This design comes from an exercise in tuning for small area and a short achievable clock period on the open sky130 flow, not from production work. Only simulation tests tie the RTL to the original design; equivalence was not proved. The series may have gaps, and a smaller design here may also do less where the tests do not look.

--- design/flow/design.v ---
module two_multipliers_one_adder(
A0,
A1,
B0,
B1,
clk,
reset,
mode_0,
mode_1,
P
);
input [17:0] A0;
input [17:0] A1;
input [17:0] B0;
input [17:0] B1;
input clk;
input reset;
input mode_0;
input mode_1;
output [71:0] P;
reg [17:0] A0_registered;
reg [17:0] B0_registered;
reg [17:0] A1_registered;
reg [17:0] B1_registered;
wire [35:0] A0xB0;
wire [35:0] A1xB1;
wire [36:0] tempsum;
reg [71:0] moutput;
always @(posedge clk)
if (reset) begin
    A0_registered <= 18'b0;
    A1_registered <= 18'b0;
    B0_registered <= 18'b0;
    B1_registered <= 18'b0;
	moutput <= 72'b0;
    end else begin
    A0_registered <= A0;
    A1_registered <= A1;
    B0_registered <= B0;
    B1_registered <= B1;
	if (mode_0 == 1'b0 && mode_1 ==1'b0) begin
	moutput <= {35'd0, tempsum};
	end else if (mode_0 == 1'b1 && mode_1 ==1'b0) begin
	moutput <= {A0xB0, A1xB1};
	end else begin
	moutput <= {36'd0, A0xB0};
	end
end
assign A0xB0 = A0_registered * B0_registered;
assign A1xB1 = A1_registered * B1_registered;
assign P = moutput;
assign tempsum = A0xB0 + A1xB1;
endmodule
module accumulate(
A0,
B0,
C0,
clk,
add_previous,
reset,
mode_0,
S
);
input [71:0] A0;
input [71:0] B0;
input [43:0] C0;
input clk;
input reset;
input add_previous;
input mode_0;
output [143:0] S;
wire [37:0] A0pB0;
wire [43:0] accumulated;
reg [37:0] A0pB0_reg;
reg [143:0] S_temp;
always @(posedge clk)
if (reset) begin
    A0pB0_reg <= 38'b0;
	S_temp <= 144'b0;
    end else begin
    A0pB0_reg <= A0pB0;
	if (mode_0) begin
	S_temp <= {A0[71:0],B0[71:0]};
	end else if (add_previous) begin
    S_temp <= { accumulated , 100'd0};
    end else begin
    S_temp <= {A0pB0_reg, 100'd0};
    end
end
assign A0pB0 = A0[35:0] + B0[35:0];
assign accumulated = A0pB0_reg + C0;
assign S = S_temp;
endmodule
module half_dsp (
A0,
A1,
B0,
B1,
C0,
C1,
D0,
D1,
mode_0,
mode_1,
from_previous,
add_previous,
clk,
reset,
result
);
input [17:0] A0;
input [17:0] A1;
input [17:0] B0;
input [17:0] B1;
input [17:0] C0;
input [17:0] C1;
input [17:0] D0;
input [17:0] D1;
input [43:0] from_previous;
input clk;
input reset;
input mode_0;
input mode_1;
input add_previous;
output [143:0] result;
wire [71:0] partial_0;
wire [71:0] partial_1;
wire [143:0] the_output;
two_multipliers_one_adder m0(
.A0 (A0),
.A1 (A1),
.B0 (B0),
.B1 (B1),
.clk (clk),
.mode_0 (mode_0),
.mode_1 (mode_1),
.reset (reset),
.P (partial_0)
);
two_multipliers_one_adder m1(
.A0 (C0),
.A1 (C1),
.B0 (D0),
.B1 (D1),
.clk (clk),
.mode_0 (mode_0),
.mode_1 (mode_1),
.reset (reset),
.P (partial_1)
);
accumulate m2(
.A0 (partial_0),
.B0 (partial_1),
.C0 (from_previous),
.add_previous (add_previous),
.S (the_output),
.clk (clk),
.mode_0 (mode_0),
.reset (reset)
);
assign result = the_output;
endmodule
module dsp (
A0,
A1,
B0,
B1,
C0,
C1,
D0,
D1,
E0,
E1,
F0,
F1,
G0,
G1,
H0,
H1,
from_previous,
add_previous,
clk,
mode_0,
mode_1,
reset,
result0,
result1
);
input [17:0] A0;
input [17:0] A1;
input [17:0] B0;
input [17:0] B1;
input [17:0] C0;
input [17:0] C1;
input [17:0] D0;
input [17:0] D1;
input [17:0] E0;
input [17:0] E1;
input [17:0] F0;
input [17:0] F1;
input [17:0] G0;
input [17:0] G1;
input [17:0] H0;
input [17:0] H1;
input [43:0] from_previous;
input clk;
input reset;
input mode_0;
input mode_1;
input add_previous;
output [143:0] result0;
output [143:0] result1;
wire [143:0] the_output0;
wire [143:0] the_output1;
half_dsp m0(
.A0 (A0),
.A1 (A1),
.B0 (B0),
.B1 (B1),
.C0 (C0),
.C1 (C1),
.D0 (D0),
.D1 (D1),
.mode_0 (mode_0),
.mode_1 (mode_1),
.from_previous (from_previous),
.add_previous (add_previous),
.clk (clk),
.reset (reset),
.result (the_output0)
);
half_dsp m1(
.A0 (E0),
.A1 (E1),
.B0 (F0),
.B1 (F1),
.C0 (G0),
.C1 (G1),
.D0 (H0),
.D1 (H1),
.mode_0 (mode_0),
.mode_1 (mode_1),
.from_previous (the_output0[71:28]),
.add_previous (add_previous),
.clk (clk),
.reset (reset),
.result (the_output1)
);
assign result0 = the_output0;
assign result1 = the_output1;
endmodule
--- design/flow/run.sh ---
#!/bin/bash
# synth_recipe.tcl (not shown) runs the flow's synth.tcl, then flattens the netlist and writes it again
# the make line also repeats each setting of config.mk as NAME=value (left out here)
make -C /OpenROAD-flow-scripts/flow DESIGN_CONFIG=/design/flow/config.mk WORK_HOME=/design/flow/orfs CLKGATE_MAP_FILE= SYNTH_SCRIPT=/design/flow/synth_recipe.tcl finish
--- design/flow/config.mk ---
export PLATFORM = sky130hd
export DESIGN_NAME = dsp
export DESIGN_NICKNAME = dsp
export VERILOG_FILES = /design/flow/design.v
export SDC_FILE = /design/flow/constraint.sdc
export NUM_CORES = 4
export LEC_CHECK = 0
export CAP_MARGIN = 20
export CORE_MARGIN = 2
export CORE_UTILIZATION = 40
export SLEW_MARGIN = 20
--- design/flow/constraint.sdc ---
create_clock -name core_clock -period 8.5 [get_ports {clk}]
set_input_delay 1.7000 -clock core_clock [delete_from_list [all_inputs] [get_ports {clk}]]
set_output_delay 1.7000 -clock core_clock [all_outputs]
set_load 0.01 [all_outputs]
==> reports/results.txt, run 1 <==
Capture point of the worst path: m1.m1.moutput[34]
Vias in the first global route: 103000
Worst Path Arrival: 9.03 ns
Register area share after synthesis: 14.8%
WHS Endpoint: m1.m2.S_temp[36]
Synth Cell Area: 0.127 mm2
Final Cycle Share: 97.8%
Largest net degree at the start of global routing: 215
Met3 Resource Use GR: 4.96%
Global-route wire length before repair: 641 mm
Critical path startpoint: m1.m1.A0_registered[7]
Commonest non-fill, non-tap cells in the layout: inv_1, fa_1, nand2_1
Total placed cells including tap cells: 19600
Die area: 0.322 mm2
M2 GR Usage: 39.7%
CP max FO: 4
Drt total wl: 422 mm
Fin area: 0.149 mm2
Ports: 625
Worst-Margin Slew: 1.28 ns
Detailed Routing Iterations Pass 1: 6
Wirelength per Cell: 21.3 um
R2R cell count: 36
Startpoint Class: register
Status: finished clean
Hpwl dp: 355 mm
Fmax: 120 MHz
Syn_area_per_cell: 8.74 um2
CTS Buf Count: 122
Synthesis Warnings: 2
CTS resizes: 39
Most used cell, CP: fa_1
Die Ht: 568 um
Layout cells sized above 1: 9.68%
Clock-pin slew on the worst setup and hold paths: 0.06 ns
GRT Residual Overflow: 0
Grt met1 use: 35.7%
Post-synth EDFFs: 0
CTS Root Buffer Type: clkbuf_16
# nets final: 19100
Final Max Slew Viols: 0
Critical path's largest stage delay: 0.59 ns
Final Setup Violations: 0
DR DRC count: 0
Syn nets: 18100
Most common cell after layout, fill and taps aside: inv_1
# port buffers: 624
Routability Congestion: 0.958
FFs w/ async S/R, synth: 0%
Busiest layer in global routing: met2
CP Data Required Time: 9.22 ns
Area Growth Syn to Fin: 17.2%
Via/cell ratio: 5.12
Regs by FF count: m0.m2.S_temp: 144 flops, m1.m2.S_temp: 144 flops
Antenna-violating nets left: 0
Crit end category: register
Cell count after synthesis: 14500
Core area: 0.315 mm2
Worst path slowest cell: fa_1
Total track usage: 26.1%
Via count of the routed design: 102000
Synth Register Bits: 938
Placed inst area: 0.143 mm2
Postcts setup bufs: 1
Worst Path Class, Setup: register to register
Initial DRC count: 7805
Sinks on Clock Net: 938
Final instance count without filler cells: 19800
Cts hold-fix bufs: 0
Hold Path Origin: m1.m1.moutput[36]
Max_cap viols: 0
TritonCTS clock tree: built
CTS H-tree lvls: 3
Final Hold Viols: 0
Max Buffers Root-to-Sink: 4
Worst min-delay path class: register to register
Worst r2r dst: m1.m1.moutput[34]
Slew HR: 14.8%
Hold path depth: 1
Die width: 568 um
Initial core utilization: 40.3%
Hold_ws: 0.450 ns
Skew-Pair Late Insertion Delay: 0.95 ns
Unique masters post-synth: 112
Initial antenna violation count: 52
RR Startpoint: m1.m1.A0_registered[7]
RSZ-0062 raised after global routing: yes
Fillcell total: 30700
Post-synth top flop: dfxtp_1
## run 1: stage by stage
stage / util (%) / worst slack (ns)
floorplan: - / 0.141
global placement: 45.3 / -0.0472
detailed placement: 45.3 / -0.0761
CTS: 46.7 / 0.000560
global route: 47.2 / -0.122
finish: 47.2 / 0.189
## run 1: cells in the mapped netlist, drive strengths merged, types with 94 or more instances
library cell | instances | area (um2)
a211oi | 202 | 1540
a21o | 246 | 1850
a21oi | 563 | 2830
and2 | 1214 | 7600
and3 | 253 | 1580
clkbuf | 574 | 2150
dfxtp | 938 | 18800
fa | 2056 | 41200
ha | 1164 | 14600
inv | 2835 | 10600
nand2 | 1742 | 6540
nand3 | 94 | 470
nor2 | 576 | 2170
nor2b | 349 | 2180
o21ai | 318 | 1600
xnor2 | 275 | 2470
xor2 | 177 | 1570
## run 1: worst max-delay path, delay by kind of cell, from the launching register on
kind | cells | cell delay [ns]
fa+ha+maj | 10 | 4.25
compound gates | 13 | 2.10
buf+inv | 7 | 0.58
simple gates | 4 | 0.40
flops | 1 | 0.37
mux | 1 | 0.26
xor+xnor | 1 | 0.17
## run 1: kinds of logic after synthesis
family	after synthesis	share of synthesized area, %
buffers and inverters	3447	10.2
AO/OA/AOI/OAI	1858	9.66
multiplexers	52	0.415
XOR/XNOR	453	3.19
flip-flops	938	14.8
AND/OR/NAND/NOR	4564	17.8
adder cells (fa/ha/maj)	3228	43.9
## run 1: per-layer routing
layer | vias to the layer above | wire [um] | part of all wire [%]
met4 | 6 | 22800 | 5.4
met1 | 50600 | 182000 | 43
met3 | 578 | 33900 | 8.0
met5 | - | 41 | 0.0097
met2 | 3372 | 183000 | 43
li1 | 47100 | - | -
## run 1: area by class of cell
type	instances	area (um2)	share of cell area [%]
clock buffers	142	3270	2.20
flip-flops and latches	938	19000	12.8
well taps	4160	5200	3.50
diodes	22	55.1	0.0370
multi-input cells	10200	96400	64.7
repair buffers	1507	13200	8.88
inverters	2837	10700	7.16
clock inverters	81	1070	0.720
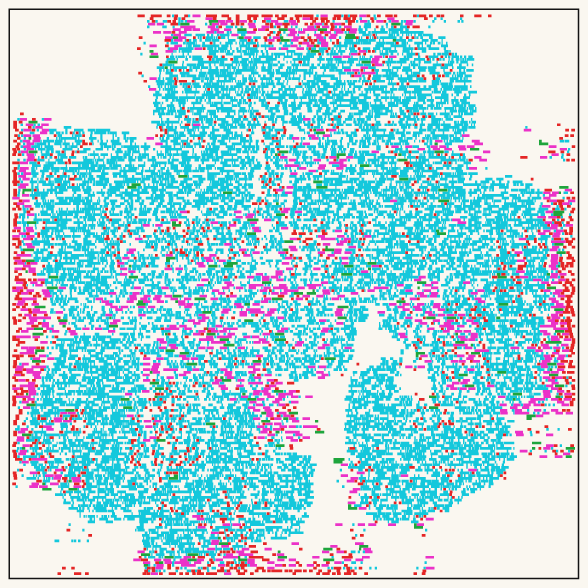
**Above:** run 1 (cell classes on the final placement).
Scale: 1 px per um.
| class | color | cells | share of their area |
|---|---|---|---|
| clock drivers and dummy loads | green | 223 | 3.0% |
| remaining logic cells | cyan | 12992 | 75% |
| remaining buffers and delay cells | red | 1507 | 9.2% |
| sequential cells | magenta | 938 | 13% |
Core Rows: 206
sequential share of cell area: 12.8%

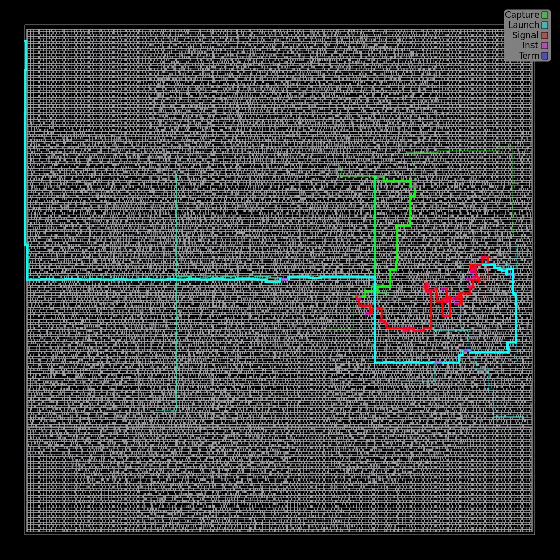
**Above:** run 1 (path with the least slack).
Final Worst Setup Slack: 0.189 ns
Final min period: 8.31 ns
Fin Setup TNS: 0 ns

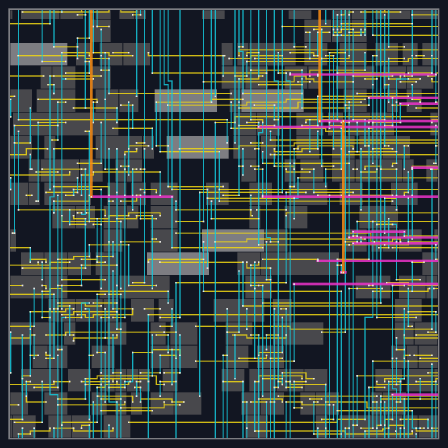
**Above:** run 1 (a small window of the routed layout).
Window x 117 to 167, y 117 to 167 um. Cells in gray, sequential cells in the stronger gray; small squares are vias.
| layer | color |
|---|---|
| M1 | yellow |
| M3 | magenta |
| M4 | orange |
| M2 | cyan |
sequential cells in the window: 6
most frequent: buf_4 (35), a21oi_1 (14), inv_1 (13)
cells with their middle in the window: 176
netlist names of flops here include: m0.m1.moutput (6)

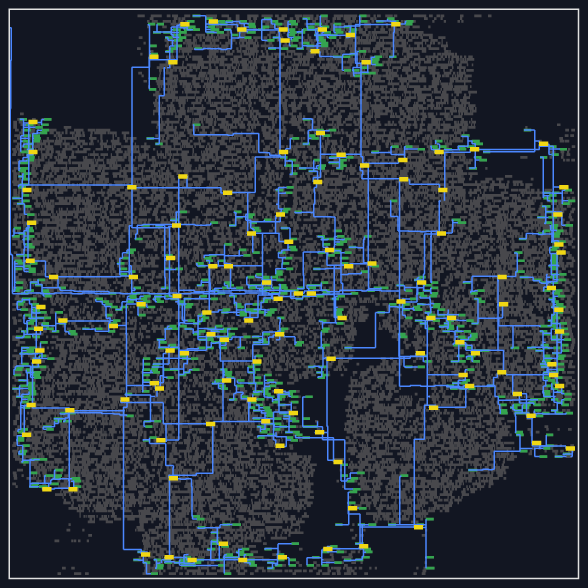
**Above:** run 1 (clock wires, drivers and flops).
Scale: 1 px per um.
[clock wires] blue | length: 17100 um
[flip-flops] green | count: 938
[clock-net drivers] yellow | count: 122
routed clock nets: 123
clock skew: 0.105 ns

## Run 2: files that changed since run 1, shown whole
==> design/flow/design.v <==
module two_multipliers_one_adder(
A0,
A1,
B0,
B1,
clk,
sel_sum,
sel_pair,
sel_x,
P
);
input [17:0] A0;
input [17:0] A1;
input [17:0] B0;
input [17:0] B1;
input clk;
input sel_sum;
input sel_pair;
input sel_x;
output [71:0] P;
reg [17:0] A0_registered;
reg [17:0] A1_registered;
reg [8:0] B0_one, B0_two, B0_neg, B1_one, B1_two, B1_neg;
reg B0_b17, B1_b17;
wire [8:0] b0_one, b0_two, b0_neg, b1_one, b1_two, b1_neg;
wire b0_b17, b1_b17;
booth18 e0(.b(B0), .one(b0_one), .two(b0_two), .neg(b0_neg), .b17(b0_b17));
booth18 e1(.b(B1), .one(b1_one), .two(b1_two), .neg(b1_neg), .b17(b1_b17));
wire [36:0] xs_w, xc_w, ys_w, yc_w;
reg [36:0] xs, xc, ys, yc;
mul18cs mx(.a(A0_registered), .one(B0_one), .two(B0_two), .neg(B0_neg), .b17(B0_b17),
           .s(xs_w), .c(xc_w));
mul18cs my(.a(A1_registered), .one(B1_one), .two(B1_two), .neg(B1_neg), .b17(B1_b17),
           .s(ys_w), .c(yc_w));
always @(posedge clk) begin
    A0_registered <= A0;
    A1_registered <= A1;
    B0_one <= b0_one; B0_two <= b0_two; B0_neg <= b0_neg; B0_b17 <= b0_b17;
    B1_one <= b1_one; B1_two <= b1_two; B1_neg <= b1_neg; B1_b17 <= b1_b17;
    xs <= xs_w;
    xc <= xc_w;
    ys <= ys_w;
    yc <= yc_w;
end
wire [35:0] A0xB0 = xs[35:0] + xc[35:0];
wire [35:0] A1xB1 = ys[35:0] + yc[35:0];
wire [36:0] t1s = xs ^ xc ^ ys;
wire [36:0] t1c = (xs & xc) | (xs & ys) | (xc & ys);
wire [36:0] t1cs = {t1c[35:0], 1'b0};
wire [36:0] t2s = t1s ^ t1cs ^ yc;
wire [36:0] t2c = (t1s & t1cs) | (t1s & yc) | (t1cs & yc);
wire [36:0] tempsum = t2s + {t2c[35:0], 1'b0};
assign P[71:37] = {35{sel_pair}} & A0xB0[35:1];
assign P[36]    = (sel_pair & A0xB0[0]) | (sel_sum & tempsum[36]);
assign P[35:0]  = ({36{sel_pair}} & A1xB1) | ({36{sel_sum}} & tempsum[35:0])
                | ({36{sel_x}} & A0xB0);
endmodule
module booth18(b, one, two, neg, b17);
  input [17:0] b;
  output [8:0] one;
  output [8:0] two;
  output [8:0] neg;
  output b17;
  wire [18:0] bx = {b, 1'b0};
  genvar k;
  generate for (k = 0; k < 9; k = k + 1) begin : dig
    wire b2 = bx[2*k+2], b1 = bx[2*k+1], b0 = bx[2*k];
    assign one[k] = b1 ^ b0;
    assign two[k] = (b2 & ~b1 & ~b0) | (~b2 & b1 & b0);
    assign neg[k] = b2;
  end endgenerate
  assign b17 = b[17];
endmodule
module mul18cs(a, one, two, neg, b17, s, c);
  input [17:0] a;
  input [8:0] one;
  input [8:0] two;
  input [8:0] neg;
  input b17;
  output [36:0] s;
  output [36:0] c;
  wire v0_0 = ((one[0] & a[0])) ^ neg[0];
  wire v0_1 = ((one[0] & a[1]) | (two[0] & a[0])) ^ neg[0];
  wire v0_2 = ((one[0] & a[2]) | (two[0] & a[1])) ^ neg[0];
  wire v0_3 = ((one[0] & a[3]) | (two[0] & a[2])) ^ neg[0];
  wire v0_4 = ((one[0] & a[4]) | (two[0] & a[3])) ^ neg[0];
  wire v0_5 = ((one[0] & a[5]) | (two[0] & a[4])) ^ neg[0];
  wire v0_6 = ((one[0] & a[6]) | (two[0] & a[5])) ^ neg[0];
  wire v0_7 = ((one[0] & a[7]) | (two[0] & a[6])) ^ neg[0];
  wire v0_8 = ((one[0] & a[8]) | (two[0] & a[7])) ^ neg[0];
  wire v0_9 = ((one[0] & a[9]) | (two[0] & a[8])) ^ neg[0];
  wire v0_10 = ((one[0] & a[10]) | (two[0] & a[9])) ^ neg[0];
  wire v0_11 = ((one[0] & a[11]) | (two[0] & a[10])) ^ neg[0];
  wire v0_12 = ((one[0] & a[12]) | (two[0] & a[11])) ^ neg[0];
  wire v0_13 = ((one[0] & a[13]) | (two[0] & a[12])) ^ neg[0];
  wire v0_14 = ((one[0] & a[14]) | (two[0] & a[13])) ^ neg[0];
  wire v0_15 = ((one[0] & a[15]) | (two[0] & a[14])) ^ neg[0];
  wire v0_16 = ((one[0] & a[16]) | (two[0] & a[15])) ^ neg[0];
  wire v0_17 = ((one[0] & a[17]) | (two[0] & a[16])) ^ neg[0];
  wire v0_18 = ((two[0] & a[17])) ^ neg[0];
  wire ns0 = ~neg[0];
  wire v1_0 = ((one[1] & a[0])) ^ neg[1];
  wire v1_1 = ((one[1] & a[1]) | (two[1] & a[0])) ^ neg[1];
  wire v1_2 = ((one[1] & a[2]) | (two[1] & a[1])) ^ neg[1];
  wire v1_3 = ((one[1] & a[3]) | (two[1] & a[2])) ^ neg[1];
  wire v1_4 = ((one[1] & a[4]) | (two[1] & a[3])) ^ neg[1];
  wire v1_5 = ((one[1] & a[5]) | (two[1] & a[4])) ^ neg[1];
  wire v1_6 = ((one[1] & a[6]) | (two[1] & a[5])) ^ neg[1];
  wire v1_7 = ((one[1] & a[7]) | (two[1] & a[6])) ^ neg[1];
  wire v1_8 = ((one[1] & a[8]) | (two[1] & a[7])) ^ neg[1];
  wire v1_9 = ((one[1] & a[9]) | (two[1] & a[8])) ^ neg[1];
  wire v1_10 = ((one[1] & a[10]) | (two[1] & a[9])) ^ neg[1];
  wire v1_11 = ((one[1] & a[11]) | (two[1] & a[10])) ^ neg[1];
  wire v1_12 = ((one[1] & a[12]) | (two[1] & a[11])) ^ neg[1];
  wire v1_13 = ((one[1] & a[13]) | (two[1] & a[12])) ^ neg[1];
  wire v1_14 = ((one[1] & a[14]) | (two[1] & a[13])) ^ neg[1];
  wire v1_15 = ((one[1] & a[15]) | (two[1] & a[14])) ^ neg[1];
  wire v1_16 = ((one[1] & a[16]) | (two[1] & a[15])) ^ neg[1];
  wire v1_17 = ((one[1] & a[17]) | (two[1] & a[16])) ^ neg[1];
  wire v1_18 = ((two[1] & a[17])) ^ neg[1];
  wire ns1 = ~neg[1];
  wire v2_0 = ((one[2] & a[0])) ^ neg[2];
  wire v2_1 = ((one[2] & a[1]) | (two[2] & a[0])) ^ neg[2];
  wire v2_2 = ((one[2] & a[2]) | (two[2] & a[1])) ^ neg[2];
  wire v2_3 = ((one[2] & a[3]) | (two[2] & a[2])) ^ neg[2];
  wire v2_4 = ((one[2] & a[4]) | (two[2] & a[3])) ^ neg[2];
  wire v2_5 = ((one[2] & a[5]) | (two[2] & a[4])) ^ neg[2];
  wire v2_6 = ((one[2] & a[6]) | (two[2] & a[5])) ^ neg[2];
  wire v2_7 = ((one[2] & a[7]) | (two[2] & a[6])) ^ neg[2];
  wire v2_8 = ((one[2] & a[8]) | (two[2] & a[7])) ^ neg[2];
  wire v2_9 = ((one[2] & a[9]) | (two[2] & a[8])) ^ neg[2];
  wire v2_10 = ((one[2] & a[10]) | (two[2] & a[9])) ^ neg[2];
  wire v2_11 = ((one[2] & a[11]) | (two[2] & a[10])) ^ neg[2];
  wire v2_12 = ((one[2] & a[12]) | (two[2] & a[11])) ^ neg[2];
  wire v2_13 = ((one[2] & a[13]) | (two[2] & a[12])) ^ neg[2];
  wire v2_14 = ((one[2] & a[14]) | (two[2] & a[13])) ^ neg[2];
  wire v2_15 = ((one[2] & a[15]) | (two[2] & a[14])) ^ neg[2];
  wire v2_16 = ((one[2] & a[16]) | (two[2] & a[15])) ^ neg[2];
  wire v2_17 = ((one[2] & a[17]) | (two[2] & a[16])) ^ neg[2];
  wire v2_18 = ((two[2] & a[17])) ^ neg[2];
  wire ns2 = ~neg[2];
  wire v3_0 = ((one[3] & a[0])) ^ neg[3];
  wire v3_1 = ((one[3] & a[1]) | (two[3] & a[0])) ^ neg[3];
  wire v3_2 = ((one[3] & a[2]) | (two[3] & a[1])) ^ neg[3];
  wire v3_3 = ((one[3] & a[3]) | (two[3] & a[2])) ^ neg[3];
  wire v3_4 = ((one[3] & a[4]) | (two[3] & a[3])) ^ neg[3];
  wire v3_5 = ((one[3] & a[5]) | (two[3] & a[4])) ^ neg[3];
  wire v3_6 = ((one[3] & a[6]) | (two[3] & a[5])) ^ neg[3];
  wire v3_7 = ((one[3] & a[7]) | (two[3] & a[6])) ^ neg[3];
  wire v3_8 = ((one[3] & a[8]) | (two[3] & a[7])) ^ neg[3];
  wire v3_9 = ((one[3] & a[9]) | (two[3] & a[8])) ^ neg[3];
  wire v3_10 = ((one[3] & a[10]) | (two[3] & a[9])) ^ neg[3];
  wire v3_11 = ((one[3] & a[11]) | (two[3] & a[10])) ^ neg[3];
  wire v3_12 = ((one[3] & a[12]) | (two[3] & a[11])) ^ neg[3];
  wire v3_13 = ((one[3] & a[13]) | (two[3] & a[12])) ^ neg[3];
  wire v3_14 = ((one[3] & a[14]) | (two[3] & a[13])) ^ neg[3];
  wire v3_15 = ((one[3] & a[15]) | (two[3] & a[14])) ^ neg[3];
  wire v3_16 = ((one[3] & a[16]) | (two[3] & a[15])) ^ neg[3];
  wire v3_17 = ((one[3] & a[17]) | (two[3] & a[16])) ^ neg[3];
  wire v3_18 = ((two[3] & a[17])) ^ neg[3];
  wire ns3 = ~neg[3];
  wire v4_0 = ((one[4] & a[0])) ^ neg[4];
  wire v4_1 = ((one[4] & a[1]) | (two[4] & a[0])) ^ neg[4];
  wire v4_2 = ((one[4] & a[2]) | (two[4] & a[1])) ^ neg[4];
  wire v4_3 = ((one[4] & a[3]) | (two[4] & a[2])) ^ neg[4];
  wire v4_4 = ((one[4] & a[4]) | (two[4] & a[3])) ^ neg[4];
  wire v4_5 = ((one[4] & a[5]) | (two[4] & a[4])) ^ neg[4];
  wire v4_6 = ((one[4] & a[6]) | (two[4] & a[5])) ^ neg[4];
  wire v4_7 = ((one[4] & a[7]) | (two[4] & a[6])) ^ neg[4];
  wire v4_8 = ((one[4] & a[8]) | (two[4] & a[7])) ^ neg[4];
  wire v4_9 = ((one[4] & a[9]) | (two[4] & a[8])) ^ neg[4];
  wire v4_10 = ((one[4] & a[10]) | (two[4] & a[9])) ^ neg[4];
  wire v4_11 = ((one[4] & a[11]) | (two[4] & a[10])) ^ neg[4];
  wire v4_12 = ((one[4] & a[12]) | (two[4] & a[11])) ^ neg[4];
  wire v4_13 = ((one[4] & a[13]) | (two[4] & a[12])) ^ neg[4];
  wire v4_14 = ((one[4] & a[14]) | (two[4] & a[13])) ^ neg[4];
  wire v4_15 = ((one[4] & a[15]) | (two[4] & a[14])) ^ neg[4];
  wire v4_16 = ((one[4] & a[16]) | (two[4] & a[15])) ^ neg[4];
  wire v4_17 = ((one[4] & a[17]) | (two[4] & a[16])) ^ neg[4];
  wire v4_18 = ((two[4] & a[17])) ^ neg[4];
  wire ns4 = ~neg[4];
  wire v5_0 = ((one[5] & a[0])) ^ neg[5];
  wire v5_1 = ((one[5] & a[1]) | (two[5] & a[0])) ^ neg[5];
  wire v5_2 = ((one[5] & a[2]) | (two[5] & a[1])) ^ neg[5];
  wire v5_3 = ((one[5] & a[3]) | (two[5] & a[2])) ^ neg[5];
  wire v5_4 = ((one[5] & a[4]) | (two[5] & a[3])) ^ neg[5];
  wire v5_5 = ((one[5] & a[5]) | (two[5] & a[4])) ^ neg[5];
  wire v5_6 = ((one[5] & a[6]) | (two[5] & a[5])) ^ neg[5];
  wire v5_7 = ((one[5] & a[7]) | (two[5] & a[6])) ^ neg[5];
  wire v5_8 = ((one[5] & a[8]) | (two[5] & a[7])) ^ neg[5];
  wire v5_9 = ((one[5] & a[9]) | (two[5] & a[8])) ^ neg[5];
  wire v5_10 = ((one[5] & a[10]) | (two[5] & a[9])) ^ neg[5];
  wire v5_11 = ((one[5] & a[11]) | (two[5] & a[10])) ^ neg[5];
  wire v5_12 = ((one[5] & a[12]) | (two[5] & a[11])) ^ neg[5];
  wire v5_13 = ((one[5] & a[13]) | (two[5] & a[12])) ^ neg[5];
  wire v5_14 = ((one[5] & a[14]) | (two[5] & a[13])) ^ neg[5];
  wire v5_15 = ((one[5] & a[15]) | (two[5] & a[14])) ^ neg[5];
  wire v5_16 = ((one[5] & a[16]) | (two[5] & a[15])) ^ neg[5];
  wire v5_17 = ((one[5] & a[17]) | (two[5] & a[16])) ^ neg[5];
  wire v5_18 = ((two[5] & a[17])) ^ neg[5];
  wire ns5 = ~neg[5];
  wire v6_0 = ((one[6] & a[0])) ^ neg[6];
  wire v6_1 = ((one[6] & a[1]) | (two[6] & a[0])) ^ neg[6];
  wire v6_2 = ((one[6] & a[2]) | (two[6] & a[1])) ^ neg[6];
  wire v6_3 = ((one[6] & a[3]) | (two[6] & a[2])) ^ neg[6];
  wire v6_4 = ((one[6] & a[4]) | (two[6] & a[3])) ^ neg[6];
  wire v6_5 = ((one[6] & a[5]) | (two[6] & a[4])) ^ neg[6];
  wire v6_6 = ((one[6] & a[6]) | (two[6] & a[5])) ^ neg[6];
  wire v6_7 = ((one[6] & a[7]) | (two[6] & a[6])) ^ neg[6];
  wire v6_8 = ((one[6] & a[8]) | (two[6] & a[7])) ^ neg[6];
  wire v6_9 = ((one[6] & a[9]) | (two[6] & a[8])) ^ neg[6];
  wire v6_10 = ((one[6] & a[10]) | (two[6] & a[9])) ^ neg[6];
  wire v6_11 = ((one[6] & a[11]) | (two[6] & a[10])) ^ neg[6];
  wire v6_12 = ((one[6] & a[12]) | (two[6] & a[11])) ^ neg[6];
  wire v6_13 = ((one[6] & a[13]) | (two[6] & a[12])) ^ neg[6];
  wire v6_14 = ((one[6] & a[14]) | (two[6] & a[13])) ^ neg[6];
  wire v6_15 = ((one[6] & a[15]) | (two[6] & a[14])) ^ neg[6];
  wire v6_16 = ((one[6] & a[16]) | (two[6] & a[15])) ^ neg[6];
  wire v6_17 = ((one[6] & a[17]) | (two[6] & a[16])) ^ neg[6];
  wire v6_18 = ((two[6] & a[17])) ^ neg[6];
  wire ns6 = ~neg[6];
  wire v7_0 = ((one[7] & a[0])) ^ neg[7];
  wire v7_1 = ((one[7] & a[1]) | (two[7] & a[0])) ^ neg[7];
  wire v7_2 = ((one[7] & a[2]) | (two[7] & a[1])) ^ neg[7];
  wire v7_3 = ((one[7] & a[3]) | (two[7] & a[2])) ^ neg[7];
  wire v7_4 = ((one[7] & a[4]) | (two[7] & a[3])) ^ neg[7];
  wire v7_5 = ((one[7] & a[5]) | (two[7] & a[4])) ^ neg[7];
  wire v7_6 = ((one[7] & a[6]) | (two[7] & a[5])) ^ neg[7];
  wire v7_7 = ((one[7] & a[7]) | (two[7] & a[6])) ^ neg[7];
  wire v7_8 = ((one[7] & a[8]) | (two[7] & a[7])) ^ neg[7];
  wire v7_9 = ((one[7] & a[9]) | (two[7] & a[8])) ^ neg[7];
  wire v7_10 = ((one[7] & a[10]) | (two[7] & a[9])) ^ neg[7];
  wire v7_11 = ((one[7] & a[11]) | (two[7] & a[10])) ^ neg[7];
  wire v7_12 = ((one[7] & a[12]) | (two[7] & a[11])) ^ neg[7];
  wire v7_13 = ((one[7] & a[13]) | (two[7] & a[12])) ^ neg[7];
  wire v7_14 = ((one[7] & a[14]) | (two[7] & a[13])) ^ neg[7];
  wire v7_15 = ((one[7] & a[15]) | (two[7] & a[14])) ^ neg[7];
  wire v7_16 = ((one[7] & a[16]) | (two[7] & a[15])) ^ neg[7];
  wire v7_17 = ((one[7] & a[17]) | (two[7] & a[16])) ^ neg[7];
  wire v7_18 = ((two[7] & a[17])) ^ neg[7];
  wire ns7 = ~neg[7];
  wire v8_0 = ((one[8] & a[0])) ^ neg[8];
  wire v8_1 = ((one[8] & a[1]) | (two[8] & a[0])) ^ neg[8];
  wire v8_2 = ((one[8] & a[2]) | (two[8] & a[1])) ^ neg[8];
  wire v8_3 = ((one[8] & a[3]) | (two[8] & a[2])) ^ neg[8];
  wire v8_4 = ((one[8] & a[4]) | (two[8] & a[3])) ^ neg[8];
  wire v8_5 = ((one[8] & a[5]) | (two[8] & a[4])) ^ neg[8];
  wire v8_6 = ((one[8] & a[6]) | (two[8] & a[5])) ^ neg[8];
  wire v8_7 = ((one[8] & a[7]) | (two[8] & a[6])) ^ neg[8];
  wire v8_8 = ((one[8] & a[8]) | (two[8] & a[7])) ^ neg[8];
  wire v8_9 = ((one[8] & a[9]) | (two[8] & a[8])) ^ neg[8];
  wire v8_10 = ((one[8] & a[10]) | (two[8] & a[9])) ^ neg[8];
  wire v8_11 = ((one[8] & a[11]) | (two[8] & a[10])) ^ neg[8];
  wire v8_12 = ((one[8] & a[12]) | (two[8] & a[11])) ^ neg[8];
  wire v8_13 = ((one[8] & a[13]) | (two[8] & a[12])) ^ neg[8];
  wire v8_14 = ((one[8] & a[14]) | (two[8] & a[13])) ^ neg[8];
  wire v8_15 = ((one[8] & a[15]) | (two[8] & a[14])) ^ neg[8];
  wire v8_16 = ((one[8] & a[16]) | (two[8] & a[15])) ^ neg[8];
  wire v8_17 = ((one[8] & a[17]) | (two[8] & a[16])) ^ neg[8];
  wire v8_18 = ((two[8] & a[17])) ^ neg[8];
  wire ns8 = ~neg[8];
  wire r9_0 = b17 & a[0];
  wire r9_1 = b17 & a[1];
  wire r9_2 = b17 & a[2];
  wire r9_3 = b17 & a[3];
  wire r9_4 = b17 & a[4];
  wire r9_5 = b17 & a[5];
  wire r9_6 = b17 & a[6];
  wire r9_7 = b17 & a[7];
  wire r9_8 = b17 & a[8];
  wire r9_9 = b17 & a[9];
  wire r9_10 = b17 & a[10];
  wire r9_11 = b17 & a[11];
  wire r9_12 = b17 & a[12];
  wire r9_13 = b17 & a[13];
  wire r9_14 = b17 & a[14];
  wire r9_15 = b17 & a[15];
  wire r9_16 = b17 & a[16];
  wire r9_17 = b17 & a[17];
  wire hs0 = v0_16 ^ v1_14;
  wire hc0 = v0_16 & v1_14;
  wire hs1 = v0_17 ^ v1_15;
  wire hc1 = v0_17 & v1_15;
  wire fs0 = v0_18 ^ v1_16 ^ v2_14;
  wire fc0 = (v0_18 & v1_16) | (v0_18 & v2_14) | (v1_16 & v2_14);
  wire fs1 = ns0 ^ v1_17 ^ v2_15;
  wire fc1 = (ns0 & v1_17) | (ns0 & v2_15) | (v1_17 & v2_15);
  wire hs2 = v3_13 ^ v4_11;
  wire hc2 = v3_13 & v4_11;
  wire fs2 = v1_18 ^ v2_16 ^ v3_14;
  wire fc2 = (v1_18 & v2_16) | (v1_18 & v3_14) | (v2_16 & v3_14);
  wire hs3 = v4_12 ^ v5_10;
  wire hc3 = v4_12 & v5_10;
  wire fs3 = ns1 ^ v2_17 ^ v3_15;
  wire fc3 = (ns1 & v2_17) | (ns1 & v3_15) | (v2_17 & v3_15);
  wire hs4 = v2_18 ^ v3_16;
  wire hc4 = v2_18 & v3_16;
  wire hs5 = v0_10 ^ v1_8;
  wire hc5 = v0_10 & v1_8;
  wire hs6 = v0_11 ^ v1_9;
  wire hc6 = v0_11 & v1_9;
  wire fs4 = v0_12 ^ v1_10 ^ v2_8;
  wire fc4 = (v0_12 & v1_10) | (v0_12 & v2_8) | (v1_10 & v2_8);
  wire hs7 = v3_6 ^ v4_4;
  wire hc7 = v3_6 & v4_4;
  wire fs5 = v0_13 ^ v1_11 ^ v2_9;
  wire fc5 = (v0_13 & v1_11) | (v0_13 & v2_9) | (v1_11 & v2_9);
  wire hs8 = v3_7 ^ v4_5;
  wire hc8 = v3_7 & v4_5;
  wire fs6 = v0_14 ^ v1_12 ^ v2_10;
  wire fc6 = (v0_14 & v1_12) | (v0_14 & v2_10) | (v1_12 & v2_10);
  wire fs7 = v3_8 ^ v4_6 ^ v5_4;
  wire fc7 = (v3_8 & v4_6) | (v3_8 & v5_4) | (v4_6 & v5_4);
  wire hs9 = v6_2 ^ v7_0;
  wire hc9 = v6_2 & v7_0;
  wire fs8 = v0_15 ^ v1_13 ^ v2_11;
  wire fc8 = (v0_15 & v1_13) | (v0_15 & v2_11) | (v1_13 & v2_11);
  wire fs9 = v3_9 ^ v4_7 ^ v5_5;
  wire fc9 = (v3_9 & v4_7) | (v3_9 & v5_5) | (v4_7 & v5_5);
  wire hs10 = v6_3 ^ v7_1;
  wire hc10 = v6_3 & v7_1;
  wire fs10 = v2_12 ^ v3_10 ^ v4_8;
  wire fc10 = (v2_12 & v3_10) | (v2_12 & v4_8) | (v3_10 & v4_8);
  wire fs11 = v5_6 ^ v6_4 ^ v7_2;
  wire fc11 = (v5_6 & v6_4) | (v5_6 & v7_2) | (v6_4 & v7_2);
  wire fs12 = v8_0 ^ neg[8] ^ hs0;
  wire fc12 = (v8_0 & neg[8]) | (v8_0 & hs0) | (neg[8] & hs0);
  wire fs13 = v2_13 ^ v3_11 ^ v4_9;
  wire fc13 = (v2_13 & v3_11) | (v2_13 & v4_9) | (v3_11 & v4_9);
  wire fs14 = v5_7 ^ v6_5 ^ v7_3;
  wire fc14 = (v5_7 & v6_5) | (v5_7 & v7_3) | (v6_5 & v7_3);
  wire fs15 = v8_1 ^ hc0 ^ hs1;
  wire fc15 = (v8_1 & hc0) | (v8_1 & hs1) | (hc0 & hs1);
  wire fs16 = v3_12 ^ v4_10 ^ v5_8;
  wire fc16 = (v3_12 & v4_10) | (v3_12 & v5_8) | (v4_10 & v5_8);
  wire fs17 = v6_6 ^ v7_4 ^ v8_2;
  wire fc17 = (v6_6 & v7_4) | (v6_6 & v8_2) | (v7_4 & v8_2);
  wire fs18 = r9_0 ^ hc1 ^ fs0;
  wire fc18 = (r9_0 & hc1) | (r9_0 & fs0) | (hc1 & fs0);
  wire fs19 = v5_9 ^ v6_7 ^ v7_5;
  wire fc19 = (v5_9 & v6_7) | (v5_9 & v7_5) | (v6_7 & v7_5);
  wire fs20 = v8_3 ^ r9_1 ^ 1'b1;
  wire fc20 = (v8_3 & r9_1) | (v8_3 & 1'b1) | (r9_1 & 1'b1);
  wire fs21 = fc0 ^ fs1 ^ hs2;
  wire fc21 = (fc0 & fs1) | (fc0 & hs2) | (fs1 & hs2);
  wire fs22 = v6_8 ^ v7_6 ^ v8_4;
  wire fc22 = (v6_8 & v7_6) | (v6_8 & v8_4) | (v7_6 & v8_4);
  wire fs23 = r9_2 ^ 1'b1 ^ fc1;
  wire fc23 = (r9_2 & 1'b1) | (r9_2 & fc1) | (1'b1 & fc1);
  wire fs24 = hc2 ^ fs2 ^ hs3;
  wire fc24 = (hc2 & fs2) | (hc2 & hs3) | (fs2 & hs3);
  wire fs25 = v4_13 ^ v5_11 ^ v6_9;
  wire fc25 = (v4_13 & v5_11) | (v4_13 & v6_9) | (v5_11 & v6_9);
  wire fs26 = v7_7 ^ v8_5 ^ r9_3;
  wire fc26 = (v7_7 & v8_5) | (v7_7 & r9_3) | (v8_5 & r9_3);
  wire fs27 = fc2 ^ hc3 ^ fs3;
  wire fc27 = (fc2 & hc3) | (fc2 & fs3) | (hc3 & fs3);
  wire fs28 = v4_14 ^ v5_12 ^ v6_10;
  wire fc28 = (v4_14 & v5_12) | (v4_14 & v6_10) | (v5_12 & v6_10);
  wire fs29 = v7_8 ^ v8_6 ^ r9_4;
  wire fc29 = (v7_8 & v8_6) | (v7_8 & r9_4) | (v8_6 & r9_4);
  wire fs30 = 1'b1 ^ fc3 ^ hs4;
  wire fc30 = (1'b1 & fc3) | (1'b1 & hs4) | (fc3 & hs4);
  wire fs31 = ns2 ^ v3_17 ^ v4_15;
  wire fc31 = (ns2 & v3_17) | (ns2 & v4_15) | (v3_17 & v4_15);
  wire fs32 = v5_13 ^ v6_11 ^ v7_9;
  wire fc32 = (v5_13 & v6_11) | (v5_13 & v7_9) | (v6_11 & v7_9);
  wire fs33 = v8_7 ^ r9_5 ^ hc4;
  wire fc33 = (v8_7 & r9_5) | (v8_7 & hc4) | (r9_5 & hc4);
  wire fs34 = v3_18 ^ v4_16 ^ v5_14;
  wire fc34 = (v3_18 & v4_16) | (v3_18 & v5_14) | (v4_16 & v5_14);
  wire fs35 = v6_12 ^ v7_10 ^ v8_8;
  wire fc35 = (v6_12 & v7_10) | (v6_12 & v8_8) | (v7_10 & v8_8);
  wire hs11 = r9_6 ^ 1'b1;
  wire hc11 = r9_6 & 1'b1;
  wire fs36 = ns3 ^ v4_17 ^ v5_15;
  wire fc36 = (ns3 & v4_17) | (ns3 & v5_15) | (v4_17 & v5_15);
  wire fs37 = v6_13 ^ v7_11 ^ v8_9;
  wire fc37 = (v6_13 & v7_11) | (v6_13 & v8_9) | (v7_11 & v8_9);
  wire fs38 = v4_18 ^ v5_16 ^ v6_14;
  wire fc38 = (v4_18 & v5_16) | (v4_18 & v6_14) | (v5_16 & v6_14);
  wire hs12 = v7_12 ^ v8_10;
  wire hc12 = v7_12 & v8_10;
  wire fs39 = ns4 ^ v5_17 ^ v6_15;
  wire fc39 = (ns4 & v5_17) | (ns4 & v6_15) | (v5_17 & v6_15);
  wire hs13 = v5_18 ^ v6_16;
  wire hc13 = v5_18 & v6_16;
  wire hs14 = v0_6 ^ v1_4;
  wire hc14 = v0_6 & v1_4;
  wire hs15 = v0_7 ^ v1_5;
  wire hc15 = v0_7 & v1_5;
  wire fs40 = v0_8 ^ v1_6 ^ v2_4;
  wire fc40 = (v0_8 & v1_6) | (v0_8 & v2_4) | (v1_6 & v2_4);
  wire hs16 = v3_2 ^ v4_0;
  wire hc16 = v3_2 & v4_0;
  wire fs41 = v0_9 ^ v1_7 ^ v2_5;
  wire fc41 = (v0_9 & v1_7) | (v0_9 & v2_5) | (v1_7 & v2_5);
  wire hs17 = v3_3 ^ v4_1;
  wire hc17 = v3_3 & v4_1;
  wire fs42 = v2_6 ^ v3_4 ^ v4_2;
  wire fc42 = (v2_6 & v3_4) | (v2_6 & v4_2) | (v3_4 & v4_2);
  wire fs43 = v5_0 ^ neg[5] ^ hs5;
  wire fc43 = (v5_0 & neg[5]) | (v5_0 & hs5) | (neg[5] & hs5);
  wire fs44 = v2_7 ^ v3_5 ^ v4_3;
  wire fc44 = (v2_7 & v3_5) | (v2_7 & v4_3) | (v3_5 & v4_3);
  wire fs45 = v5_1 ^ hc5 ^ hs6;
  wire fc45 = (v5_1 & hc5) | (v5_1 & hs6) | (hc5 & hs6);
  wire fs46 = v5_2 ^ v6_0 ^ neg[6];
  wire fc46 = (v5_2 & v6_0) | (v5_2 & neg[6]) | (v6_0 & neg[6]);
  wire fs47 = hc6 ^ fs4 ^ hs7;
  wire fc47 = (hc6 & fs4) | (hc6 & hs7) | (fs4 & hs7);
  wire fs48 = v5_3 ^ v6_1 ^ fc4;
  wire fc48 = (v5_3 & v6_1) | (v5_3 & fc4) | (v6_1 & fc4);
  wire fs49 = hc7 ^ fs5 ^ hs8;
  wire fc49 = (hc7 & fs5) | (hc7 & hs8) | (fs5 & hs8);
  wire fs50 = neg[7] ^ fc5 ^ hc8;
  wire fc50 = (neg[7] & fc5) | (neg[7] & hc8) | (fc5 & hc8);
  wire fs51 = fs6 ^ fs7 ^ hs9;
  wire fc51 = (fs6 & fs7) | (fs6 & hs9) | (fs7 & hs9);
  wire fs52 = fc6 ^ fc7 ^ hc9;
  wire fc52 = (fc6 & fc7) | (fc6 & hc9) | (fc7 & hc9);
  wire fs53 = fs8 ^ fs9 ^ hs10;
  wire fc53 = (fs8 & fs9) | (fs8 & hs10) | (fs9 & hs10);
  wire fs54 = fc8 ^ fc9 ^ hc10;
  wire fc54 = (fc8 & fc9) | (fc8 & hc10) | (fc9 & hc10);
  wire fs55 = fs10 ^ fs11 ^ fs12;
  wire fc55 = (fs10 & fs11) | (fs10 & fs12) | (fs11 & fs12);
  wire fs56 = fc10 ^ fc11 ^ fc12;
  wire fc56 = (fc10 & fc11) | (fc10 & fc12) | (fc11 & fc12);
  wire fs57 = fs13 ^ fs14 ^ fs15;
  wire fc57 = (fs13 & fs14) | (fs13 & fs15) | (fs14 & fs15);
  wire fs58 = fc13 ^ fc14 ^ fc15;
  wire fc58 = (fc13 & fc14) | (fc13 & fc15) | (fc14 & fc15);
  wire fs59 = fs16 ^ fs17 ^ fs18;
  wire fc59 = (fs16 & fs17) | (fs16 & fs18) | (fs17 & fs18);
  wire fs60 = fc16 ^ fc17 ^ fc18;
  wire fc60 = (fc16 & fc17) | (fc16 & fc18) | (fc17 & fc18);
  wire fs61 = fs19 ^ fs20 ^ fs21;
  wire fc61 = (fs19 & fs20) | (fs19 & fs21) | (fs20 & fs21);
  wire fs62 = fc19 ^ fc20 ^ fc21;
  wire fc62 = (fc19 & fc20) | (fc19 & fc21) | (fc20 & fc21);
  wire fs63 = fs22 ^ fs23 ^ fs24;
  wire fc63 = (fs22 & fs23) | (fs22 & fs24) | (fs23 & fs24);
  wire fs64 = fc22 ^ fc23 ^ fc24;
  wire fc64 = (fc22 & fc23) | (fc22 & fc24) | (fc23 & fc24);
  wire fs65 = fs25 ^ fs26 ^ fs27;
  wire fc65 = (fs25 & fs26) | (fs25 & fs27) | (fs26 & fs27);
  wire fs66 = fc25 ^ fc26 ^ fc27;
  wire fc66 = (fc25 & fc26) | (fc25 & fc27) | (fc26 & fc27);
  wire fs67 = fs28 ^ fs29 ^ fs30;
  wire fc67 = (fs28 & fs29) | (fs28 & fs30) | (fs29 & fs30);
  wire fs68 = fc28 ^ fc29 ^ fc30;
  wire fc68 = (fc28 & fc29) | (fc28 & fc30) | (fc29 & fc30);
  wire fs69 = fs31 ^ fs32 ^ fs33;
  wire fc69 = (fs31 & fs32) | (fs31 & fs33) | (fs32 & fs33);
  wire fs70 = fc31 ^ fc32 ^ fc33;
  wire fc70 = (fc31 & fc32) | (fc31 & fc33) | (fc32 & fc33);
  wire fs71 = fs34 ^ fs35 ^ hs11;
  wire fc71 = (fs34 & fs35) | (fs34 & hs11) | (fs35 & hs11);
  wire fs72 = r9_7 ^ fc34 ^ fc35;
  wire fc72 = (r9_7 & fc34) | (r9_7 & fc35) | (fc34 & fc35);
  wire fs73 = hc11 ^ fs36 ^ fs37;
  wire fc73 = (hc11 & fs36) | (hc11 & fs37) | (fs36 & fs37);
  wire fs74 = r9_8 ^ 1'b1 ^ fc36;
  wire fc74 = (r9_8 & 1'b1) | (r9_8 & fc36) | (1'b1 & fc36);
  wire fs75 = fc37 ^ fs38 ^ hs12;
  wire fc75 = (fc37 & fs38) | (fc37 & hs12) | (fs38 & hs12);
  wire fs76 = v7_13 ^ v8_11 ^ r9_9;
  wire fc76 = (v7_13 & v8_11) | (v7_13 & r9_9) | (v8_11 & r9_9);
  wire fs77 = fc38 ^ hc12 ^ fs39;
  wire fc77 = (fc38 & hc12) | (fc38 & fs39) | (hc12 & fs39);
  wire fs78 = v7_14 ^ v8_12 ^ r9_10;
  wire fc78 = (v7_14 & v8_12) | (v7_14 & r9_10) | (v8_12 & r9_10);
  wire fs79 = 1'b1 ^ fc39 ^ hs13;
  wire fc79 = (1'b1 & fc39) | (1'b1 & hs13) | (fc39 & hs13);
  wire fs80 = ns5 ^ v6_17 ^ v7_15;
  wire fc80 = (ns5 & v6_17) | (ns5 & v7_15) | (v6_17 & v7_15);
  wire fs81 = v8_13 ^ r9_11 ^ hc13;
  wire fc81 = (v8_13 & r9_11) | (v8_13 & hc13) | (r9_11 & hc13);
  wire fs82 = v6_18 ^ v7_16 ^ v8_14;
  wire fc82 = (v6_18 & v7_16) | (v6_18 & v8_14) | (v7_16 & v8_14);
  wire hs18 = r9_12 ^ 1'b1;
  wire hc18 = r9_12 & 1'b1;
  wire fs83 = ns6 ^ v7_17 ^ v8_15;
  wire fc83 = (ns6 & v7_17) | (ns6 & v8_15) | (v7_17 & v8_15);
  wire hs19 = v7_18 ^ v8_16;
  wire hc19 = v7_18 & v8_16;
  wire hs20 = v0_4 ^ v1_2;
  wire hc20 = v0_4 & v1_2;
  wire hs21 = v0_5 ^ v1_3;
  wire hc21 = v0_5 & v1_3;
  wire fs84 = v2_2 ^ v3_0 ^ neg[3];
  wire fc84 = (v2_2 & v3_0) | (v2_2 & neg[3]) | (v3_0 & neg[3]);
  wire fs85 = v2_3 ^ v3_1 ^ hc14;
  wire fc85 = (v2_3 & v3_1) | (v2_3 & hc14) | (v3_1 & hc14);
  wire fs86 = neg[4] ^ hc15 ^ fs40;
  wire fc86 = (neg[4] & hc15) | (neg[4] & fs40) | (hc15 & fs40);
  wire fs87 = fc40 ^ hc16 ^ fs41;
  wire fc87 = (fc40 & hc16) | (fc40 & fs41) | (hc16 & fs41);
  wire fs88 = fc41 ^ hc17 ^ fs42;
  wire fc88 = (fc41 & hc17) | (fc41 & fs42) | (hc17 & fs42);
  wire fs89 = fc42 ^ fc43 ^ fs44;
  wire fc89 = (fc42 & fc43) | (fc42 & fs44) | (fc43 & fs44);
  wire fs90 = fc44 ^ fc45 ^ fs46;
  wire fc90 = (fc44 & fc45) | (fc44 & fs46) | (fc45 & fs46);
  wire fs91 = fc46 ^ fc47 ^ fs48;
  wire fc91 = (fc46 & fc47) | (fc46 & fs48) | (fc47 & fs48);
  wire fs92 = fc48 ^ fc49 ^ fs50;
  wire fc92 = (fc48 & fc49) | (fc48 & fs50) | (fc49 & fs50);
  wire fs93 = fc50 ^ fc51 ^ fs52;
  wire fc93 = (fc50 & fc51) | (fc50 & fs52) | (fc51 & fs52);
  wire fs94 = fc52 ^ fc53 ^ fs54;
  wire fc94 = (fc52 & fc53) | (fc52 & fs54) | (fc53 & fs54);
  wire fs95 = fc54 ^ fc55 ^ fs56;
  wire fc95 = (fc54 & fc55) | (fc54 & fs56) | (fc55 & fs56);
  wire fs96 = fc56 ^ fc57 ^ fs58;
  wire fc96 = (fc56 & fc57) | (fc56 & fs58) | (fc57 & fs58);
  wire fs97 = fc58 ^ fc59 ^ fs60;
  wire fc97 = (fc58 & fc59) | (fc58 & fs60) | (fc59 & fs60);
  wire fs98 = fc60 ^ fc61 ^ fs62;
  wire fc98 = (fc60 & fc61) | (fc60 & fs62) | (fc61 & fs62);
  wire fs99 = fc62 ^ fc63 ^ fs64;
  wire fc99 = (fc62 & fc63) | (fc62 & fs64) | (fc63 & fs64);
  wire fs100 = fc64 ^ fc65 ^ fs66;
  wire fc100 = (fc64 & fc65) | (fc64 & fs66) | (fc65 & fs66);
  wire fs101 = fc66 ^ fc67 ^ fs68;
  wire fc101 = (fc66 & fc67) | (fc66 & fs68) | (fc67 & fs68);
  wire fs102 = fc68 ^ fc69 ^ fs70;
  wire fc102 = (fc68 & fc69) | (fc68 & fs70) | (fc69 & fs70);
  wire fs103 = fc70 ^ fc71 ^ fs72;
  wire fc103 = (fc70 & fc71) | (fc70 & fs72) | (fc71 & fs72);
  wire fs104 = fc72 ^ fc73 ^ fs74;
  wire fc104 = (fc72 & fc73) | (fc72 & fs74) | (fc73 & fs74);
  wire fs105 = fc74 ^ fc75 ^ fs76;
  wire fc105 = (fc74 & fc75) | (fc74 & fs76) | (fc75 & fs76);
  wire fs106 = fc76 ^ fc77 ^ fs78;
  wire fc106 = (fc76 & fc77) | (fc76 & fs78) | (fc77 & fs78);
  wire fs107 = fc78 ^ fc79 ^ fs80;
  wire fc107 = (fc78 & fc79) | (fc78 & fs80) | (fc79 & fs80);
  wire fs108 = fc80 ^ fc81 ^ fs82;
  wire fc108 = (fc80 & fc81) | (fc80 & fs82) | (fc81 & fs82);
  wire fs109 = r9_13 ^ fc82 ^ hc18;
  wire fc109 = (r9_13 & fc82) | (r9_13 & hc18) | (fc82 & hc18);
  wire fs110 = r9_14 ^ 1'b1 ^ fc83;
  wire fc110 = (r9_14 & 1'b1) | (r9_14 & fc83) | (1'b1 & fc83);
  wire fs111 = ns7 ^ v8_17 ^ r9_15;
  wire fc111 = (ns7 & v8_17) | (ns7 & r9_15) | (v8_17 & r9_15);
  wire hs22 = v8_18 ^ r9_16;
  wire hc22 = v8_18 & r9_16;
  wire hs23 = v0_2 ^ v1_0;
  wire hc23 = v0_2 & v1_0;
  wire hs24 = v0_3 ^ v1_1;
  wire hc24 = v0_3 & v1_1;
  wire fs112 = v2_0 ^ neg[2] ^ hs20;
  wire fc112 = (v2_0 & neg[2]) | (v2_0 & hs20) | (neg[2] & hs20);
  wire fs113 = v2_1 ^ hc20 ^ hs21;
  wire fc113 = (v2_1 & hc20) | (v2_1 & hs21) | (hc20 & hs21);
  wire fs114 = hs14 ^ hc21 ^ fs84;
  wire fc114 = (hs14 & hc21) | (hs14 & fs84) | (hc21 & fs84);
  wire fs115 = hs15 ^ fc84 ^ fs85;
  wire fc115 = (hs15 & fc84) | (hs15 & fs85) | (fc84 & fs85);
  wire fs116 = hs16 ^ fc85 ^ fs86;
  wire fc116 = (hs16 & fc85) | (hs16 & fs86) | (fc85 & fs86);
  wire fs117 = hs17 ^ fc86 ^ fs87;
  wire fc117 = (hs17 & fc86) | (hs17 & fs87) | (fc86 & fs87);
  wire fs118 = fs43 ^ fc87 ^ fs88;
  wire fc118 = (fs43 & fc87) | (fs43 & fs88) | (fc87 & fs88);
  wire fs119 = fs45 ^ fc88 ^ fs89;
  wire fc119 = (fs45 & fc88) | (fs45 & fs89) | (fc88 & fs89);
  wire fs120 = fs47 ^ fc89 ^ fs90;
  wire fc120 = (fs47 & fc89) | (fs47 & fs90) | (fc89 & fs90);
  wire fs121 = fs49 ^ fc90 ^ fs91;
  wire fc121 = (fs49 & fc90) | (fs49 & fs91) | (fc90 & fs91);
  wire fs122 = fs51 ^ fc91 ^ fs92;
  wire fc122 = (fs51 & fc91) | (fs51 & fs92) | (fc91 & fs92);
  wire fs123 = fs53 ^ fc92 ^ fs93;
  wire fc123 = (fs53 & fc92) | (fs53 & fs93) | (fc92 & fs93);
  wire fs124 = fs55 ^ fc93 ^ fs94;
  wire fc124 = (fs55 & fc93) | (fs55 & fs94) | (fc93 & fs94);
  wire fs125 = fs57 ^ fc94 ^ fs95;
  wire fc125 = (fs57 & fc94) | (fs57 & fs95) | (fc94 & fs95);
  wire fs126 = fs59 ^ fc95 ^ fs96;
  wire fc126 = (fs59 & fc95) | (fs59 & fs96) | (fc95 & fs96);
  wire fs127 = fs61 ^ fc96 ^ fs97;
  wire fc127 = (fs61 & fc96) | (fs61 & fs97) | (fc96 & fs97);
  wire fs128 = fs63 ^ fc97 ^ fs98;
  wire fc128 = (fs63 & fc97) | (fs63 & fs98) | (fc97 & fs98);
  wire fs129 = fs65 ^ fc98 ^ fs99;
  wire fc129 = (fs65 & fc98) | (fs65 & fs99) | (fc98 & fs99);
  wire fs130 = fs67 ^ fc99 ^ fs100;
  wire fc130 = (fs67 & fc99) | (fs67 & fs100) | (fc99 & fs100);
  wire fs131 = fs69 ^ fc100 ^ fs101;
  wire fc131 = (fs69 & fc100) | (fs69 & fs101) | (fc100 & fs101);
  wire fs132 = fs71 ^ fc101 ^ fs102;
  wire fc132 = (fs71 & fc101) | (fs71 & fs102) | (fc101 & fs102);
  wire fs133 = fs73 ^ fc102 ^ fs103;
  wire fc133 = (fs73 & fc102) | (fs73 & fs103) | (fc102 & fs103);
  wire fs134 = fs75 ^ fc103 ^ fs104;
  wire fc134 = (fs75 & fc103) | (fs75 & fs104) | (fc103 & fs104);
  wire fs135 = fs77 ^ fc104 ^ fs105;
  wire fc135 = (fs77 & fc104) | (fs77 & fs105) | (fc104 & fs105);
  wire fs136 = fs79 ^ fc105 ^ fs106;
  wire fc136 = (fs79 & fc105) | (fs79 & fs106) | (fc105 & fs106);
  wire fs137 = fs81 ^ fc106 ^ fs107;
  wire fc137 = (fs81 & fc106) | (fs81 & fs107) | (fc106 & fs107);
  wire fs138 = hs18 ^ fc107 ^ fs108;
  wire fc138 = (hs18 & fc107) | (hs18 & fs108) | (fc107 & fs108);
  wire fs139 = fs83 ^ fc108 ^ fs109;
  wire fc139 = (fs83 & fc108) | (fs83 & fs109) | (fc108 & fs109);
  wire fs140 = hs19 ^ fc109 ^ fs110;
  wire fc140 = (hs19 & fc109) | (hs19 & fs110) | (fc109 & fs110);
  wire fs141 = hc19 ^ fc110 ^ fs111;
  wire fc141 = (hc19 & fc110) | (hc19 & fs111) | (fc110 & fs111);
  wire fs142 = 1'b1 ^ fc111 ^ hs22;
  wire fc142 = (1'b1 & fc111) | (1'b1 & hs22) | (fc111 & hs22);
  wire fs143 = ns8 ^ r9_17 ^ hc22;
  wire fc143 = (ns8 & r9_17) | (ns8 & hc22) | (r9_17 & hc22);
  assign s[0] = v0_0;
  assign c[0] = neg[0];
  assign s[1] = v0_1;
  assign c[1] = 1'b0;
  assign s[2] = neg[1];
  assign c[2] = hs23;
  assign s[3] = hc23;
  assign c[3] = hs24;
  assign s[4] = hc24;
  assign c[4] = fs112;
  assign s[5] = fc112;
  assign c[5] = fs113;
  assign s[6] = fc113;
  assign c[6] = fs114;
  assign s[7] = fc114;
  assign c[7] = fs115;
  assign s[8] = fc115;
  assign c[8] = fs116;
  assign s[9] = fc116;
  assign c[9] = fs117;
  assign s[10] = fc117;
  assign c[10] = fs118;
  assign s[11] = fc118;
  assign c[11] = fs119;
  assign s[12] = fc119;
  assign c[12] = fs120;
  assign s[13] = fc120;
  assign c[13] = fs121;
  assign s[14] = fc121;
  assign c[14] = fs122;
  assign s[15] = fc122;
  assign c[15] = fs123;
  assign s[16] = fc123;
  assign c[16] = fs124;
  assign s[17] = fc124;
  assign c[17] = fs125;
  assign s[18] = fc125;
  assign c[18] = fs126;
  assign s[19] = fc126;
  assign c[19] = fs127;
  assign s[20] = fc127;
  assign c[20] = fs128;
  assign s[21] = fc128;
  assign c[21] = fs129;
  assign s[22] = fc129;
  assign c[22] = fs130;
  assign s[23] = fc130;
  assign c[23] = fs131;
  assign s[24] = fc131;
  assign c[24] = fs132;
  assign s[25] = fc132;
  assign c[25] = fs133;
  assign s[26] = fc133;
  assign c[26] = fs134;
  assign s[27] = fc134;
  assign c[27] = fs135;
  assign s[28] = fc135;
  assign c[28] = fs136;
  assign s[29] = fc136;
  assign c[29] = fs137;
  assign s[30] = fc137;
  assign c[30] = fs138;
  assign s[31] = fc138;
  assign c[31] = fs139;
  assign s[32] = fc139;
  assign c[32] = fs140;
  assign s[33] = fc140;
  assign c[33] = fs141;
  assign s[34] = fc141;
  assign c[34] = fs142;
  assign s[35] = fc142;
  assign c[35] = fs143;
  assign s[36] = 1'b1;
  assign c[36] = fc143;
endmodule
module accumulate(
A0,
B0,
C0,
clk,
add_previous,
reset,
mode_0,
S
);
input [71:0] A0;
input [71:0] B0;
input [43:0] C0;
input clk;
input reset;
input add_previous;
input mode_0;
output [143:0] S;
reg [35:0] A0_reg;
reg [35:0] B0_reg;
reg [143:0] S_temp;
wire pass = mode_0 & ~reset;
wire acc  = ~mode_0 & ~reset;
wire [43:0] x = {8'd0, A0_reg};
wire [43:0] y = {8'd0, B0_reg};
wire [43:0] cs_s = x ^ y ^ C0;
wire [43:0] cs_c = (x & y) | (x & C0) | (y & C0);
wire [43:0] with_prev = cs_s + {cs_c[42:0], 1'b0};
wire [36:0] no_prev = A0_reg + B0_reg;
wire [43:0] accumulated = add_previous ? with_prev : {7'd0, no_prev};
always @(posedge clk) begin
    A0_reg <= A0[35:0];
    B0_reg <= B0[35:0];
    S_temp[143:100] <= ({44{pass}} & {A0[71:28]}) | ({44{acc}} & accumulated);
    S_temp[99:72]   <= {28{pass}} & A0[27:0];
    S_temp[71:0]    <= {72{pass}} & B0;
end
assign S = S_temp;
endmodule
module half_dsp (
A0, A1, B0, B1, C0, C1, D0, D1,
sel_sum, sel_pair, sel_x, mode_0,
from_previous, add_previous, clk, reset,
result
);
input [17:0] A0;
input [17:0] A1;
input [17:0] B0;
input [17:0] B1;
input [17:0] C0;
input [17:0] C1;
input [17:0] D0;
input [17:0] D1;
input sel_sum;
input sel_pair;
input sel_x;
input mode_0;
input [43:0] from_previous;
input add_previous;
input clk;
input reset;
output [143:0] result;
wire [71:0] p0;
wire [71:0] p1;
two_multipliers_one_adder m0(
.A0 (A0), .A1 (A1), .B0 (B0), .B1 (B1),
.clk (clk),
.sel_sum (sel_sum), .sel_pair (sel_pair), .sel_x (sel_x),
.P (p0)
);
two_multipliers_one_adder m1(
.A0 (C0), .A1 (C1), .B0 (D0), .B1 (D1),
.clk (clk),
.sel_sum (sel_sum), .sel_pair (sel_pair), .sel_x (sel_x),
.P (p1)
);
accumulate m2(
.A0 (p0),
.B0 (p1),
.C0 (from_previous),
.add_previous (add_previous),
.S (result),
.clk (clk),
.mode_0 (mode_0),
.reset (reset)
);
endmodule
module dsp (
A0, A1, B0, B1, C0, C1, D0, D1,
E0, E1, F0, F1, G0, G1, H0, H1,
from_previous, add_previous, clk, mode_0, mode_1, reset,
result0, result1
);
input [17:0] A0;
input [17:0] A1;
input [17:0] B0;
input [17:0] B1;
input [17:0] C0;
input [17:0] C1;
input [17:0] D0;
input [17:0] D1;
input [17:0] E0;
input [17:0] E1;
input [17:0] F0;
input [17:0] F1;
input [17:0] G0;
input [17:0] G1;
input [17:0] H0;
input [17:0] H1;
input [43:0] from_previous;
input clk;
input reset;
input mode_0;
input mode_1;
input add_previous;
output [143:0] result0;
output [143:0] result1;
reg reset_d;
reg sel_sum;    
reg sel_pair;   
reg sel_x;      
always @(posedge clk) begin
    reset_d  <= reset;
    sel_sum  <= ~reset & ~reset_d & ~mode_0 & ~mode_1;
    sel_pair <= ~reset & ~reset_d &  mode_0 & ~mode_1;
    sel_x    <= ~reset & ~reset_d &  mode_1;
end
wire sel_sum_e  = sel_sum & ~reset;
wire sel_pair_e = sel_pair & ~reset;
wire sel_x_e    = sel_x & ~reset;
wire [143:0] the_output0;
wire [143:0] the_output1;
half_dsp m0(
.A0 (A0), .A1 (A1), .B0 (B0), .B1 (B1),
.C0 (C0), .C1 (C1), .D0 (D0), .D1 (D1),
.sel_sum (sel_sum_e), .sel_pair (sel_pair_e), .sel_x (sel_x_e),
.mode_0 (mode_0),
.from_previous (from_previous),
.add_previous (add_previous),
.clk (clk),
.reset (reset),
.result (the_output0)
);
half_dsp m1(
.A0 (E0), .A1 (E1), .B0 (F0), .B1 (F1),
.C0 (G0), .C1 (G1), .D0 (H0), .D1 (H1),
.sel_sum (sel_sum_e), .sel_pair (sel_pair_e), .sel_x (sel_x_e),
.mode_0 (mode_0),
.from_previous (the_output0[71:28]),
.add_previous (add_previous),
.clk (clk),
.reset (reset),
.result (the_output1)
);
assign result0 = the_output0;
assign result1 = the_output1;
endmodule
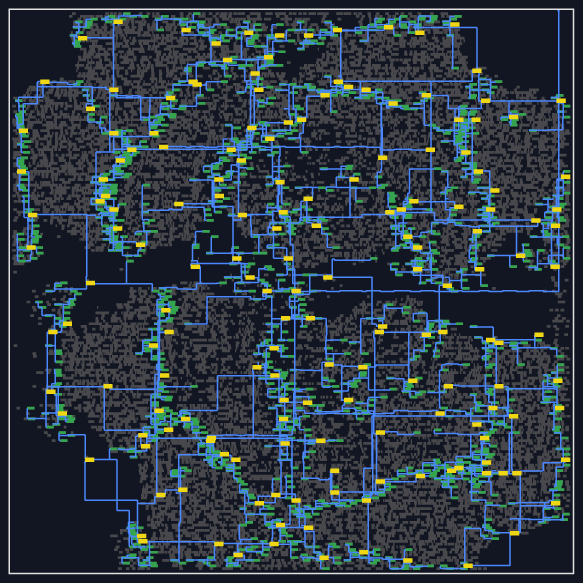
**Above:** run 2 (clock wires, drivers and flops).
Scale: 1 px per um.
[clock wires] blue | length: 23.0 mm
[clock-net drivers] yellow | count: 174
[flip-flops] green | count: 1372
flops lie: widely spread

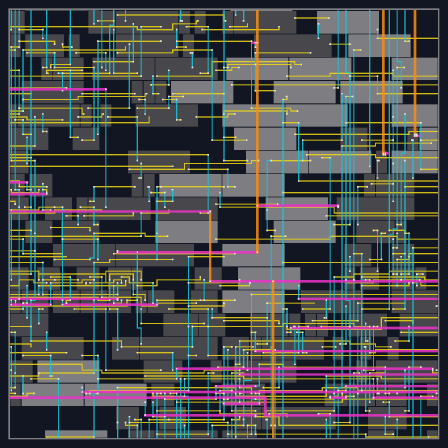
**Above:** run 2 (a small window of the routed layout).
Window x 116 to 166, y 116 to 166 um. Cells in gray, sequential cells in the stronger gray; small squares are vias.
| layer | color |
|---|---|
| M1 | yellow |
| M4 | orange |
| M3 | magenta |
| M2 | cyan |
most frequent: inv_1 (28), dfxtp_1 (26), fa_1 (21)
netlist names of flops here include: m0.m1.xc (9), m0.m1.xs (9), m0.m1.ys (5)
cells with their middle in the window: 133
sequential cells in the window: 26

==> reports/results.txt, run 2 <==
Core area: 0.311 mm2 (-1.4%)
DR DRC count: 0 (unchanged)
Routed wl met3: 36.1 mm (+6.4%)
GRT Residual Overflow: 0 (unchanged)
CP Data Required Time: 9.25 ns (+0.03 ns)
Area share of the largest cell type after synthesis: 22.5% (-9.9 points)
Final Setup Violations: 0 (unchanged)
CP cell instances: clkdlybuf4s50_1, fa_1, ha_1, fa_1, a211oi_1, o211ai_1, a22o_1, a22o_1, o21ai_0, o2bb2ai_1, o2111ai_1, nand2_1, nand3_1, xor2_1, o22ai_1
Hpwl dp: 361 mm (+1.6%)
CTS H-tree lvls: 4 (+1)
Routability Congestion: 0.985 (+2.8%)
Cell count after synthesis: 13300 (-8.4%)
Area Growth Syn to Fin: 12.0%
Sinks on Clock Net: 1372 (+46%)
# nets final: 15900 (-17%)
Skew-Pair Late Insertion Delay: 0.92 ns (-0.03 ns)
Most frequent cells after synthesis: inv_1, fa_1, dfxtp_1
Worst r2r dst: m1.m2.S_temp[36]
Post-synth EDFFs: 0 (unchanged)
Largest net degree at the start of global routing: 91 (-58%)
Crit end category: register
Initial DRC count: 9831 (+26%)
Ports: 625 (unchanged)
Synth Register Bits: 1372 (+46%)
Multi-input logic area: 0.0881 mm2 (-8.6%)
CP top delay family: compound AO/OA/AOI/OAI gates
WHS Endpoint: sel_sum
Core Rows: 205 (-0.49%)
Main area contributors after synthesis: fa_1, dfxtp_1, xnor2_1, ha_1, a22oi_1
M1 wire length: 196 mm (+7.7%)
Global-route wire length before repair: 684 mm (+6.7%)
Via count of the routed design: 99500 (-2.0%)
# port buffers: 624 (unchanged)
Hold_ws: 0.451 ns (+0.00146 ns)
Worst-Margin Slew: 1.16 ns (-0.115 ns)
Post-synth top flop: dfxtp_1
Vias in the first global route: 98700 (-3.9%)
Synth area leader: fa_1
Die width: 563 um (-0.88%)
Synthesis Warnings: 3 (+1)
Regs by FF count: m0.m2.S_temp: 144 flops, m1.m2.S_temp: 144 flops
TritonCTS clock tree: built
Total placed cells including tap cells: 17300 (-12%)
R2R cell count: 16 (-56%)
FFs w/ async S/R, synth: 0% (unchanged)
Final Hold Viols: 0 (unchanged)
CP max FO: 4 (unchanged)
Final Max Slew Viols: 0 (unchanged)
Initial antenna violation count: 28 (-46%)
Drt total wl: 469 mm (+11%)
Detailed Routing Iterations Pass 1: 6 (unchanged)
Unique masters post-synth: 85 (-24%)
Commonest non-fill, non-tap cells in the layout: inv_1, fa_1, dfxtp_1
Uppermost layer routed: met5
Antenna-violating nets left: 0 (unchanged)
Most numerous cell in the Yosys netlist: inv_1
Fmax: 188 MHz (+57%)
Cts hold-fix bufs: 0 (unchanged)
Worst Path Class, Setup: input pin to register
Register Area: 0.0275 mm2 (+44%)
Worst path slowest cell: clkdlybuf4s50_1
CTS resizes: 0 (-100%)
Met2 wire length: 206 mm (+13%)
Postcts setup bufs: 0 (-1)
Critical path's largest stage delay: 0.52 ns (-0.07 ns)
Via/cell ratio: 5.66 (+10%)
Max Buffers Root-to-Sink: 4 (unchanged)
Synth Cell Area: 0.125 mm2 (-1.8%)
Hold Path Origin: reset_d
RSZ-0062 raised after global routing: no
Status: finished clean
CTS Root Buffer Type: clkbuf_16
Die Ht: 563 um (-0.88%)
Final Cycle Share: 62.4% (-35 points)
Critical path startpoint: from_previous[1]
Worst min-delay path class: register to register
Startpoint Class: input pin
Worst Path Arrival: 6.05 ns (-2.98 ns)
Clock skew: 0.0415 ns (-0.0631 ns)
WP buf/inv: 1 (-6)
Syn nets: 15900 (-12%)
Initial core utilization: 40.1% (-0.16 points)
Fin Setup TNS: 0 ns (unchanged)
Max_cap viols: 0 (unchanged)
Layout cells sized above 1: 3.80% (-5.9 points)
Hold path depth: 1 (unchanged)
Clock-pin slew on the worst setup and hold paths: 0.06 ns (about the same)
CTS Buf Count: 174 (+43%)
Fillcell total: 30100 (-2.1%)
Register area share after synthesis: 22.0% (+7.2 points)
Die area: 0.317 mm2 (-1.8%)
RR Startpoint: m1.m1.xs[10]
Slew HR: 22.4% (+7.6 points)
Total track usage: 29.1% (+2.9 points)
Wirelength per Cell: 26.7 um (+25%)
Most common cell after layout, fill and taps aside: inv_1
Syn_area_per_cell: 9.38 um2 (+7.3%)
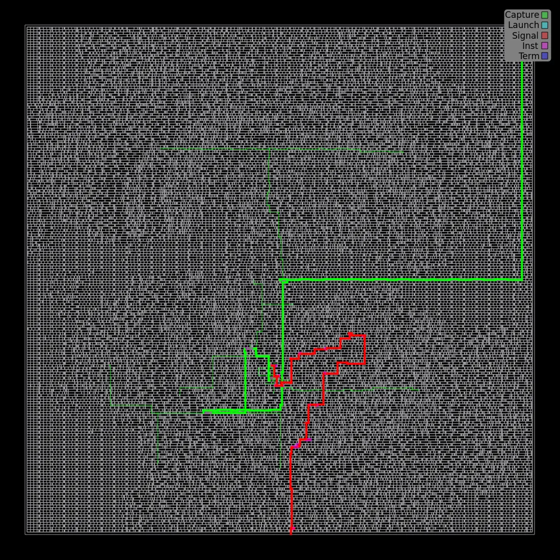
**Above:** run 2 (path with the least slack).
final core utilization: 44.9%
Final min period: 5.31 ns
final instance count without filler cells: 17600
Final Worst Setup Slack: 3.19 ns

## run 2: per-layer routing
layer	vias up	track usage, %
li1	44700	-
met1	49600	38.8
met2	4467	44.7
met3	763	4.77
met4	6	16.3
met5	-	0
## run 2: stage by stage
stage / util [%] / area, um2 / worst slack [ns]
finish: 44.9 / 140000 / 3.19
detailed placement: 43.0 / 134000 / 2.26
floorplan: - / 125000 / 3.49
CTS: 44.9 / 140000 / 3.22
global placement: 43.0 / 134000 / 2.30
global route: 44.9 / 140000 / 2.96
## run 2: worst reg2reg max path, cell delays in order (launching register included)
cell	delay, ns
dfxtp_1	0.36
inv_1	0.08
fa_1	0.49
fa_1	0.49
inv_1	0.04
ha_1	0.35
nand4_1	0.16
nor3_1	0.29
a2111oi_0	0.10
a31oi_1	0.43
a41oi_1	0.37
o311ai_1	0.55
a41oi_1	0.30
o31ai_1	0.30
a21oi_1	0.11
xnor2_1	0.40
o21ai_0	0.13
## run 2: cell type report
type,count,share of cell area (%)
multi-input cells,9443,63.0
flip-flops and latches,1372,19.6
repair buffers,746,5.13
inverters,1560,4.19
well taps,4140,3.70
clock buffers,204,3.32
clock inverters,111,0.998
diodes,19,0.0340
## run 2: worst max-delay path by stage
stage | endpoint | cells after the start
finish | m0.m2.S_temp[143] | 15
global route | m0.m2.S_temp[143] | 15
CTS | m0.m2.S_temp[143] | 15
detailed placement | m0.m2.S_temp[143] | 15
global placement | m0.m2.S_temp[143] | 15
floorplan | m0.m2.S_temp[133] | 14
## run 2: kinds of logic (layout without fill, tap and decap cells)
group | after synthesis | after routing | share of synthesized area [%]
AO/OA/AOI/OAI | 3256 | 3256 | 18.0
XOR/XNOR | 1939 | 1939 | 13.6
adder cells (fa/ha/maj) | 2224 | 2224 | 30.7
buffers and inverters | 2500 | 2621 | 7.52
flip-flops | 1372 | 1372 | 22.0
multiplexers | 58 | 58 | 0.483
other | 0 | 19 | 0
AND/OR/NAND/NOR | 1966 | 1966 | 7.66
==> inputs of run 3 (changes only) <==
--- a/design/flow/config.mk
+++ b/design/flow/config.mk
@@ -10,2 +10,3 @@
 export CORE_UTILIZATION = 40
+export SETUP_SLACK_MARGIN = 4.0
 export SLEW_MARGIN = 20
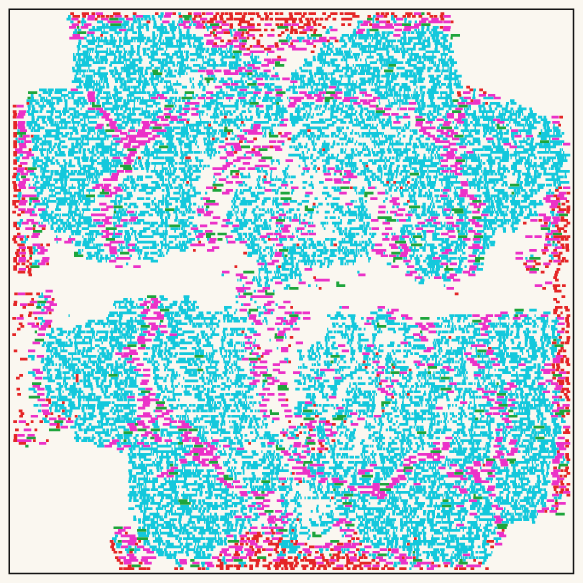
**Above:** run 3 (cell classes on the final placement).
Scale: 1 px per um.
| class | color | cells | share of their area |
|---|---|---|---|
| sequential cells | magenta | 1372 | 20% |
| remaining logic cells | cyan | 11003 | 70% |
| remaining buffers and delay cells | red | 812 | 5.6% |
| clock drivers and dummy loads | green | 312 | 4.5% |

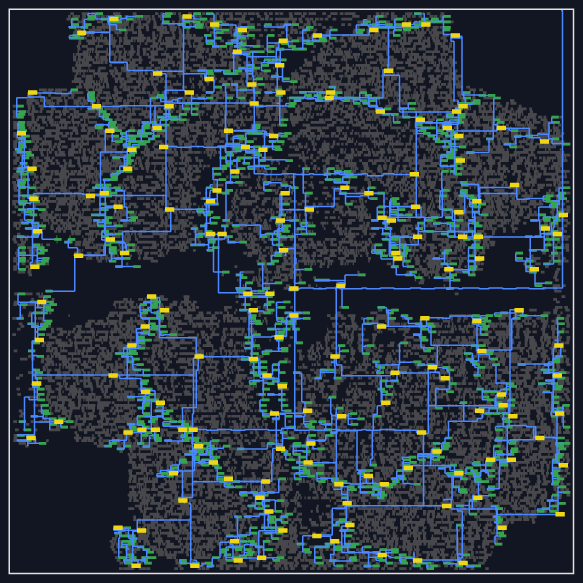
**Above:** run 3 (clock wires, drivers and flops).
Scale: 1 px per um.
[clock-net drivers] yellow | count: 173
[clock wires] blue | length: 21.6 mm
[flip-flops] green | count: 1372
flops lie: widely spread
routed clock nets: 174
clock skew: 0.0462 ns
Skew-Pair Late Insertion Delay: 0.90 ns

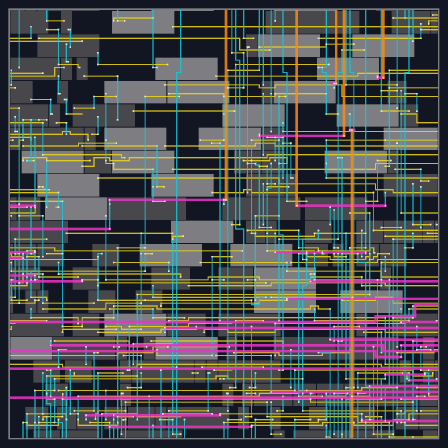
**Above:** run 3 (a small window of the routed layout).
Window x 116 to 166, y 116 to 166 um. Cells in gray, sequential cells in the stronger gray; small squares are vias.
| layer | color |
|---|---|
| M1 | yellow |
| M2 | cyan |
| M4 | orange |
| M3 | magenta |
sequential cells in the window: 28
cells with their middle in the window: 126
netlist names of flops here include: m0.m1.xc (10), m0.m1.xs (9), m0.m1.ys (6)
most frequent: dfxtp_1 (28), inv_1 (27), fa_1 (18)

==> reports/results.txt, run 3 <==
CP Data Required Time: 9.26 ns (about the same)
DR DRC count: 0 (unchanged)
Via count of the routed design: 99900 (+0.34%)
Post-synth top flop: dfxtp_1
Most frequent cells after synthesis: inv_1, fa_1, dfxtp_1
Pre-CTS setup slack: 2.85 ns (+0.588 ns)
Commonest non-fill, non-tap cells in the layout: inv_1, fa_1, dfxtp_1
Most numerous cell in the Yosys netlist: inv_1
Final Max Slew Viols: 0 (unchanged)
RR Startpoint: m1.m1.ys[12]
Regs by FF count: m0.m2.S_temp: 144 flops, m1.m2.S_temp: 144 flops
# port buffers: 624 (unchanged)
Final Setup Violations: 0 (unchanged)
Met3 Resource Use GR: 5.35% (+0.58 points)
TritonCTS clock tree: built
Synth Cell Area: 0.125 mm2 (unchanged)
Syn nets: 15900 (unchanged)
Worst r2r dst: m1.m2.S_temp[33]
Register area share after synthesis: 22.0% (unchanged)
R2R cell count: 16 (unchanged)
Die area: 0.317 mm2 (unchanged)
Layout cells sized above 1: 5.27% (+1.5 points)
RSZ-0062 raised after global routing: yes
Grt met1 use: 38.4% (-0.37 points)
Total track usage: 29.1% (+0.087 points)
Initial core utilization: 40.1% (unchanged)
Final Hold Viols: 0 (unchanged)
Global-route wire length before repair: 686 mm (+0.29%)
Cell count after synthesis: 13300 (unchanged)
Busiest layer in global routing: met2
Wirelength per Cell: 26.6 um (-0.16%)
Worst-Margin Slew: 1.20 ns (+0.0406 ns)
CTS Root Buffer Type: clkbuf_16
Final core utilization: 45.4% (+0.46 points)
Hpwl dp: 361 mm (+0.11%)
Critical path startpoint: m1.m1.ys[12]
Sinks on Clock Net: 1372 (unchanged)
Die Ht: 563 um (unchanged)
Worst Path Class, Setup: register to register
Crit end category: register
Fin Setup TNS: 0 ns (unchanged)
Synthesis Warnings: 3 (unchanged)
Synth Register Bits: 1372 (unchanged)
Final Worst Setup Slack: 3.93 ns (+0.737 ns)
Most common cell after layout, fill and taps aside: inv_1
Fmax: 219 MHz (+16%)
Total placed cells including tap cells: 17300 (+0.11%)
Via/cell ratio: 5.66 (about the same)
Die width: 563 um (unchanged)
Worst Path Arrival: 5.33 ns (-0.72 ns)
Routed wl met3: 37.9 mm (+5.0%)
Post-synth EDFFs: 0 (unchanged)
CTS H-tree lvls: 4 (unchanged)
Vias in the first global route: 99600 (+0.93%)
Core area: 0.311 mm2 (unchanged)
Final Cycle Share: 53.8% (-8.7 points)
Initial DRC count: 9658 (-1.8%)
Unique masters post-synth: 85 (unchanged)
Core Rows: 205 (unchanged)
CP max FO: 4 (unchanged)
Syn_area_per_cell: 9.38 um2 (unchanged)
Worst min-delay path class: register to register
Area Growth Syn to Fin: 13.1%
Clock-pin slew on the worst setup and hold paths: 0.06 ns (about the same)
CTS Buf Count: 173 (-0.57%)
Antenna-violating nets left: 0 (unchanged)
Detailed Routing Iterations Pass 1: 7 (+1)
M1 wire length: 193 mm (-1.4%)
Startpoint Class: register
Final instance count without filler cells: 17700 (+0.33%)
Largest net degree at the start of global routing: 67 (-26%)
Routability Congestion: 0.980 (-0.52%)
Area share of the largest cell type after synthesis: 22.5% (unchanged)
Fillcell total: 30000 (-0.33%)
Status: finished clean
Drt total wl: 470 mm (+0.17%)
Slew HR: 19.2% (-3.2 points)
Capture point of the worst path: m1.m2.S_temp[33]
# nets final: 15900 (+0.41%)
Synth area leader: fa_1
M2 GR Usage: 44.3% (-0.32 points)
Uppermost layer routed: met5
Max_cap viols: 0 (unchanged)
Final min period: 4.57 ns (-0.737 ns)
Ports: 625 (unchanged)
Main area contributors after synthesis: fa_1, dfxtp_1, xnor2_1, ha_1, a22oi_1
Initial antenna violation count: 44 (+57%)
Met2 wire length: 204 mm (-1.2%)
GRT Residual Overflow: 0 (unchanged)
Max Buffers Root-to-Sink: 4 (unchanged)
FFs w/ async S/R, synth: 0% (unchanged)
## run 3: cell counts after synthesis
Identical to the previous run, type by type.
## run 3: worst min-delay path by stage
stage / to / start / slack, ns / cells past startpoint
after floorplan: m0.m1.yc[0] / m0.m1.B1_neg[0] / 0.36 / 0
after global placement: sel_x / reset_d / 0.44 / 1
after detailed placement: sel_x / reset_d / 0.44 / 1
after CTS: sel_x / reset_d / 0.45 / 1
after global routing: sel_x / reset_d / 0.49 / 1
final: sel_x / reset_d / 0.46 / 1
## run 3: cell families (layout without fill, tap and decap cells)
kind of cell	count (synthesis)	count (layout)	synth area share, %
muxes	58	58	0.483
and+or+nand+nor	1966	1966	7.66
buffers and inverters	2500	2684	7.52
AOI/OAI and AO/OA	3256	3256	18.0
other	0	14	0
xor gates and xnor gates	1939	1939	13.6
adders and majority gates	2224	2224	30.7
DFF	1372	1372	22.0
## run 3: repair_timing
| action | CTS | global route |
|---|---|---|
| endpoints found under the setup margin | 66 | 104 |
| setup buffers | 23 | 23 |
| cloned | 0 | 0 |
| gates resized for setup | 81 | 107 |
| pin swaps | 41 | 45 |
| hold buffers | 0 | 0 |
## run 3: critical path, stage by stage (launching register included)
cell and delay [ns]:
dfxtp_2 0.33, inv_2 0.04, fa_1 0.52, fa_1 0.54, inv_2 0.05, ha_4 0.22, a21oi_2 0.13, or3b_1 0.13
a31oi_1 0.08, or4_4 0.54, o31a_1 0.29, a311o_2 0.45, a2111oi_4 0.36, o41ai_2 0.11, xor2_1 0.16, a221o_1 0.32
and2_1 0.16
## run 3: area by class of cell
class	instances	area (um2)	share of cell area, %
Antenna cell	14	35.0	0.0248
Clock buffer	220	4780	3.38
Clock inverter	92	1320	0.933
Inverter	1560	5870	4.16
Multi-Input combinational cell	9443	88900	62.9
Sequential cell	1372	27500	19.5
Tap cell	4140	5180	3.67
Timing Repair Buffer	812	7670	5.43
## run 3: stage by stage
step / instance area, um2 / hold WS (ns)
after floorplan: 125000 / 0.363
after global placement: 134000 / 0.439
after detailed placement: 134000 / 0.441
after CTS: 141000 / 0.451
after global routing: 141000 / 0.488
final: 141000 / 0.456
==> inputs of run 4 (changes only) <==
--- a/design/flow/config.mk
+++ b/design/flow/config.mk
@@ -10,3 +10,3 @@
 export CORE_UTILIZATION = 40
-export SETUP_SLACK_MARGIN = 4.0
+export SETUP_SLACK_MARGIN = 4.6
 export SLEW_MARGIN = 20
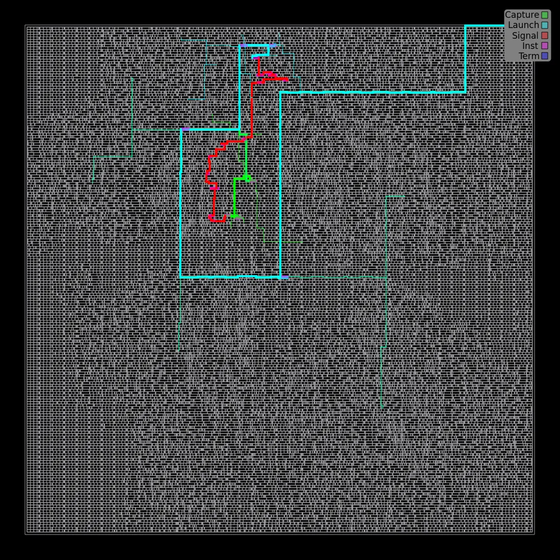
**Above:** run 4 (path with the least slack).
final instance count without filler cells: 17800
Final min period: 4.60 ns
final core utilization: 46.5%

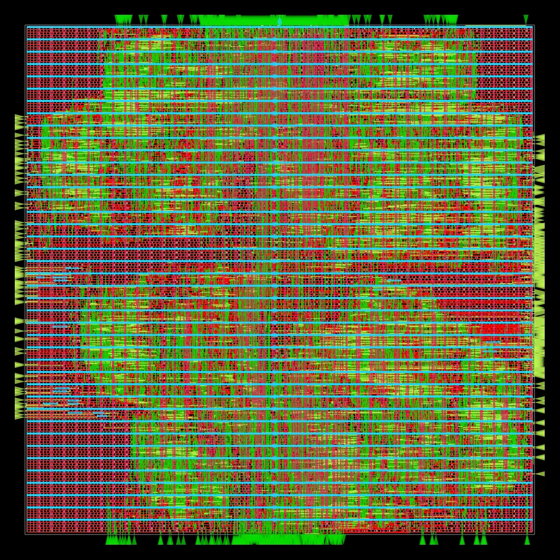
**Above:** run 4 (full-chip view from the flow's report step).
die width: 563 um
die area: 0.317 mm2

==> reports/results.txt, run 4 <==
Main area contributors after synthesis: fa_1, dfxtp_1, xnor2_1, ha_1, a22oi_1
Worst min-delay path class: register to register
Commonest non-fill, non-tap cells in the layout: inv_1, fa_1, a22oi_1
CTS Root Buffer Type: clkbuf_16
Layout cells sized above 1: 10.0% (+4.7 points)
CP Data Required Time: 9.28 ns (+0.02 ns)
Max Buffers Root-to-Sink: 4 (unchanged)
Unique masters post-synth: 85 (unchanged)
Final Cycle Share: 54.1% (+0.36 points)
TritonCTS clock tree: built
Synth Cell Area: 0.125 mm2 (unchanged)
Most common cell after layout, fill and taps aside: inv_1
DR DRC count: 0 (unchanged)
Core area: 0.311 mm2 (unchanged)
Post-synth top flop: dfxtp_1
Fmax: 217 MHz (-0.67%)
Most frequent cells after synthesis: inv_1, fa_1, dfxtp_1
Most numerous cell in the Yosys netlist: inv_1
Startpoint Class: register
Final Max Slew Viols: 0 (unchanged)
Initial antenna violation count: 42 (-4.5%)
CP max FO: 4 (unchanged)
Wirelength per Cell: 26.5 um (-0.60%)
Worst Path Arrival: 5.38 ns (+0.05 ns)
Slew HR: 9.05% (-10 points)
Syn_area_per_cell: 9.38 um2 (unchanged)
Routability Congestion: 1.00 (+2.0%)
Synth Register Bits: 1372 (unchanged)
Initial DRC count: 10500 (+8.3%)
Initial core utilization: 40.1% (unchanged)
Area Growth Syn to Fin: 15.8%
# port buffers: 624 (unchanged)
FFs w/ async S/R, synth: 0% (unchanged)
# nets final: 16100 (+0.94%)
CTS Buf Count: 171 (-1.2%)
CTS H-tree lvls: 4 (unchanged)
Drt total wl: 471 mm (+0.25%)
Clock-pin slew on the worst setup and hold paths: 0.06 ns (about the same)
Worst Path Class, Setup: register to register
Ports: 625 (unchanged)
Antenna-violating nets left: 0 (unchanged)
Final Hold Viols: 0 (unchanged)
Crit end category: register
Fin area: 0.145 mm2 (+2.4%)
Regs by FF count: m0.m2.S_temp: 144 flops, m1.m2.S_temp: 144 flops
Cell count after synthesis: 13300 (unchanged)
Post-synth EDFFs: 0 (unchanged)
Final Worst Setup Slack: 3.90 ns (-0.0309 ns)
Register area share after synthesis: 22.0% (unchanged)
RSZ-0062 raised after global routing: yes
Detailed Routing Iterations Pass 1: 8 (+1)
Syn nets: 15900 (unchanged)
Core Rows: 205 (unchanged)
Total track usage: 29.1% (-0.053 points)
Sinks on Clock Net: 1372 (unchanged)
Area share of the largest cell type after synthesis: 22.5% (unchanged)
Vias in the first global route: 98800 (-0.86%)
Via/cell ratio: 5.67 (+0.18%)
GRT Residual Overflow: 0 (unchanged)
Status: finished clean
Largest net degree at the start of global routing: 96 (+43%)
Via count of the routed design: 101000 (+1.0%)
Synth area leader: fa_1
Placed inst area: 0.134 mm2 (+0.16%)
Global-route wire length before repair: 686 mm (about the same)
Pre-CTS setup slack: 2.71 ns (-0.132 ns)
Hpwl dp: 360 mm (-0.14%)
Max_cap viols: 0 (unchanged)
Worst-Margin Slew: 1.35 ns (+0.149 ns)
Final Setup Violations: 0 (unchanged)
Synthesis Warnings: 3 (unchanged)
Fin Setup TNS: 0 ns (unchanged)
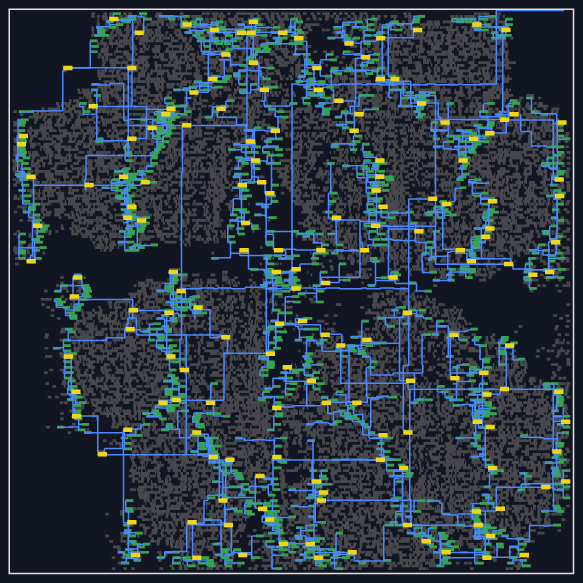
**Above:** run 4 (clock wires, drivers and flops).
Scale: 1 px per um.
[flip-flops] green | count: 1372
[clock wires] blue | length: 22.0 mm
[clock-net drivers] yellow | count: 171
routed clock nets: 172
flops lie: widely spread
Skew-Pair Late Insertion Delay: 0.93 ns
clock skew: 0.104 ns

-- run 4: area by class of cell --
class                   count  area, um2
fillers                 29700     167000
clock buffers             217       4740
diodes                     16       40.0
repair buffers            963       8960
inverters                1560       5920
flip-flops and latches   1372      27800
clock inverters            92       1160
multi-input cells        9444      90800
well taps                4140       5180
-- run 4: path summary, 6_finish.rpt --
path               startpoint               end  slack, ns  depth (start not counted)
setup / recovery  m1.m1.xs[3]  m1.m2.S_temp[33]       3.90                         14
hold / removal        reset_d             sel_x       0.45                          1
setup reg to reg  m1.m1.xs[3]  m1.m2.S_temp[33]       3.90                         14
hold reg to reg       reset_d             sel_x       0.45                          1
-- run 4: cells by family after synthesis --
| logic type | share of synthesized area (%) |
|---|---|
| AND/OR/NAND/NOR | 7.66 |
| flip-flops | 22.0 |
| buffers and inverters | 7.52 |
| XOR/XNOR | 13.6 |
| adder cells (fa/ha/maj) | 30.7 |
| AO/OA/AOI/OAI | 18.0 |
| multiplexers | 0.483 |
-- run 4: stage by stage --
stage	utilization (%)	hold WS (ns)	instances
after CTS	45.9	0.446	17700
final	46.5	0.449	17800
after global placement	43.1	0.434	17300
after floorplan	-	0.363	13300
after detailed placement	43.1	0.436	17300
after global routing	46.5	0.467	17800
-- run 4: worst max-delay path, cell delays in order (launching register included) --
cell	delay (ns)
dfxtp_2	0.33
fa_1	0.55
fa_1	0.45
ha_4	0.25
nor2b_4	0.14
o31ai_4	0.30
a211oi_2	0.14
or4_4	0.44
o31a_1	0.28
a311o_2	0.45
a2111oi_4	0.36
o41ai_2	0.14
xor2_1	0.15
a221o_1	0.32
and2_1	0.16
-- run 4: layer usage --
layer / vias to the layer above / GRT usage [%] / part of all wire [%]
met4: 34 / 15.6 / 6.5
met3: 902 / 5.12 / 8.8
met1: 49900 / 39.6 / 42
li1: 45100 / - / -
met5: - / 0 / 0.043
met2: 4964 / 43.8 / 43
-- run 4: what timing repair did --
action / CTS / global route
hold buffers: 0 / 0
pin swaps: 155 / 203
setup buffers: 118 / 87
cloned: 1 / 0
setup endpoints to repair: 473 / 238
gates resized for setup: 527 / 352
==> inputs of run 5 (changes only) <==
--- a/design/flow/design.v
+++ b/design/flow/design.v
@@ -6,5 +6,5 @@
 clk,
-sel_sum,
-sel_pair,
 sel_x,
+sel_y,
+sel_pair,
 P
@@ -16,5 +16,5 @@
 input clk;
-input sel_sum;
-input sel_pair;
 input sel_x;
+input sel_y;
+input sel_pair;
 output [71:0] P;
@@ -44,14 +44,16 @@
 end
-wire [35:0] A0xB0 = xs[35:0] + xc[35:0];
-wire [35:0] A1xB1 = ys[35:0] + yc[35:0];
-wire [36:0] t1s = xs ^ xc ^ ys;
-wire [36:0] t1c = (xs & xc) | (xs & ys) | (xc & ys);
+wire [36:0] q0 = xs & {37{sel_x}};
+wire [36:0] q1 = xc & {37{sel_x}};
+wire [36:0] q2 = ys & {37{sel_y}};
+wire [36:0] q3 = yc & {37{sel_y}};
+wire [36:0] t1s = q0 ^ q1 ^ q2;
+wire [36:0] t1c = (q0 & q1) | (q0 & q2) | (q1 & q2);
 wire [36:0] t1cs = {t1c[35:0], 1'b0};
-wire [36:0] t2s = t1s ^ t1cs ^ yc;
-wire [36:0] t2c = (t1s & t1cs) | (t1s & yc) | (t1cs & yc);
-wire [36:0] tempsum = t2s + {t2c[35:0], 1'b0};
+wire [36:0] t2s = t1s ^ t1cs ^ q3;
+wire [36:0] t2c = (t1s & t1cs) | (t1s & q3) | (t1cs & q3);
+wire [36:0] lo = t2s + {t2c[35:0], 1'b0};
+wire [35:0] A0xB0 = xs[35:0] + xc[35:0];
 assign P[71:37] = {35{sel_pair}} & A0xB0[35:1];
-assign P[36]    = (sel_pair & A0xB0[0]) | (sel_sum & tempsum[36]);
-assign P[35:0]  = ({36{sel_pair}} & A1xB1) | ({36{sel_sum}} & tempsum[35:0])
-                | ({36{sel_x}} & A0xB0);
+assign P[36]    = (sel_pair & A0xB0[0]) | lo[36];
+assign P[35:0]  = lo[35:0];
 endmodule
@@ -700,2 +702,3 @@
 mode_0,
+reset_d,
 S
@@ -709,2 +712,3 @@
 input mode_0;
+input reset_d;    
 output [143:0] S;
@@ -715,4 +719,6 @@
 wire acc  = ~mode_0 & ~reset;
-wire [43:0] x = {8'd0, A0_reg};
-wire [43:0] y = {8'd0, B0_reg};
+wire [35:0] a0 = A0_reg & {36{~reset_d}};
+wire [35:0] b0 = B0_reg & {36{~reset_d}};
+wire [43:0] x = {8'd0, a0};
+wire [43:0] y = {8'd0, b0};
 wire [43:0] cs_s = x ^ y ^ C0;
@@ -720,3 +726,3 @@
 wire [43:0] with_prev = cs_s + {cs_c[42:0], 1'b0};
-wire [36:0] no_prev = A0_reg + B0_reg;
+wire [36:0] no_prev = a0 + b0;
 wire [43:0] accumulated = add_previous ? with_prev : {7'd0, no_prev};
@@ -733,3 +739,3 @@
 A0, A1, B0, B1, C0, C1, D0, D1,
-sel_sum, sel_pair, sel_x, mode_0,
+sel_x, sel_y, sel_pair, reset_d, mode_0,
 from_previous, add_previous, clk, reset,
@@ -745,5 +751,6 @@
 input [17:0] D1;
-input sel_sum;
-input sel_pair;
 input sel_x;
+input sel_y;
+input sel_pair;
+input reset_d;
 input mode_0;
@@ -759,3 +766,3 @@
 .clk (clk),
-.sel_sum (sel_sum), .sel_pair (sel_pair), .sel_x (sel_x),
+.sel_x (sel_x), .sel_y (sel_y), .sel_pair (sel_pair),
 .P (p0)
@@ -765,3 +772,3 @@
 .clk (clk),
-.sel_sum (sel_sum), .sel_pair (sel_pair), .sel_x (sel_x),
+.sel_x (sel_x), .sel_y (sel_y), .sel_pair (sel_pair),
 .P (p1)
@@ -776,3 +783,4 @@
 .mode_0 (mode_0),
-.reset (reset)
+.reset (reset),
+.reset_d (reset_d)
 );
@@ -810,14 +818,11 @@
 reg reset_d;
-reg sel_sum;    
-reg sel_pair;   
 reg sel_x;      
+reg sel_y;      
+reg sel_pair;   
 always @(posedge clk) begin
     reset_d  <= reset;
-    sel_sum  <= ~reset & ~reset_d & ~mode_0 & ~mode_1;
+    sel_x    <= ~reset & ~reset_d & (mode_1 | ~mode_0);
+    sel_y    <= ~reset & ~reset_d & ~mode_1;
     sel_pair <= ~reset & ~reset_d &  mode_0 & ~mode_1;
-    sel_x    <= ~reset & ~reset_d &  mode_1;
 end
-wire sel_sum_e  = sel_sum & ~reset;
-wire sel_pair_e = sel_pair & ~reset;
-wire sel_x_e    = sel_x & ~reset;
 wire [143:0] the_output0;
@@ -827,3 +832,3 @@
 .C0 (C0), .C1 (C1), .D0 (D0), .D1 (D1),
-.sel_sum (sel_sum_e), .sel_pair (sel_pair_e), .sel_x (sel_x_e),
+.sel_x (sel_x), .sel_y (sel_y), .sel_pair (sel_pair), .reset_d (reset_d),
 .mode_0 (mode_0),
@@ -838,3 +843,3 @@
 .C0 (G0), .C1 (G1), .D0 (H0), .D1 (H1),
-.sel_sum (sel_sum_e), .sel_pair (sel_pair_e), .sel_x (sel_x_e),
+.sel_x (sel_x), .sel_y (sel_y), .sel_pair (sel_pair), .reset_d (reset_d),
 .mode_0 (mode_0),
--- a/design/flow/config.mk
+++ b/design/flow/config.mk
@@ -10,3 +10,3 @@
 export CORE_UTILIZATION = 40
-export SETUP_SLACK_MARGIN = 4.6
+export SETUP_SLACK_MARGIN = 4.0
 export SLEW_MARGIN = 20
==> reports/results.txt, run 5 <==
Grt met1 use: 36.5% (-3.1 points)
Largest net degree at the start of global routing: 70 (-27%)
Cell count after synthesis: 12700 (-4.9%)
CTS H-tree lvls: 4 (unchanged)
Clock-pin slew on the worst setup and hold paths: 0.06 ns (about the same)
WHS Endpoint: m1.m0.xc[0]
M2 GR Usage: 45.1% (+1.3 points)
TritonCTS clock tree: built
Area Growth Syn to Fin: 16.3%
# nets final: 15300 (-4.9%)
Fin Setup TNS: 0 ns (unchanged)
Syn nets: 15100 (-5.0%)
Layout cells sized above 1: 7.85% (-2.2 points)
Synth Cell Area: 0.119 mm2 (-4.5%)
Regs by FF count: m0.m2.S_temp: 144 flops, m1.m2.S_temp: 144 flops
Clock skew: 0.0740 ns (-0.0302 ns)
Most common cell after layout, fill and taps aside: inv_1
Worst Path Arrival: 5.34 ns (-0.04 ns)
Sinks on Clock Net: 1372 (unchanged)
Fmax: 217 MHz (-0.17%)
Core Rows: 200 (-2.4%)
Area share of the largest cell type after synthesis: 23.6% (+1.1 points)
Most numerous cell in the Yosys netlist: inv_1
# port buffers: 624 (unchanged)
Worst path slowest cell: fa_2
Critical path's largest stage delay: 0.59 ns (+0.04 ns)
Synth Register Bits: 1372 (unchanged)
Most frequent cells after synthesis: inv_1, fa_1, dfxtp_1
Hold Path Origin: m1.m0.B0_neg[0]
Total track usage: 28.8% (-0.31 points)
R2R cell count: 19 (+5)
Global-route wire length before repair: 645 mm (-5.9%)
Register area share after synthesis: 23.0% (+1.0 points)
Status: finished clean
RR Startpoint: sel_x
Antenna-violating nets left: 0 (unchanged)
Vias in the first global route: 94100 (-4.7%)
Final Cycle Share: 54.2% (+0.091 points)
Worst min-delay path class: register to register
Hold path depth: 1 (unchanged)
Post-synth top flop: dfxtp_1
Multi-input logic area: 0.0846 mm2 (-6.9%)
Detailed Routing Iterations Pass 1: 9 (+1)
Post-synth EDFFs: 0 (unchanged)
Commonest non-fill, non-tap cells in the layout: inv_1, fa_1, dfxtp_1
CP cell instances: buf_12, buf_6, buf_8, buf_12, and2_4, fa_1, fa_2, ha_4, a211o_1, o211ai_1, buf_4, a21oi_4, a211oi_4, o31ai_4, a211oi_4, o21ai_2, a31o_2, a211o_1, o211a_1
GRT Residual Overflow: 0 (unchanged)
Register Area: 0.0275 mm2 (-1.2%)
Final Setup Violations: 0 (unchanged)
Uppermost layer routed: met5
Ports: 625 (unchanged)
Via count of the routed design: 94400 (-6.5%)
Final Hold Viols: 0 (unchanged)
Synthesis Warnings: 3 (unchanged)
Initial antenna violation count: 34 (-19%)
FFs w/ async S/R, synth: 0% (unchanged)
Routability Congestion: 1.01 (+1.2%)
Slew HR: 20.6% (+12 points)
CTS Root Buffer Type: clkbuf_16
CTS Buf Count: 169 (-1.2%)
Worst r2r dst: m1.m2.S_temp[108]
Initial DRC count: 9495 (-9.2%)
RSZ-0062 raised after global routing: yes
Core area: 0.297 mm2 (-4.7%)
Worst-Margin Slew: 1.19 ns (-0.163 ns)
Cts hold-fix bufs: 0 (unchanged)
Startpoint Class: register
Wirelength per Cell: 26.4 um (-0.27%)
M1 wire length: 175 mm (-11%)
Met3 Resource Use GR: 5.52% (+0.40 points)
Initial core utilization: 40.2% (+0.070 points)
Syn_area_per_cell: 9.41 um2 (+0.40%)
Busiest layer in global routing: met2
Max_cap viols: 0 (unchanged)
CP max FO: 6 (+2)
Crit end category: register
DR DRC count: 0 (unchanged)
Synth area leader: fa_1
Fillcell total: 28200 (-5.0%)
Unique masters post-synth: 86 (+1.2%)
Worst Path Class, Setup: register to register
Final Max Slew Viols: 0 (unchanged)
Skew-Pair Late Insertion Delay: 0.90 ns (-0.03 ns)
Hold_ws: 0.651 ns (+0.203 ns)
Met2 wire length: 200 mm (-1.1%)
Main area contributors after synthesis: fa_1, dfxtp_1, xnor2_1, a22oi_1, ha_1
CP Data Required Time: 9.23 ns (-0.05 ns)
CP top delay family: compound AO/OA/AOI/OAI gates
Via/cell ratio: 5.56 (-1.9%)
Routed wl met3: 39.2 mm (-5.5%)
WP buf/inv: 5 (+5)
Hpwl dp: 334 mm (-7.5%)
Max Buffers Root-to-Sink: 4 (unchanged)
-- run 5: cell count changes after synthesis, moves of 70 or more --
cell,previous run,this run
nor2b_1,68,207
nand2_1,668,902
nor2_1,402,280
and2_1,196,287
a21oi_1,509,377
o21ai_0,438,278
xnor2_1,1227,1157
ha_1,820,676
-- run 5: how the worst max path moves through the flow --
stage                      from                end  depth (start not counted)
2_1_floorplan  from_previous[2]  m0.m2.S_temp[136]                         12
3_3_place_gp   from_previous[1]  m0.m2.S_temp[141]                         15
3_5_place_dp   from_previous[1]  m0.m2.S_temp[141]                         15
4_1_cts                   sel_x  m0.m2.S_temp[107]                         19
5_1_grt                   sel_x  m1.m2.S_temp[108]                         19
6_report                  sel_x  m1.m2.S_temp[108]                         19
-- run 5: timing repair --
| item | CTS | global route |
|---|---|---|
| setup endpoints to repair | 273 | 166 |
| buffers inserted | 49 | 101 |
| pin swaps | 50 | 170 |
| gates resized for setup | 173 | 350 |
| cloned | 7 | 24 |
-- run 5: per-stage QoR --
| stage | instance area [um2] | worst slack, ns | cells | utilization (%) |
|---|---|---|---|---|
| final | 139000 | 3.89 | 17000 | 46.7 |
| after global routing | 139000 | 3.76 | 17000 | 46.7 |
| after CTS | 135000 | 3.88 | 16800 | 45.7 |
| after detailed placement | 128000 | 2.46 | 16500 | 43.2 |
| after global placement | 128000 | 2.55 | 16500 | 43.2 |
| after floorplan | 119000 | 3.84 | 12700 | - |
-- run 5: final cells by class --
cell class | instances | share of cell area, %
Timing Repair Buffer | 960 | 7.14
Antenna cell | 21 | 0.0379
Multi-Input combinational cell | 8812 | 61.0
Tap cell | 3939 | 3.56
Sequential cell | 1372 | 19.8
Clock buffer | 220 | 3.36
Clock inverter | 85 | 0.793
Inverter | 1561 | 4.24
-- run 5: cells by family after synthesis --
group / after synthesis / share of synthesized area, %
fa+ha+maj: 2080 / 30.7
buf+inv: 2478 / 7.80
mux: 55 / 0.480
compound gates: 2674 / 15.7
flops: 1372 / 23.0
xor+xnor: 1811 / 13.3
simple gates: 2192 / 9.03
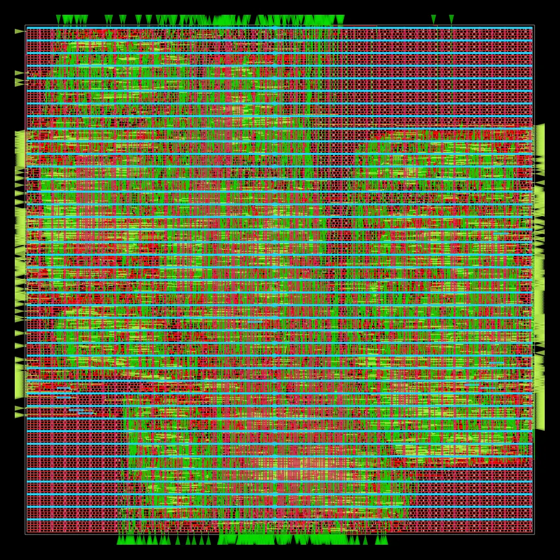
**Above:** run 5 (full-chip view from the flow's report step).
final instance count without filler cells: 17000
die width: 550 um
drt total wl: 448 mm
die area: 0.302 mm2

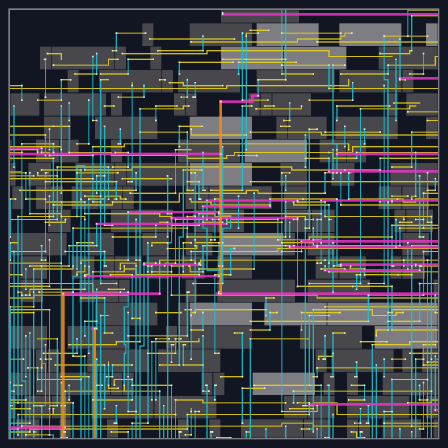
**Above:** run 5 (a small window of the routed layout).
Window x 112 to 162, y 112 to 162 um. Cells in gray, sequential cells in the stronger gray; small squares are vias.
| layer | color |
|---|---|
| M1 | yellow |
| M4 | orange |
| M2 | cyan |
| M3 | magenta |
netlist names of flops here include: m0.m1.xc (7), m0.m1.xs (7)
cells with their middle in the window: 143
most frequent: inv_1 (43), fa_1 (31), a22oi_1 (18)
sequential cells in the window: 14

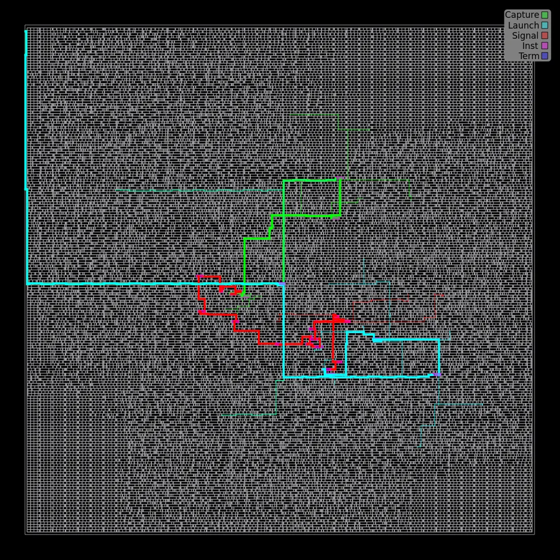
**Above:** run 5 (path with the least slack).
Final min period: 4.61 ns
final core utilization: 46.7%
Final Worst Setup Slack: 3.89 ns

==> inputs of run 6 (changes only) <==
==> design/flow/flow/run.sh (new file) <==
#!/bin/bash
# Standard layout, with one netlist step between synthesis and floorplan:
# flow/polarity.py rebuilds full adders on complemented signals where that
# removes inverters between them (a full adder is self-dual), and swaps
# xor2/xnor2 cells where that removes an inverter. Registers are untouched.
set -euo pipefail
R=orfs/results/${FLOW_PLATFORM}/dsp/base
bash standard.sh synth > synth.log 2>&1
cp $R/1_2_yosys.v yosys_std.v
python3 flow/polarity.py yosys_std.v polarity.v > polarity.log 2>&1
cp polarity.v $R/1_2_yosys.v
rm -f $R/1_synth.odb $R/1_synth.sdc
bash standard.sh > layout.log 2>&1
==> design/flow/flow/polarity.py (new file) <==
#!/usr/bin/env python3
"""Removes inverters between full-adder cells in a flat sky130hd netlist.

A full adder is self-dual: FA(~a, ~b, ~c) == (~cout, ~sum). Synthesis leaves
many full adders whose inputs or outputs pass through inverters. This picks,
for every fa cell, whether to build it on complemented signals (so that its
outputs carry the complement of what they carried before) to minimise the
number of inverters needed, then rewrites the netlist: every inverter is
removed and one inverter is placed per signal whose complement some pin
needs. The logic function of every register input and output port is
unchanged; register cells and their names are untouched.

usage: polarity.py IN.v OUT.v
"""
import re
import sys
from collections import defaultdict

XSWAP = {"sky130_fd_sc_hd__xor2_1": "sky130_fd_sc_hd__xnor2_1",
         "sky130_fd_sc_hd__xnor2_1": "sky130_fd_sc_hd__xor2_1"}
OUT_PINS = {"X", "Y", "Q", "Q_N", "SUM", "COUT", "HI", "LO"}
CELL_RE = re.compile(r"^(\s*)(sky130_fd_sc_hd__\w+)\s+(\S+)\s*\((.*?)\);", re.S | re.M)
PIN_RE = re.compile(r"\.(\w+)\(\s*((?:\\\S+\s)|[^()]*?)\s*\)")


def norm(e):
    return e.strip()


def main():
    src, dst = sys.argv[1], sys.argv[2]
    text = open(src).read()
    m_mod = re.search(r"^module\s+\w+\s*\((.*?)\);", text, re.S | re.M)
    ports = set(re.findall(r"[\w\\.\[\]$]+", m_mod.group(1)))
    # port base names (outputs/inputs) are never rewritten as drivers
    port_bases = set(p.split("[")[0] for p in ports)
    # nets named in assign statements are treated like ports
    for a in re.findall(r"^\s*assign\s+(.*?);", text, re.S | re.M):
        for n in re.findall(r"\\\S+|[A-Za-z_][\w$]*", a):
            port_bases.add(n.lstrip("\\").split("[")[0])

    cells = []
    for m in CELL_RE.finditer(text):
        typ, name, body = m.group(2), m.group(3), m.group(4)
        pins = [(p, norm(e)) for p, e in PIN_RE.findall(body)]
        cells.append(dict(typ=typ, name=name, pins=pins, span=m.span()))

    def base(net):
        n = net.lstrip("\\").split("[")[0].strip()
        return n

    def is_port(net):
        return base(net) in port_bases

    drv = {}
    for i, c in enumerate(cells):
        for p, e in c["pins"]:
            if p in OUT_PINS:
                drv[e] = (i, p)

    def is_inv(c):
        return re.match(r"sky130_fd_sc_hd__(clk)?inv_\d+$", c["typ"]) is not None

    def is_fa(c):
        return re.match(r"sky130_fd_sc_hd__fa_\d+$", c["typ"]) is not None

    # inverters we may remove: output net internal (not a port)
    removable = set()
    for i, c in enumerate(cells):
        if is_inv(c):
            y = dict(c["pins"])["Y"]
            if not is_port(y):
                removable.add(i)

    lit_cache = {}

    def lit(net):
        if net in lit_cache:
            return lit_cache[net]
        d = drv.get(net)
        if d is not None and d[0] in removable:
            a = dict(cells[d[0]]["pins"])["A"]
            r, p = lit(a)
            res = (r, p ^ 1)
        else:
            res = (net, 0)
        lit_cache[net] = res
        return res

    # load pins: every input pin of every kept cell
    loads = []  # (cell index, pin, root, pol)
    for i, c in enumerate(cells):
        if i in removable:
            continue
        for p, e in c["pins"]:
            if p in OUT_PINS:
                continue
            if not (e.startswith("\\") or re.match(r"[A-Za-z_]", e)):
                continue  # constant
            r, pol = lit(e)
            loads.append([i, p, r, pol])

    def is_x2(c):
        return c["typ"] in ("sky130_fd_sc_hd__xor2_1", "sky130_fd_sc_hd__xnor2_1")

    fa_idx = [i for i, c in enumerate(cells) if is_fa(c) or is_x2(c)]
    root_of_fa_out = {}  # root net -> fa cell index
    for i in fa_idx:
        for p, e in cells[i]["pins"]:
            if p in OUT_PINS:
                if is_port(e):
                    continue
                root_of_fa_out[e] = i
    flippable = set(i for i in fa_idx
                    if all(not (p in OUT_PINS and is_port(e)) for p, e in cells[i]["pins"]))

    flip = defaultdict(int)
    root_loads = defaultdict(list)
    for k, (i, p, r, pol) in enumerate(loads):
        root_loads[r].append(k)
    fa_in_loads = defaultdict(list)
    for k, (i, p, r, pol) in enumerate(loads):
        if i in flippable and is_fa(cells[i]):
            fa_in_loads[i].append(k)

    def eff(k):
        i, p, r, pol = loads[k]
        v = pol
        d = root_of_fa_out.get(r)
        if d is not None:
            v ^= flip[d]
        if i in flippable and is_fa(cells[i]):
            v ^= flip[i]
        return v

    n1 = defaultdict(int)
    for k in range(len(loads)):
        if eff(k):
            n1[loads[k][2]] += 1

    def cost_roots(roots):
        return sum(1 for r in roots if n1[r] > 0)

    def do_flip(i):
        touched = []
        for p, e in cells[i]["pins"]:
            if p in OUT_PINS and e in root_loads:
                touched.extend(root_loads[e])
        touched.extend(fa_in_loads[i])
        touched = list(set(touched))
        for k in touched:
            if eff(k):
                n1[loads[k][2]] -= 1
        flip[i] ^= 1
        for k in touched:
            if eff(k):
                n1[loads[k][2]] += 1

    def affected_roots(i):
        rs = set()
        for p, e in cells[i]["pins"]:
            if p in OUT_PINS:
                rs.add(e)
        for k in fa_in_loads[i]:
            rs.add(loads[k][2])
        return rs

    start = sum(1 for r in n1 if n1[r] > 0)
    improved = True
    rounds = 0
    while improved and rounds < 50:
        improved = False
        rounds += 1
        for i in fa_idx:
            if i not in flippable:
                continue
            rs = affected_roots(i)
            before = cost_roots(rs)
            do_flip(i)
            after = cost_roots(rs)
            if after < before:
                improved = True
            else:
                do_flip(i)
    import random
    rnd = random.Random(1)
    cand = [i for i in fa_idx if i in flippable]
    best = sum(1 for r in n1 if n1[r] > 0)
    best_flip = dict(flip)
    for it in range(30):
        for i in rnd.sample(cand, max(1, len(cand) // 20)):
            do_flip(i)
        improved = True
        while improved:
            improved = False
            for i in cand:
                rs = affected_roots(i)
                before = cost_roots(rs)
                do_flip(i)
                after = cost_roots(rs)
                if after < before:
                    improved = True
                elif after > before:
                    do_flip(i)
                else:
                    do_flip(i)
        cur = sum(1 for r in n1 if n1[r] > 0)
        if cur < best:
            best = cur
            best_flip = dict(flip)
        else:
            for i in cand:
                if flip[i] != best_flip.get(i, 0):
                    do_flip(i)
    end = sum(1 for r in n1 if n1[r] > 0)
    print(f"polarity: {len(fa_idx)} full adders, {sum(flip.values())} flipped, "
          f"inverters {sum(1 for i in removable)} -> {end} (start {start}), {rounds} rounds",
          file=sys.stderr)

    # rewrite
    newnets = []
    invname = {}
    counter = [0]

    def fresh(prefix):
        counter[0] += 1
        return f"_{prefix}{counter[0]}_"

    # flipped FA outputs drive fresh nets carrying the complement
    newroot = {}
    for i in fa_idx:
        if flip[i]:
            for p, e in cells[i]["pins"]:
                if p in OUT_PINS:
                    nn = fresh("polc")
                    newroot[e] = nn
                    newnets.append(nn)

    def root_net(r):
        return newroot.get(r, r)

    new_pin = {}  # (cell index, pin) -> expr
    for k, (i, p, r, pol) in enumerate(loads):
        v = eff(k)
        rn = root_net(r)
        if v:
            if rn not in invname:
                nn = fresh("poln")
                invname[rn] = nn
                newnets.append(nn)
            new_pin[(i, p)] = invname[rn]
        else:
            new_pin[(i, p)] = rn
    for i in fa_idx:
        if flip[i]:
            for p, e in cells[i]["pins"]:
                if p in OUT_PINS:
                    new_pin[(i, p)] = newroot[e]

    out = []
    pos = 0
    for i, c in enumerate(cells):
        s, e = c["span"]
        out.append(text[pos:s])
        pos = e
        if i in removable:
            continue
        indent = re.match(r"\s*", text[s:e]).group(0)
        pins = []
        typ = c["typ"]
        if is_x2(c) and flip[i]:
            typ = XSWAP[typ]
        for p, ex in c["pins"]:
            ex2 = new_pin.get((i, p), ex)
            if ex2.startswith("\\") and not ex2.endswith(" "):
                ex2 = ex2 + " "
            if is_x2(c) and flip[i] and p in OUT_PINS:
                p = "Y" if p == "X" else "X"
            pins.append(f"    .{p}({ex2})")
        out.append(f"{indent}{typ} {c['name']} (\n" + ",\n".join(pins) + "\n  );")
    rest = text[pos:]
    endi = rest.rindex("endmodule")
    extra = []
    for rn, nn in invname.items():
        a = rn if not rn.startswith("\\") or rn.endswith(" ") else rn + " "
        extra.append(f"  sky130_fd_sc_hd__inv_1 {fresh('polinv')} (\n    .A({a}),\n    .Y({nn})\n  );")
    body = "".join(out) + rest[:endi] + "\n".join(extra) + "\n" + rest[endi:]
    # declare new nets after the module header
    hdr_end = m_mod.end()
    decl = "".join(f"\n  wire {n};" for n in newnets)
    body = body[:hdr_end] + decl + body[hdr_end:]
    # drop declarations of scalar internal wires no longer referenced
    used = set(re.findall(r"\.\w+\(\s*(\\\S+|[\w$]+)", body))
    def keep_decl(m):
        n = m.group(1)
        if n in used or is_port(n):
            return m.group(0)
        return ""
    body = re.sub(r"\n  wire (_\w+_);", lambda m: keep_decl(m) and m.group(0), body)
    open(dst, "w").write(body)


if __name__ == "__main__":
    main()
==> design/flow/standard.sh (new file) <==
#!/bin/bash
# synth_recipe.tcl (not shown) runs the flow's synth.tcl, then flattens the netlist and writes it again
# the make line also repeats each setting of config.mk as NAME=value (left out here)
make -C /OpenROAD-flow-scripts/flow DESIGN_CONFIG=/design/flow/config.mk WORK_HOME=/design/flow/orfs CLKGATE_MAP_FILE= SYNTH_SCRIPT=/design/flow/synth_recipe.tcl "${@:-finish}"
removed: design/flow/run.sh
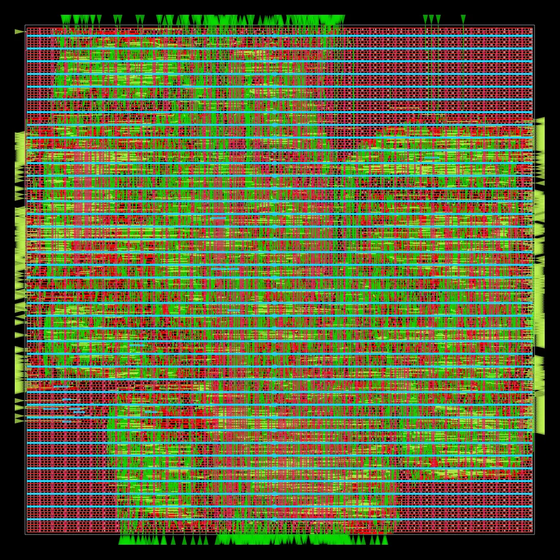
**Above:** run 6 (full-chip view from the flow's report step).
fin area: 0.136 mm2
final instance count without filler cells: 16300
Die Ht: 545 um
Ports: 625

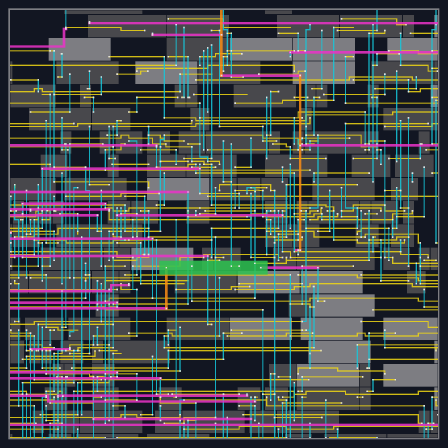
**Above:** run 6 (a small window of the routed layout).
Window x 111 to 161, y 111 to 161 um. Cells in gray, sequential cells in the stronger gray; small squares are vias.
| layer | color |
|---|---|
| M5 | green |
| M4 | orange |
| M1 | yellow |
| M2 | cyan |
| M3 | magenta |
netlist names of flops here include: m0.m1.xs (10), m0.m1.xc (7)
most frequent: fa_1 (28), inv_1 (24), a22oi_1 (19)
cells with their middle in the window: 131
sequential cells in the window: 17

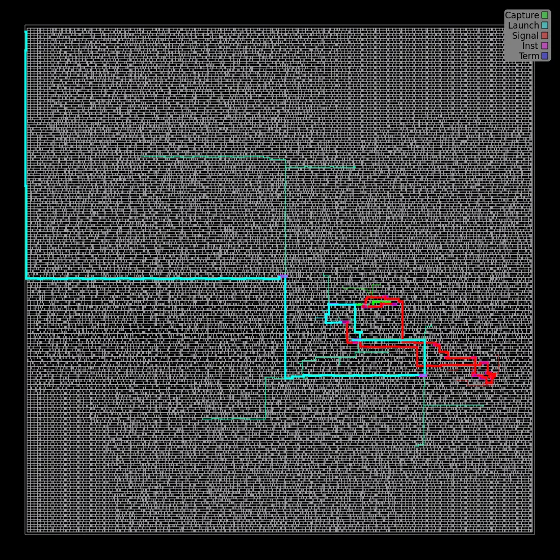
**Above:** run 6 (path with the least slack).
Final Worst Setup Slack: 3.95 ns
Final min period: 4.55 ns
final core utilization: 46.6%

==> reports/results.txt, run 6 <==
DR DRC count: 0 (unchanged)
CTS Buf Count: 171 (+1.2%)
Hpwl dp: 347 mm (+4.0%)
Inverter count: 965 (-38%)
Seq Cell Count: 1372 (unchanged)
Status: finished clean
Clock skew: 0.0725 ns (-0.00144 ns)
Cts hold-fix bufs: 0 (unchanged)
WP buf/inv: 3 (-2)
Synthesis Warnings: 3 (unchanged)
Crit end category: register
Worst Path Arrival: 5.29 ns (-0.05 ns)
Layout cells sized above 1: 7.93% (+0.085 points)
Worst min-delay path class: register to register
Hold_ws: 0.634 ns (-0.0176 ns)
Area Growth Syn to Fin: 16.0%
Skew-Pair Late Insertion Delay: 0.89 ns (about the same)
Tap Count: 3900 (-0.99%)
Syn_area_per_cell: 9.69 um2 (+3.0%)
Antenna-violating nets left: 0 (unchanged)
Vias in the first global route: 95500 (+1.5%)
Worst Path Class, Setup: register to register
Clock buffers: 212 (-3.6%)
Final Setup Violations: 0 (unchanged)
Slew HR: 13.6% (-7.0 points)
Core area: 0.291 mm2 (-1.9%)
Largest net degree at the start of global routing: 77 (+10%)
Fin Setup TNS: 0 ns (unchanged)
CP cell instances: buf_12, clkbuf_16, nand2_2, fa_1, inv_1, fa_1, ha_4, nand2_2, nor3_4, nand2_1, or3_4, a211oi_4, o31a_1, a21oi_4, o311a_1, xnor2_2, a221o_1
Syn nets: 14500 (-4.0%)
# port buffers: 624 (unchanged)
CTS H-tree lvls: 4 (unchanged)
Fillcell total: 27400 (-3.1%)
Core Rows: 198 (-1.0%)
Max_cap viols: 0 (unchanged)
[run 6: stage by stage]
step,util [%],setup slack [ns]
after global placement,43.2,2.31
after floorplan,-,3.85
after detailed placement,43.2,2.25
final,46.6,3.95
after global routing,46.6,3.82
after CTS,45.9,3.90
[run 6: timing repair]
| item | 4_1_cts | 5_1_grt |
|---|---|---|
| gates cloned | 15 | 10 |
| resized for setup | 234 | 278 |
| setup endpoints to repair | 266 | 141 |
| pin swaps | 65 | 111 |
| setup buffers | 64 | 64 |
[run 6: worst reg2reg max path: stages, from the launching register on]
cell and delay [ns]:
dfxtp_4 0.41, buf_12 0.15, clkbuf_16 0.16, nand2_2 0.06, fa_1 0.53, inv_1 0.06, fa_1 0.49, ha_4 0.31
nand2_2 0.07, nor3_4 0.21, nand2_1 0.09, or3_4 0.42, a211oi_4 0.34, o31a_1 0.26, a21oi_4 0.09, o311a_1 0.33
xnor2_2 0.16, a221o_1 0.32
[run 6: metal layers]
metal | up-vias | GRT usage [%] | wire length [um]
li1 | 40600 | - | -
met1 | 47200 | 39.0 | 182000
met2 | 4837 | 47.2 | 204000
met3 | 968 | 5.36 | 39000
met4 | 26 | 18.7 | 34400
met5 | - | 0 | 149
[run 6: worst paths after layout]
kind | to | from | cells after the start | slack, ns
worst max-delay path | m0.m2.S_temp[107] | sel_x | 17 | 3.95
worst min-delay path | m0.m1.xs[2] | m0.m1.B0_neg[1] | 1 | 0.63
worst max register to register | m0.m2.S_temp[107] | sel_x | 17 | 3.95
worst min register to register | m0.m1.xs[2] | m0.m1.B0_neg[1] | 1 | 0.63

==> notes/layouts.md <==
Pictures saved along the way, in no particular order.

Full-chip view from the flow's report step.
shot_01.png
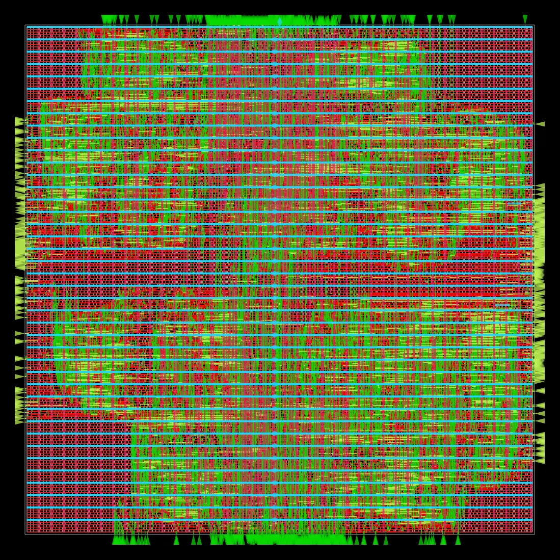
shot_02.png
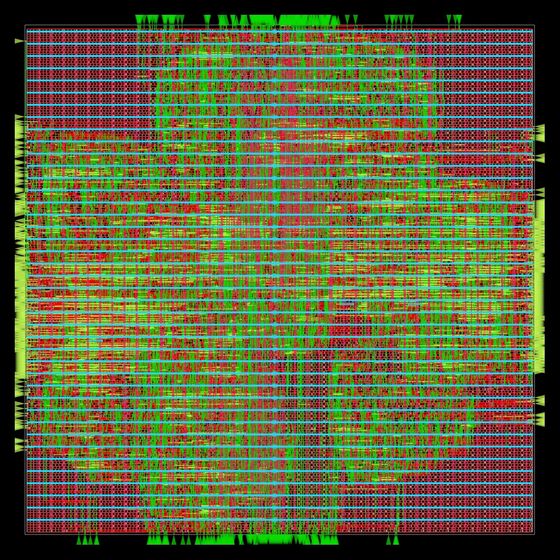
run 3: shot_01.png
run 1: shot_02.png


==> gallery <==
Cell classes on the final placement.
Scale: 1 px per um.
image #1
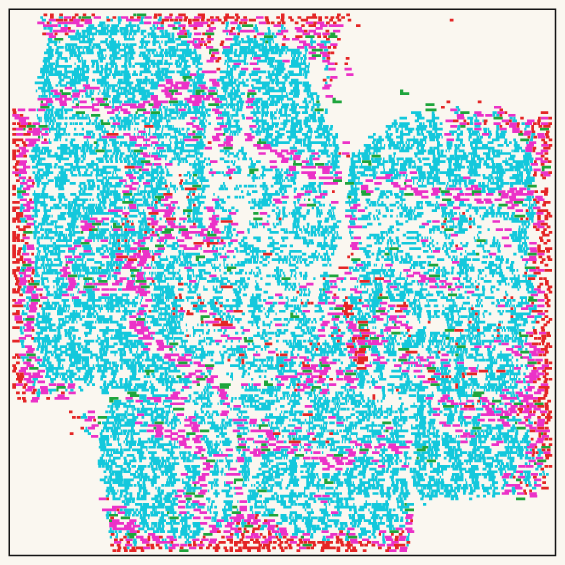
image #2
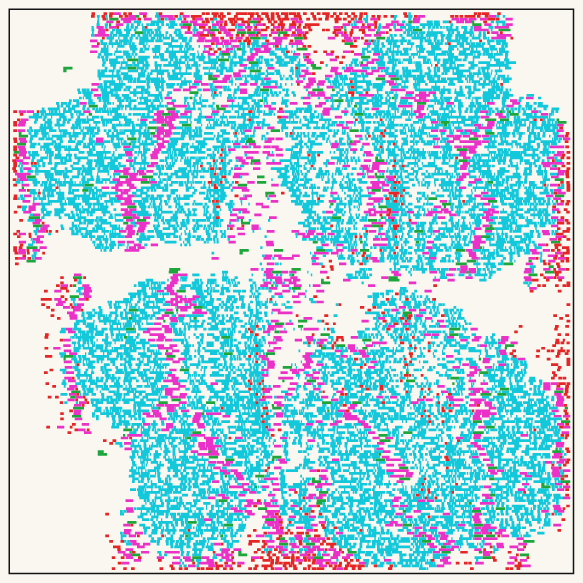
For run 6, see image #1.
For run 4, see image #2.

afterwards: timing with drivers on the ports:
The results above use ideal ports. As a check the final layouts listed here were re-extracted and re-timed, cells and wires unchanged. Step 1, drivers: a clkbuf_16 drives clk and a buf_2 each remaining input, both assumed. Step 2, shift: input delay + t, output delay - t, t = (earliest + latest rising clock arrival at the registers) / 2. This alone moves slack from input paths to output paths. Three values: ideal, step 1, step 2; two values: the first two.
run	t (ns)	slack for setup (ns)	latest minus earliest clock arrival (ns)	slew at the worst register clock pin (ns)	worst data-port slew with drivers (ns)
run 1	0.996	0.189 / 0.189 / 0.189	0.113 / 0.113	0.07 / 0.07	0.25
run 2	1.020	3.193 / 3.277 / 2.257	0.070 / 0.069	0.07 / 0.07	0.32
run 3	0.983	3.930 / 3.930 / 3.196	0.049 / 0.050	0.07 / 0.07	0.14
run 4	0.992	3.899 / 3.899 / 3.154	0.116 / 0.116	0.07 / 0.07	0.24
run 5	0.972	3.891 / 3.891 / 3.097	0.075 / 0.075	0.07 / 0.07	0.17
run 6	0.961	3.950 / 3.950 / 3.081	0.091 / 0.092	0.08 / 0.08	0.20
After both steps setup and hold are still met in every run listed. The setup slack of run 2, which loses most, moves by +0.084 ns with the drivers and by -0.936 ns with both steps.
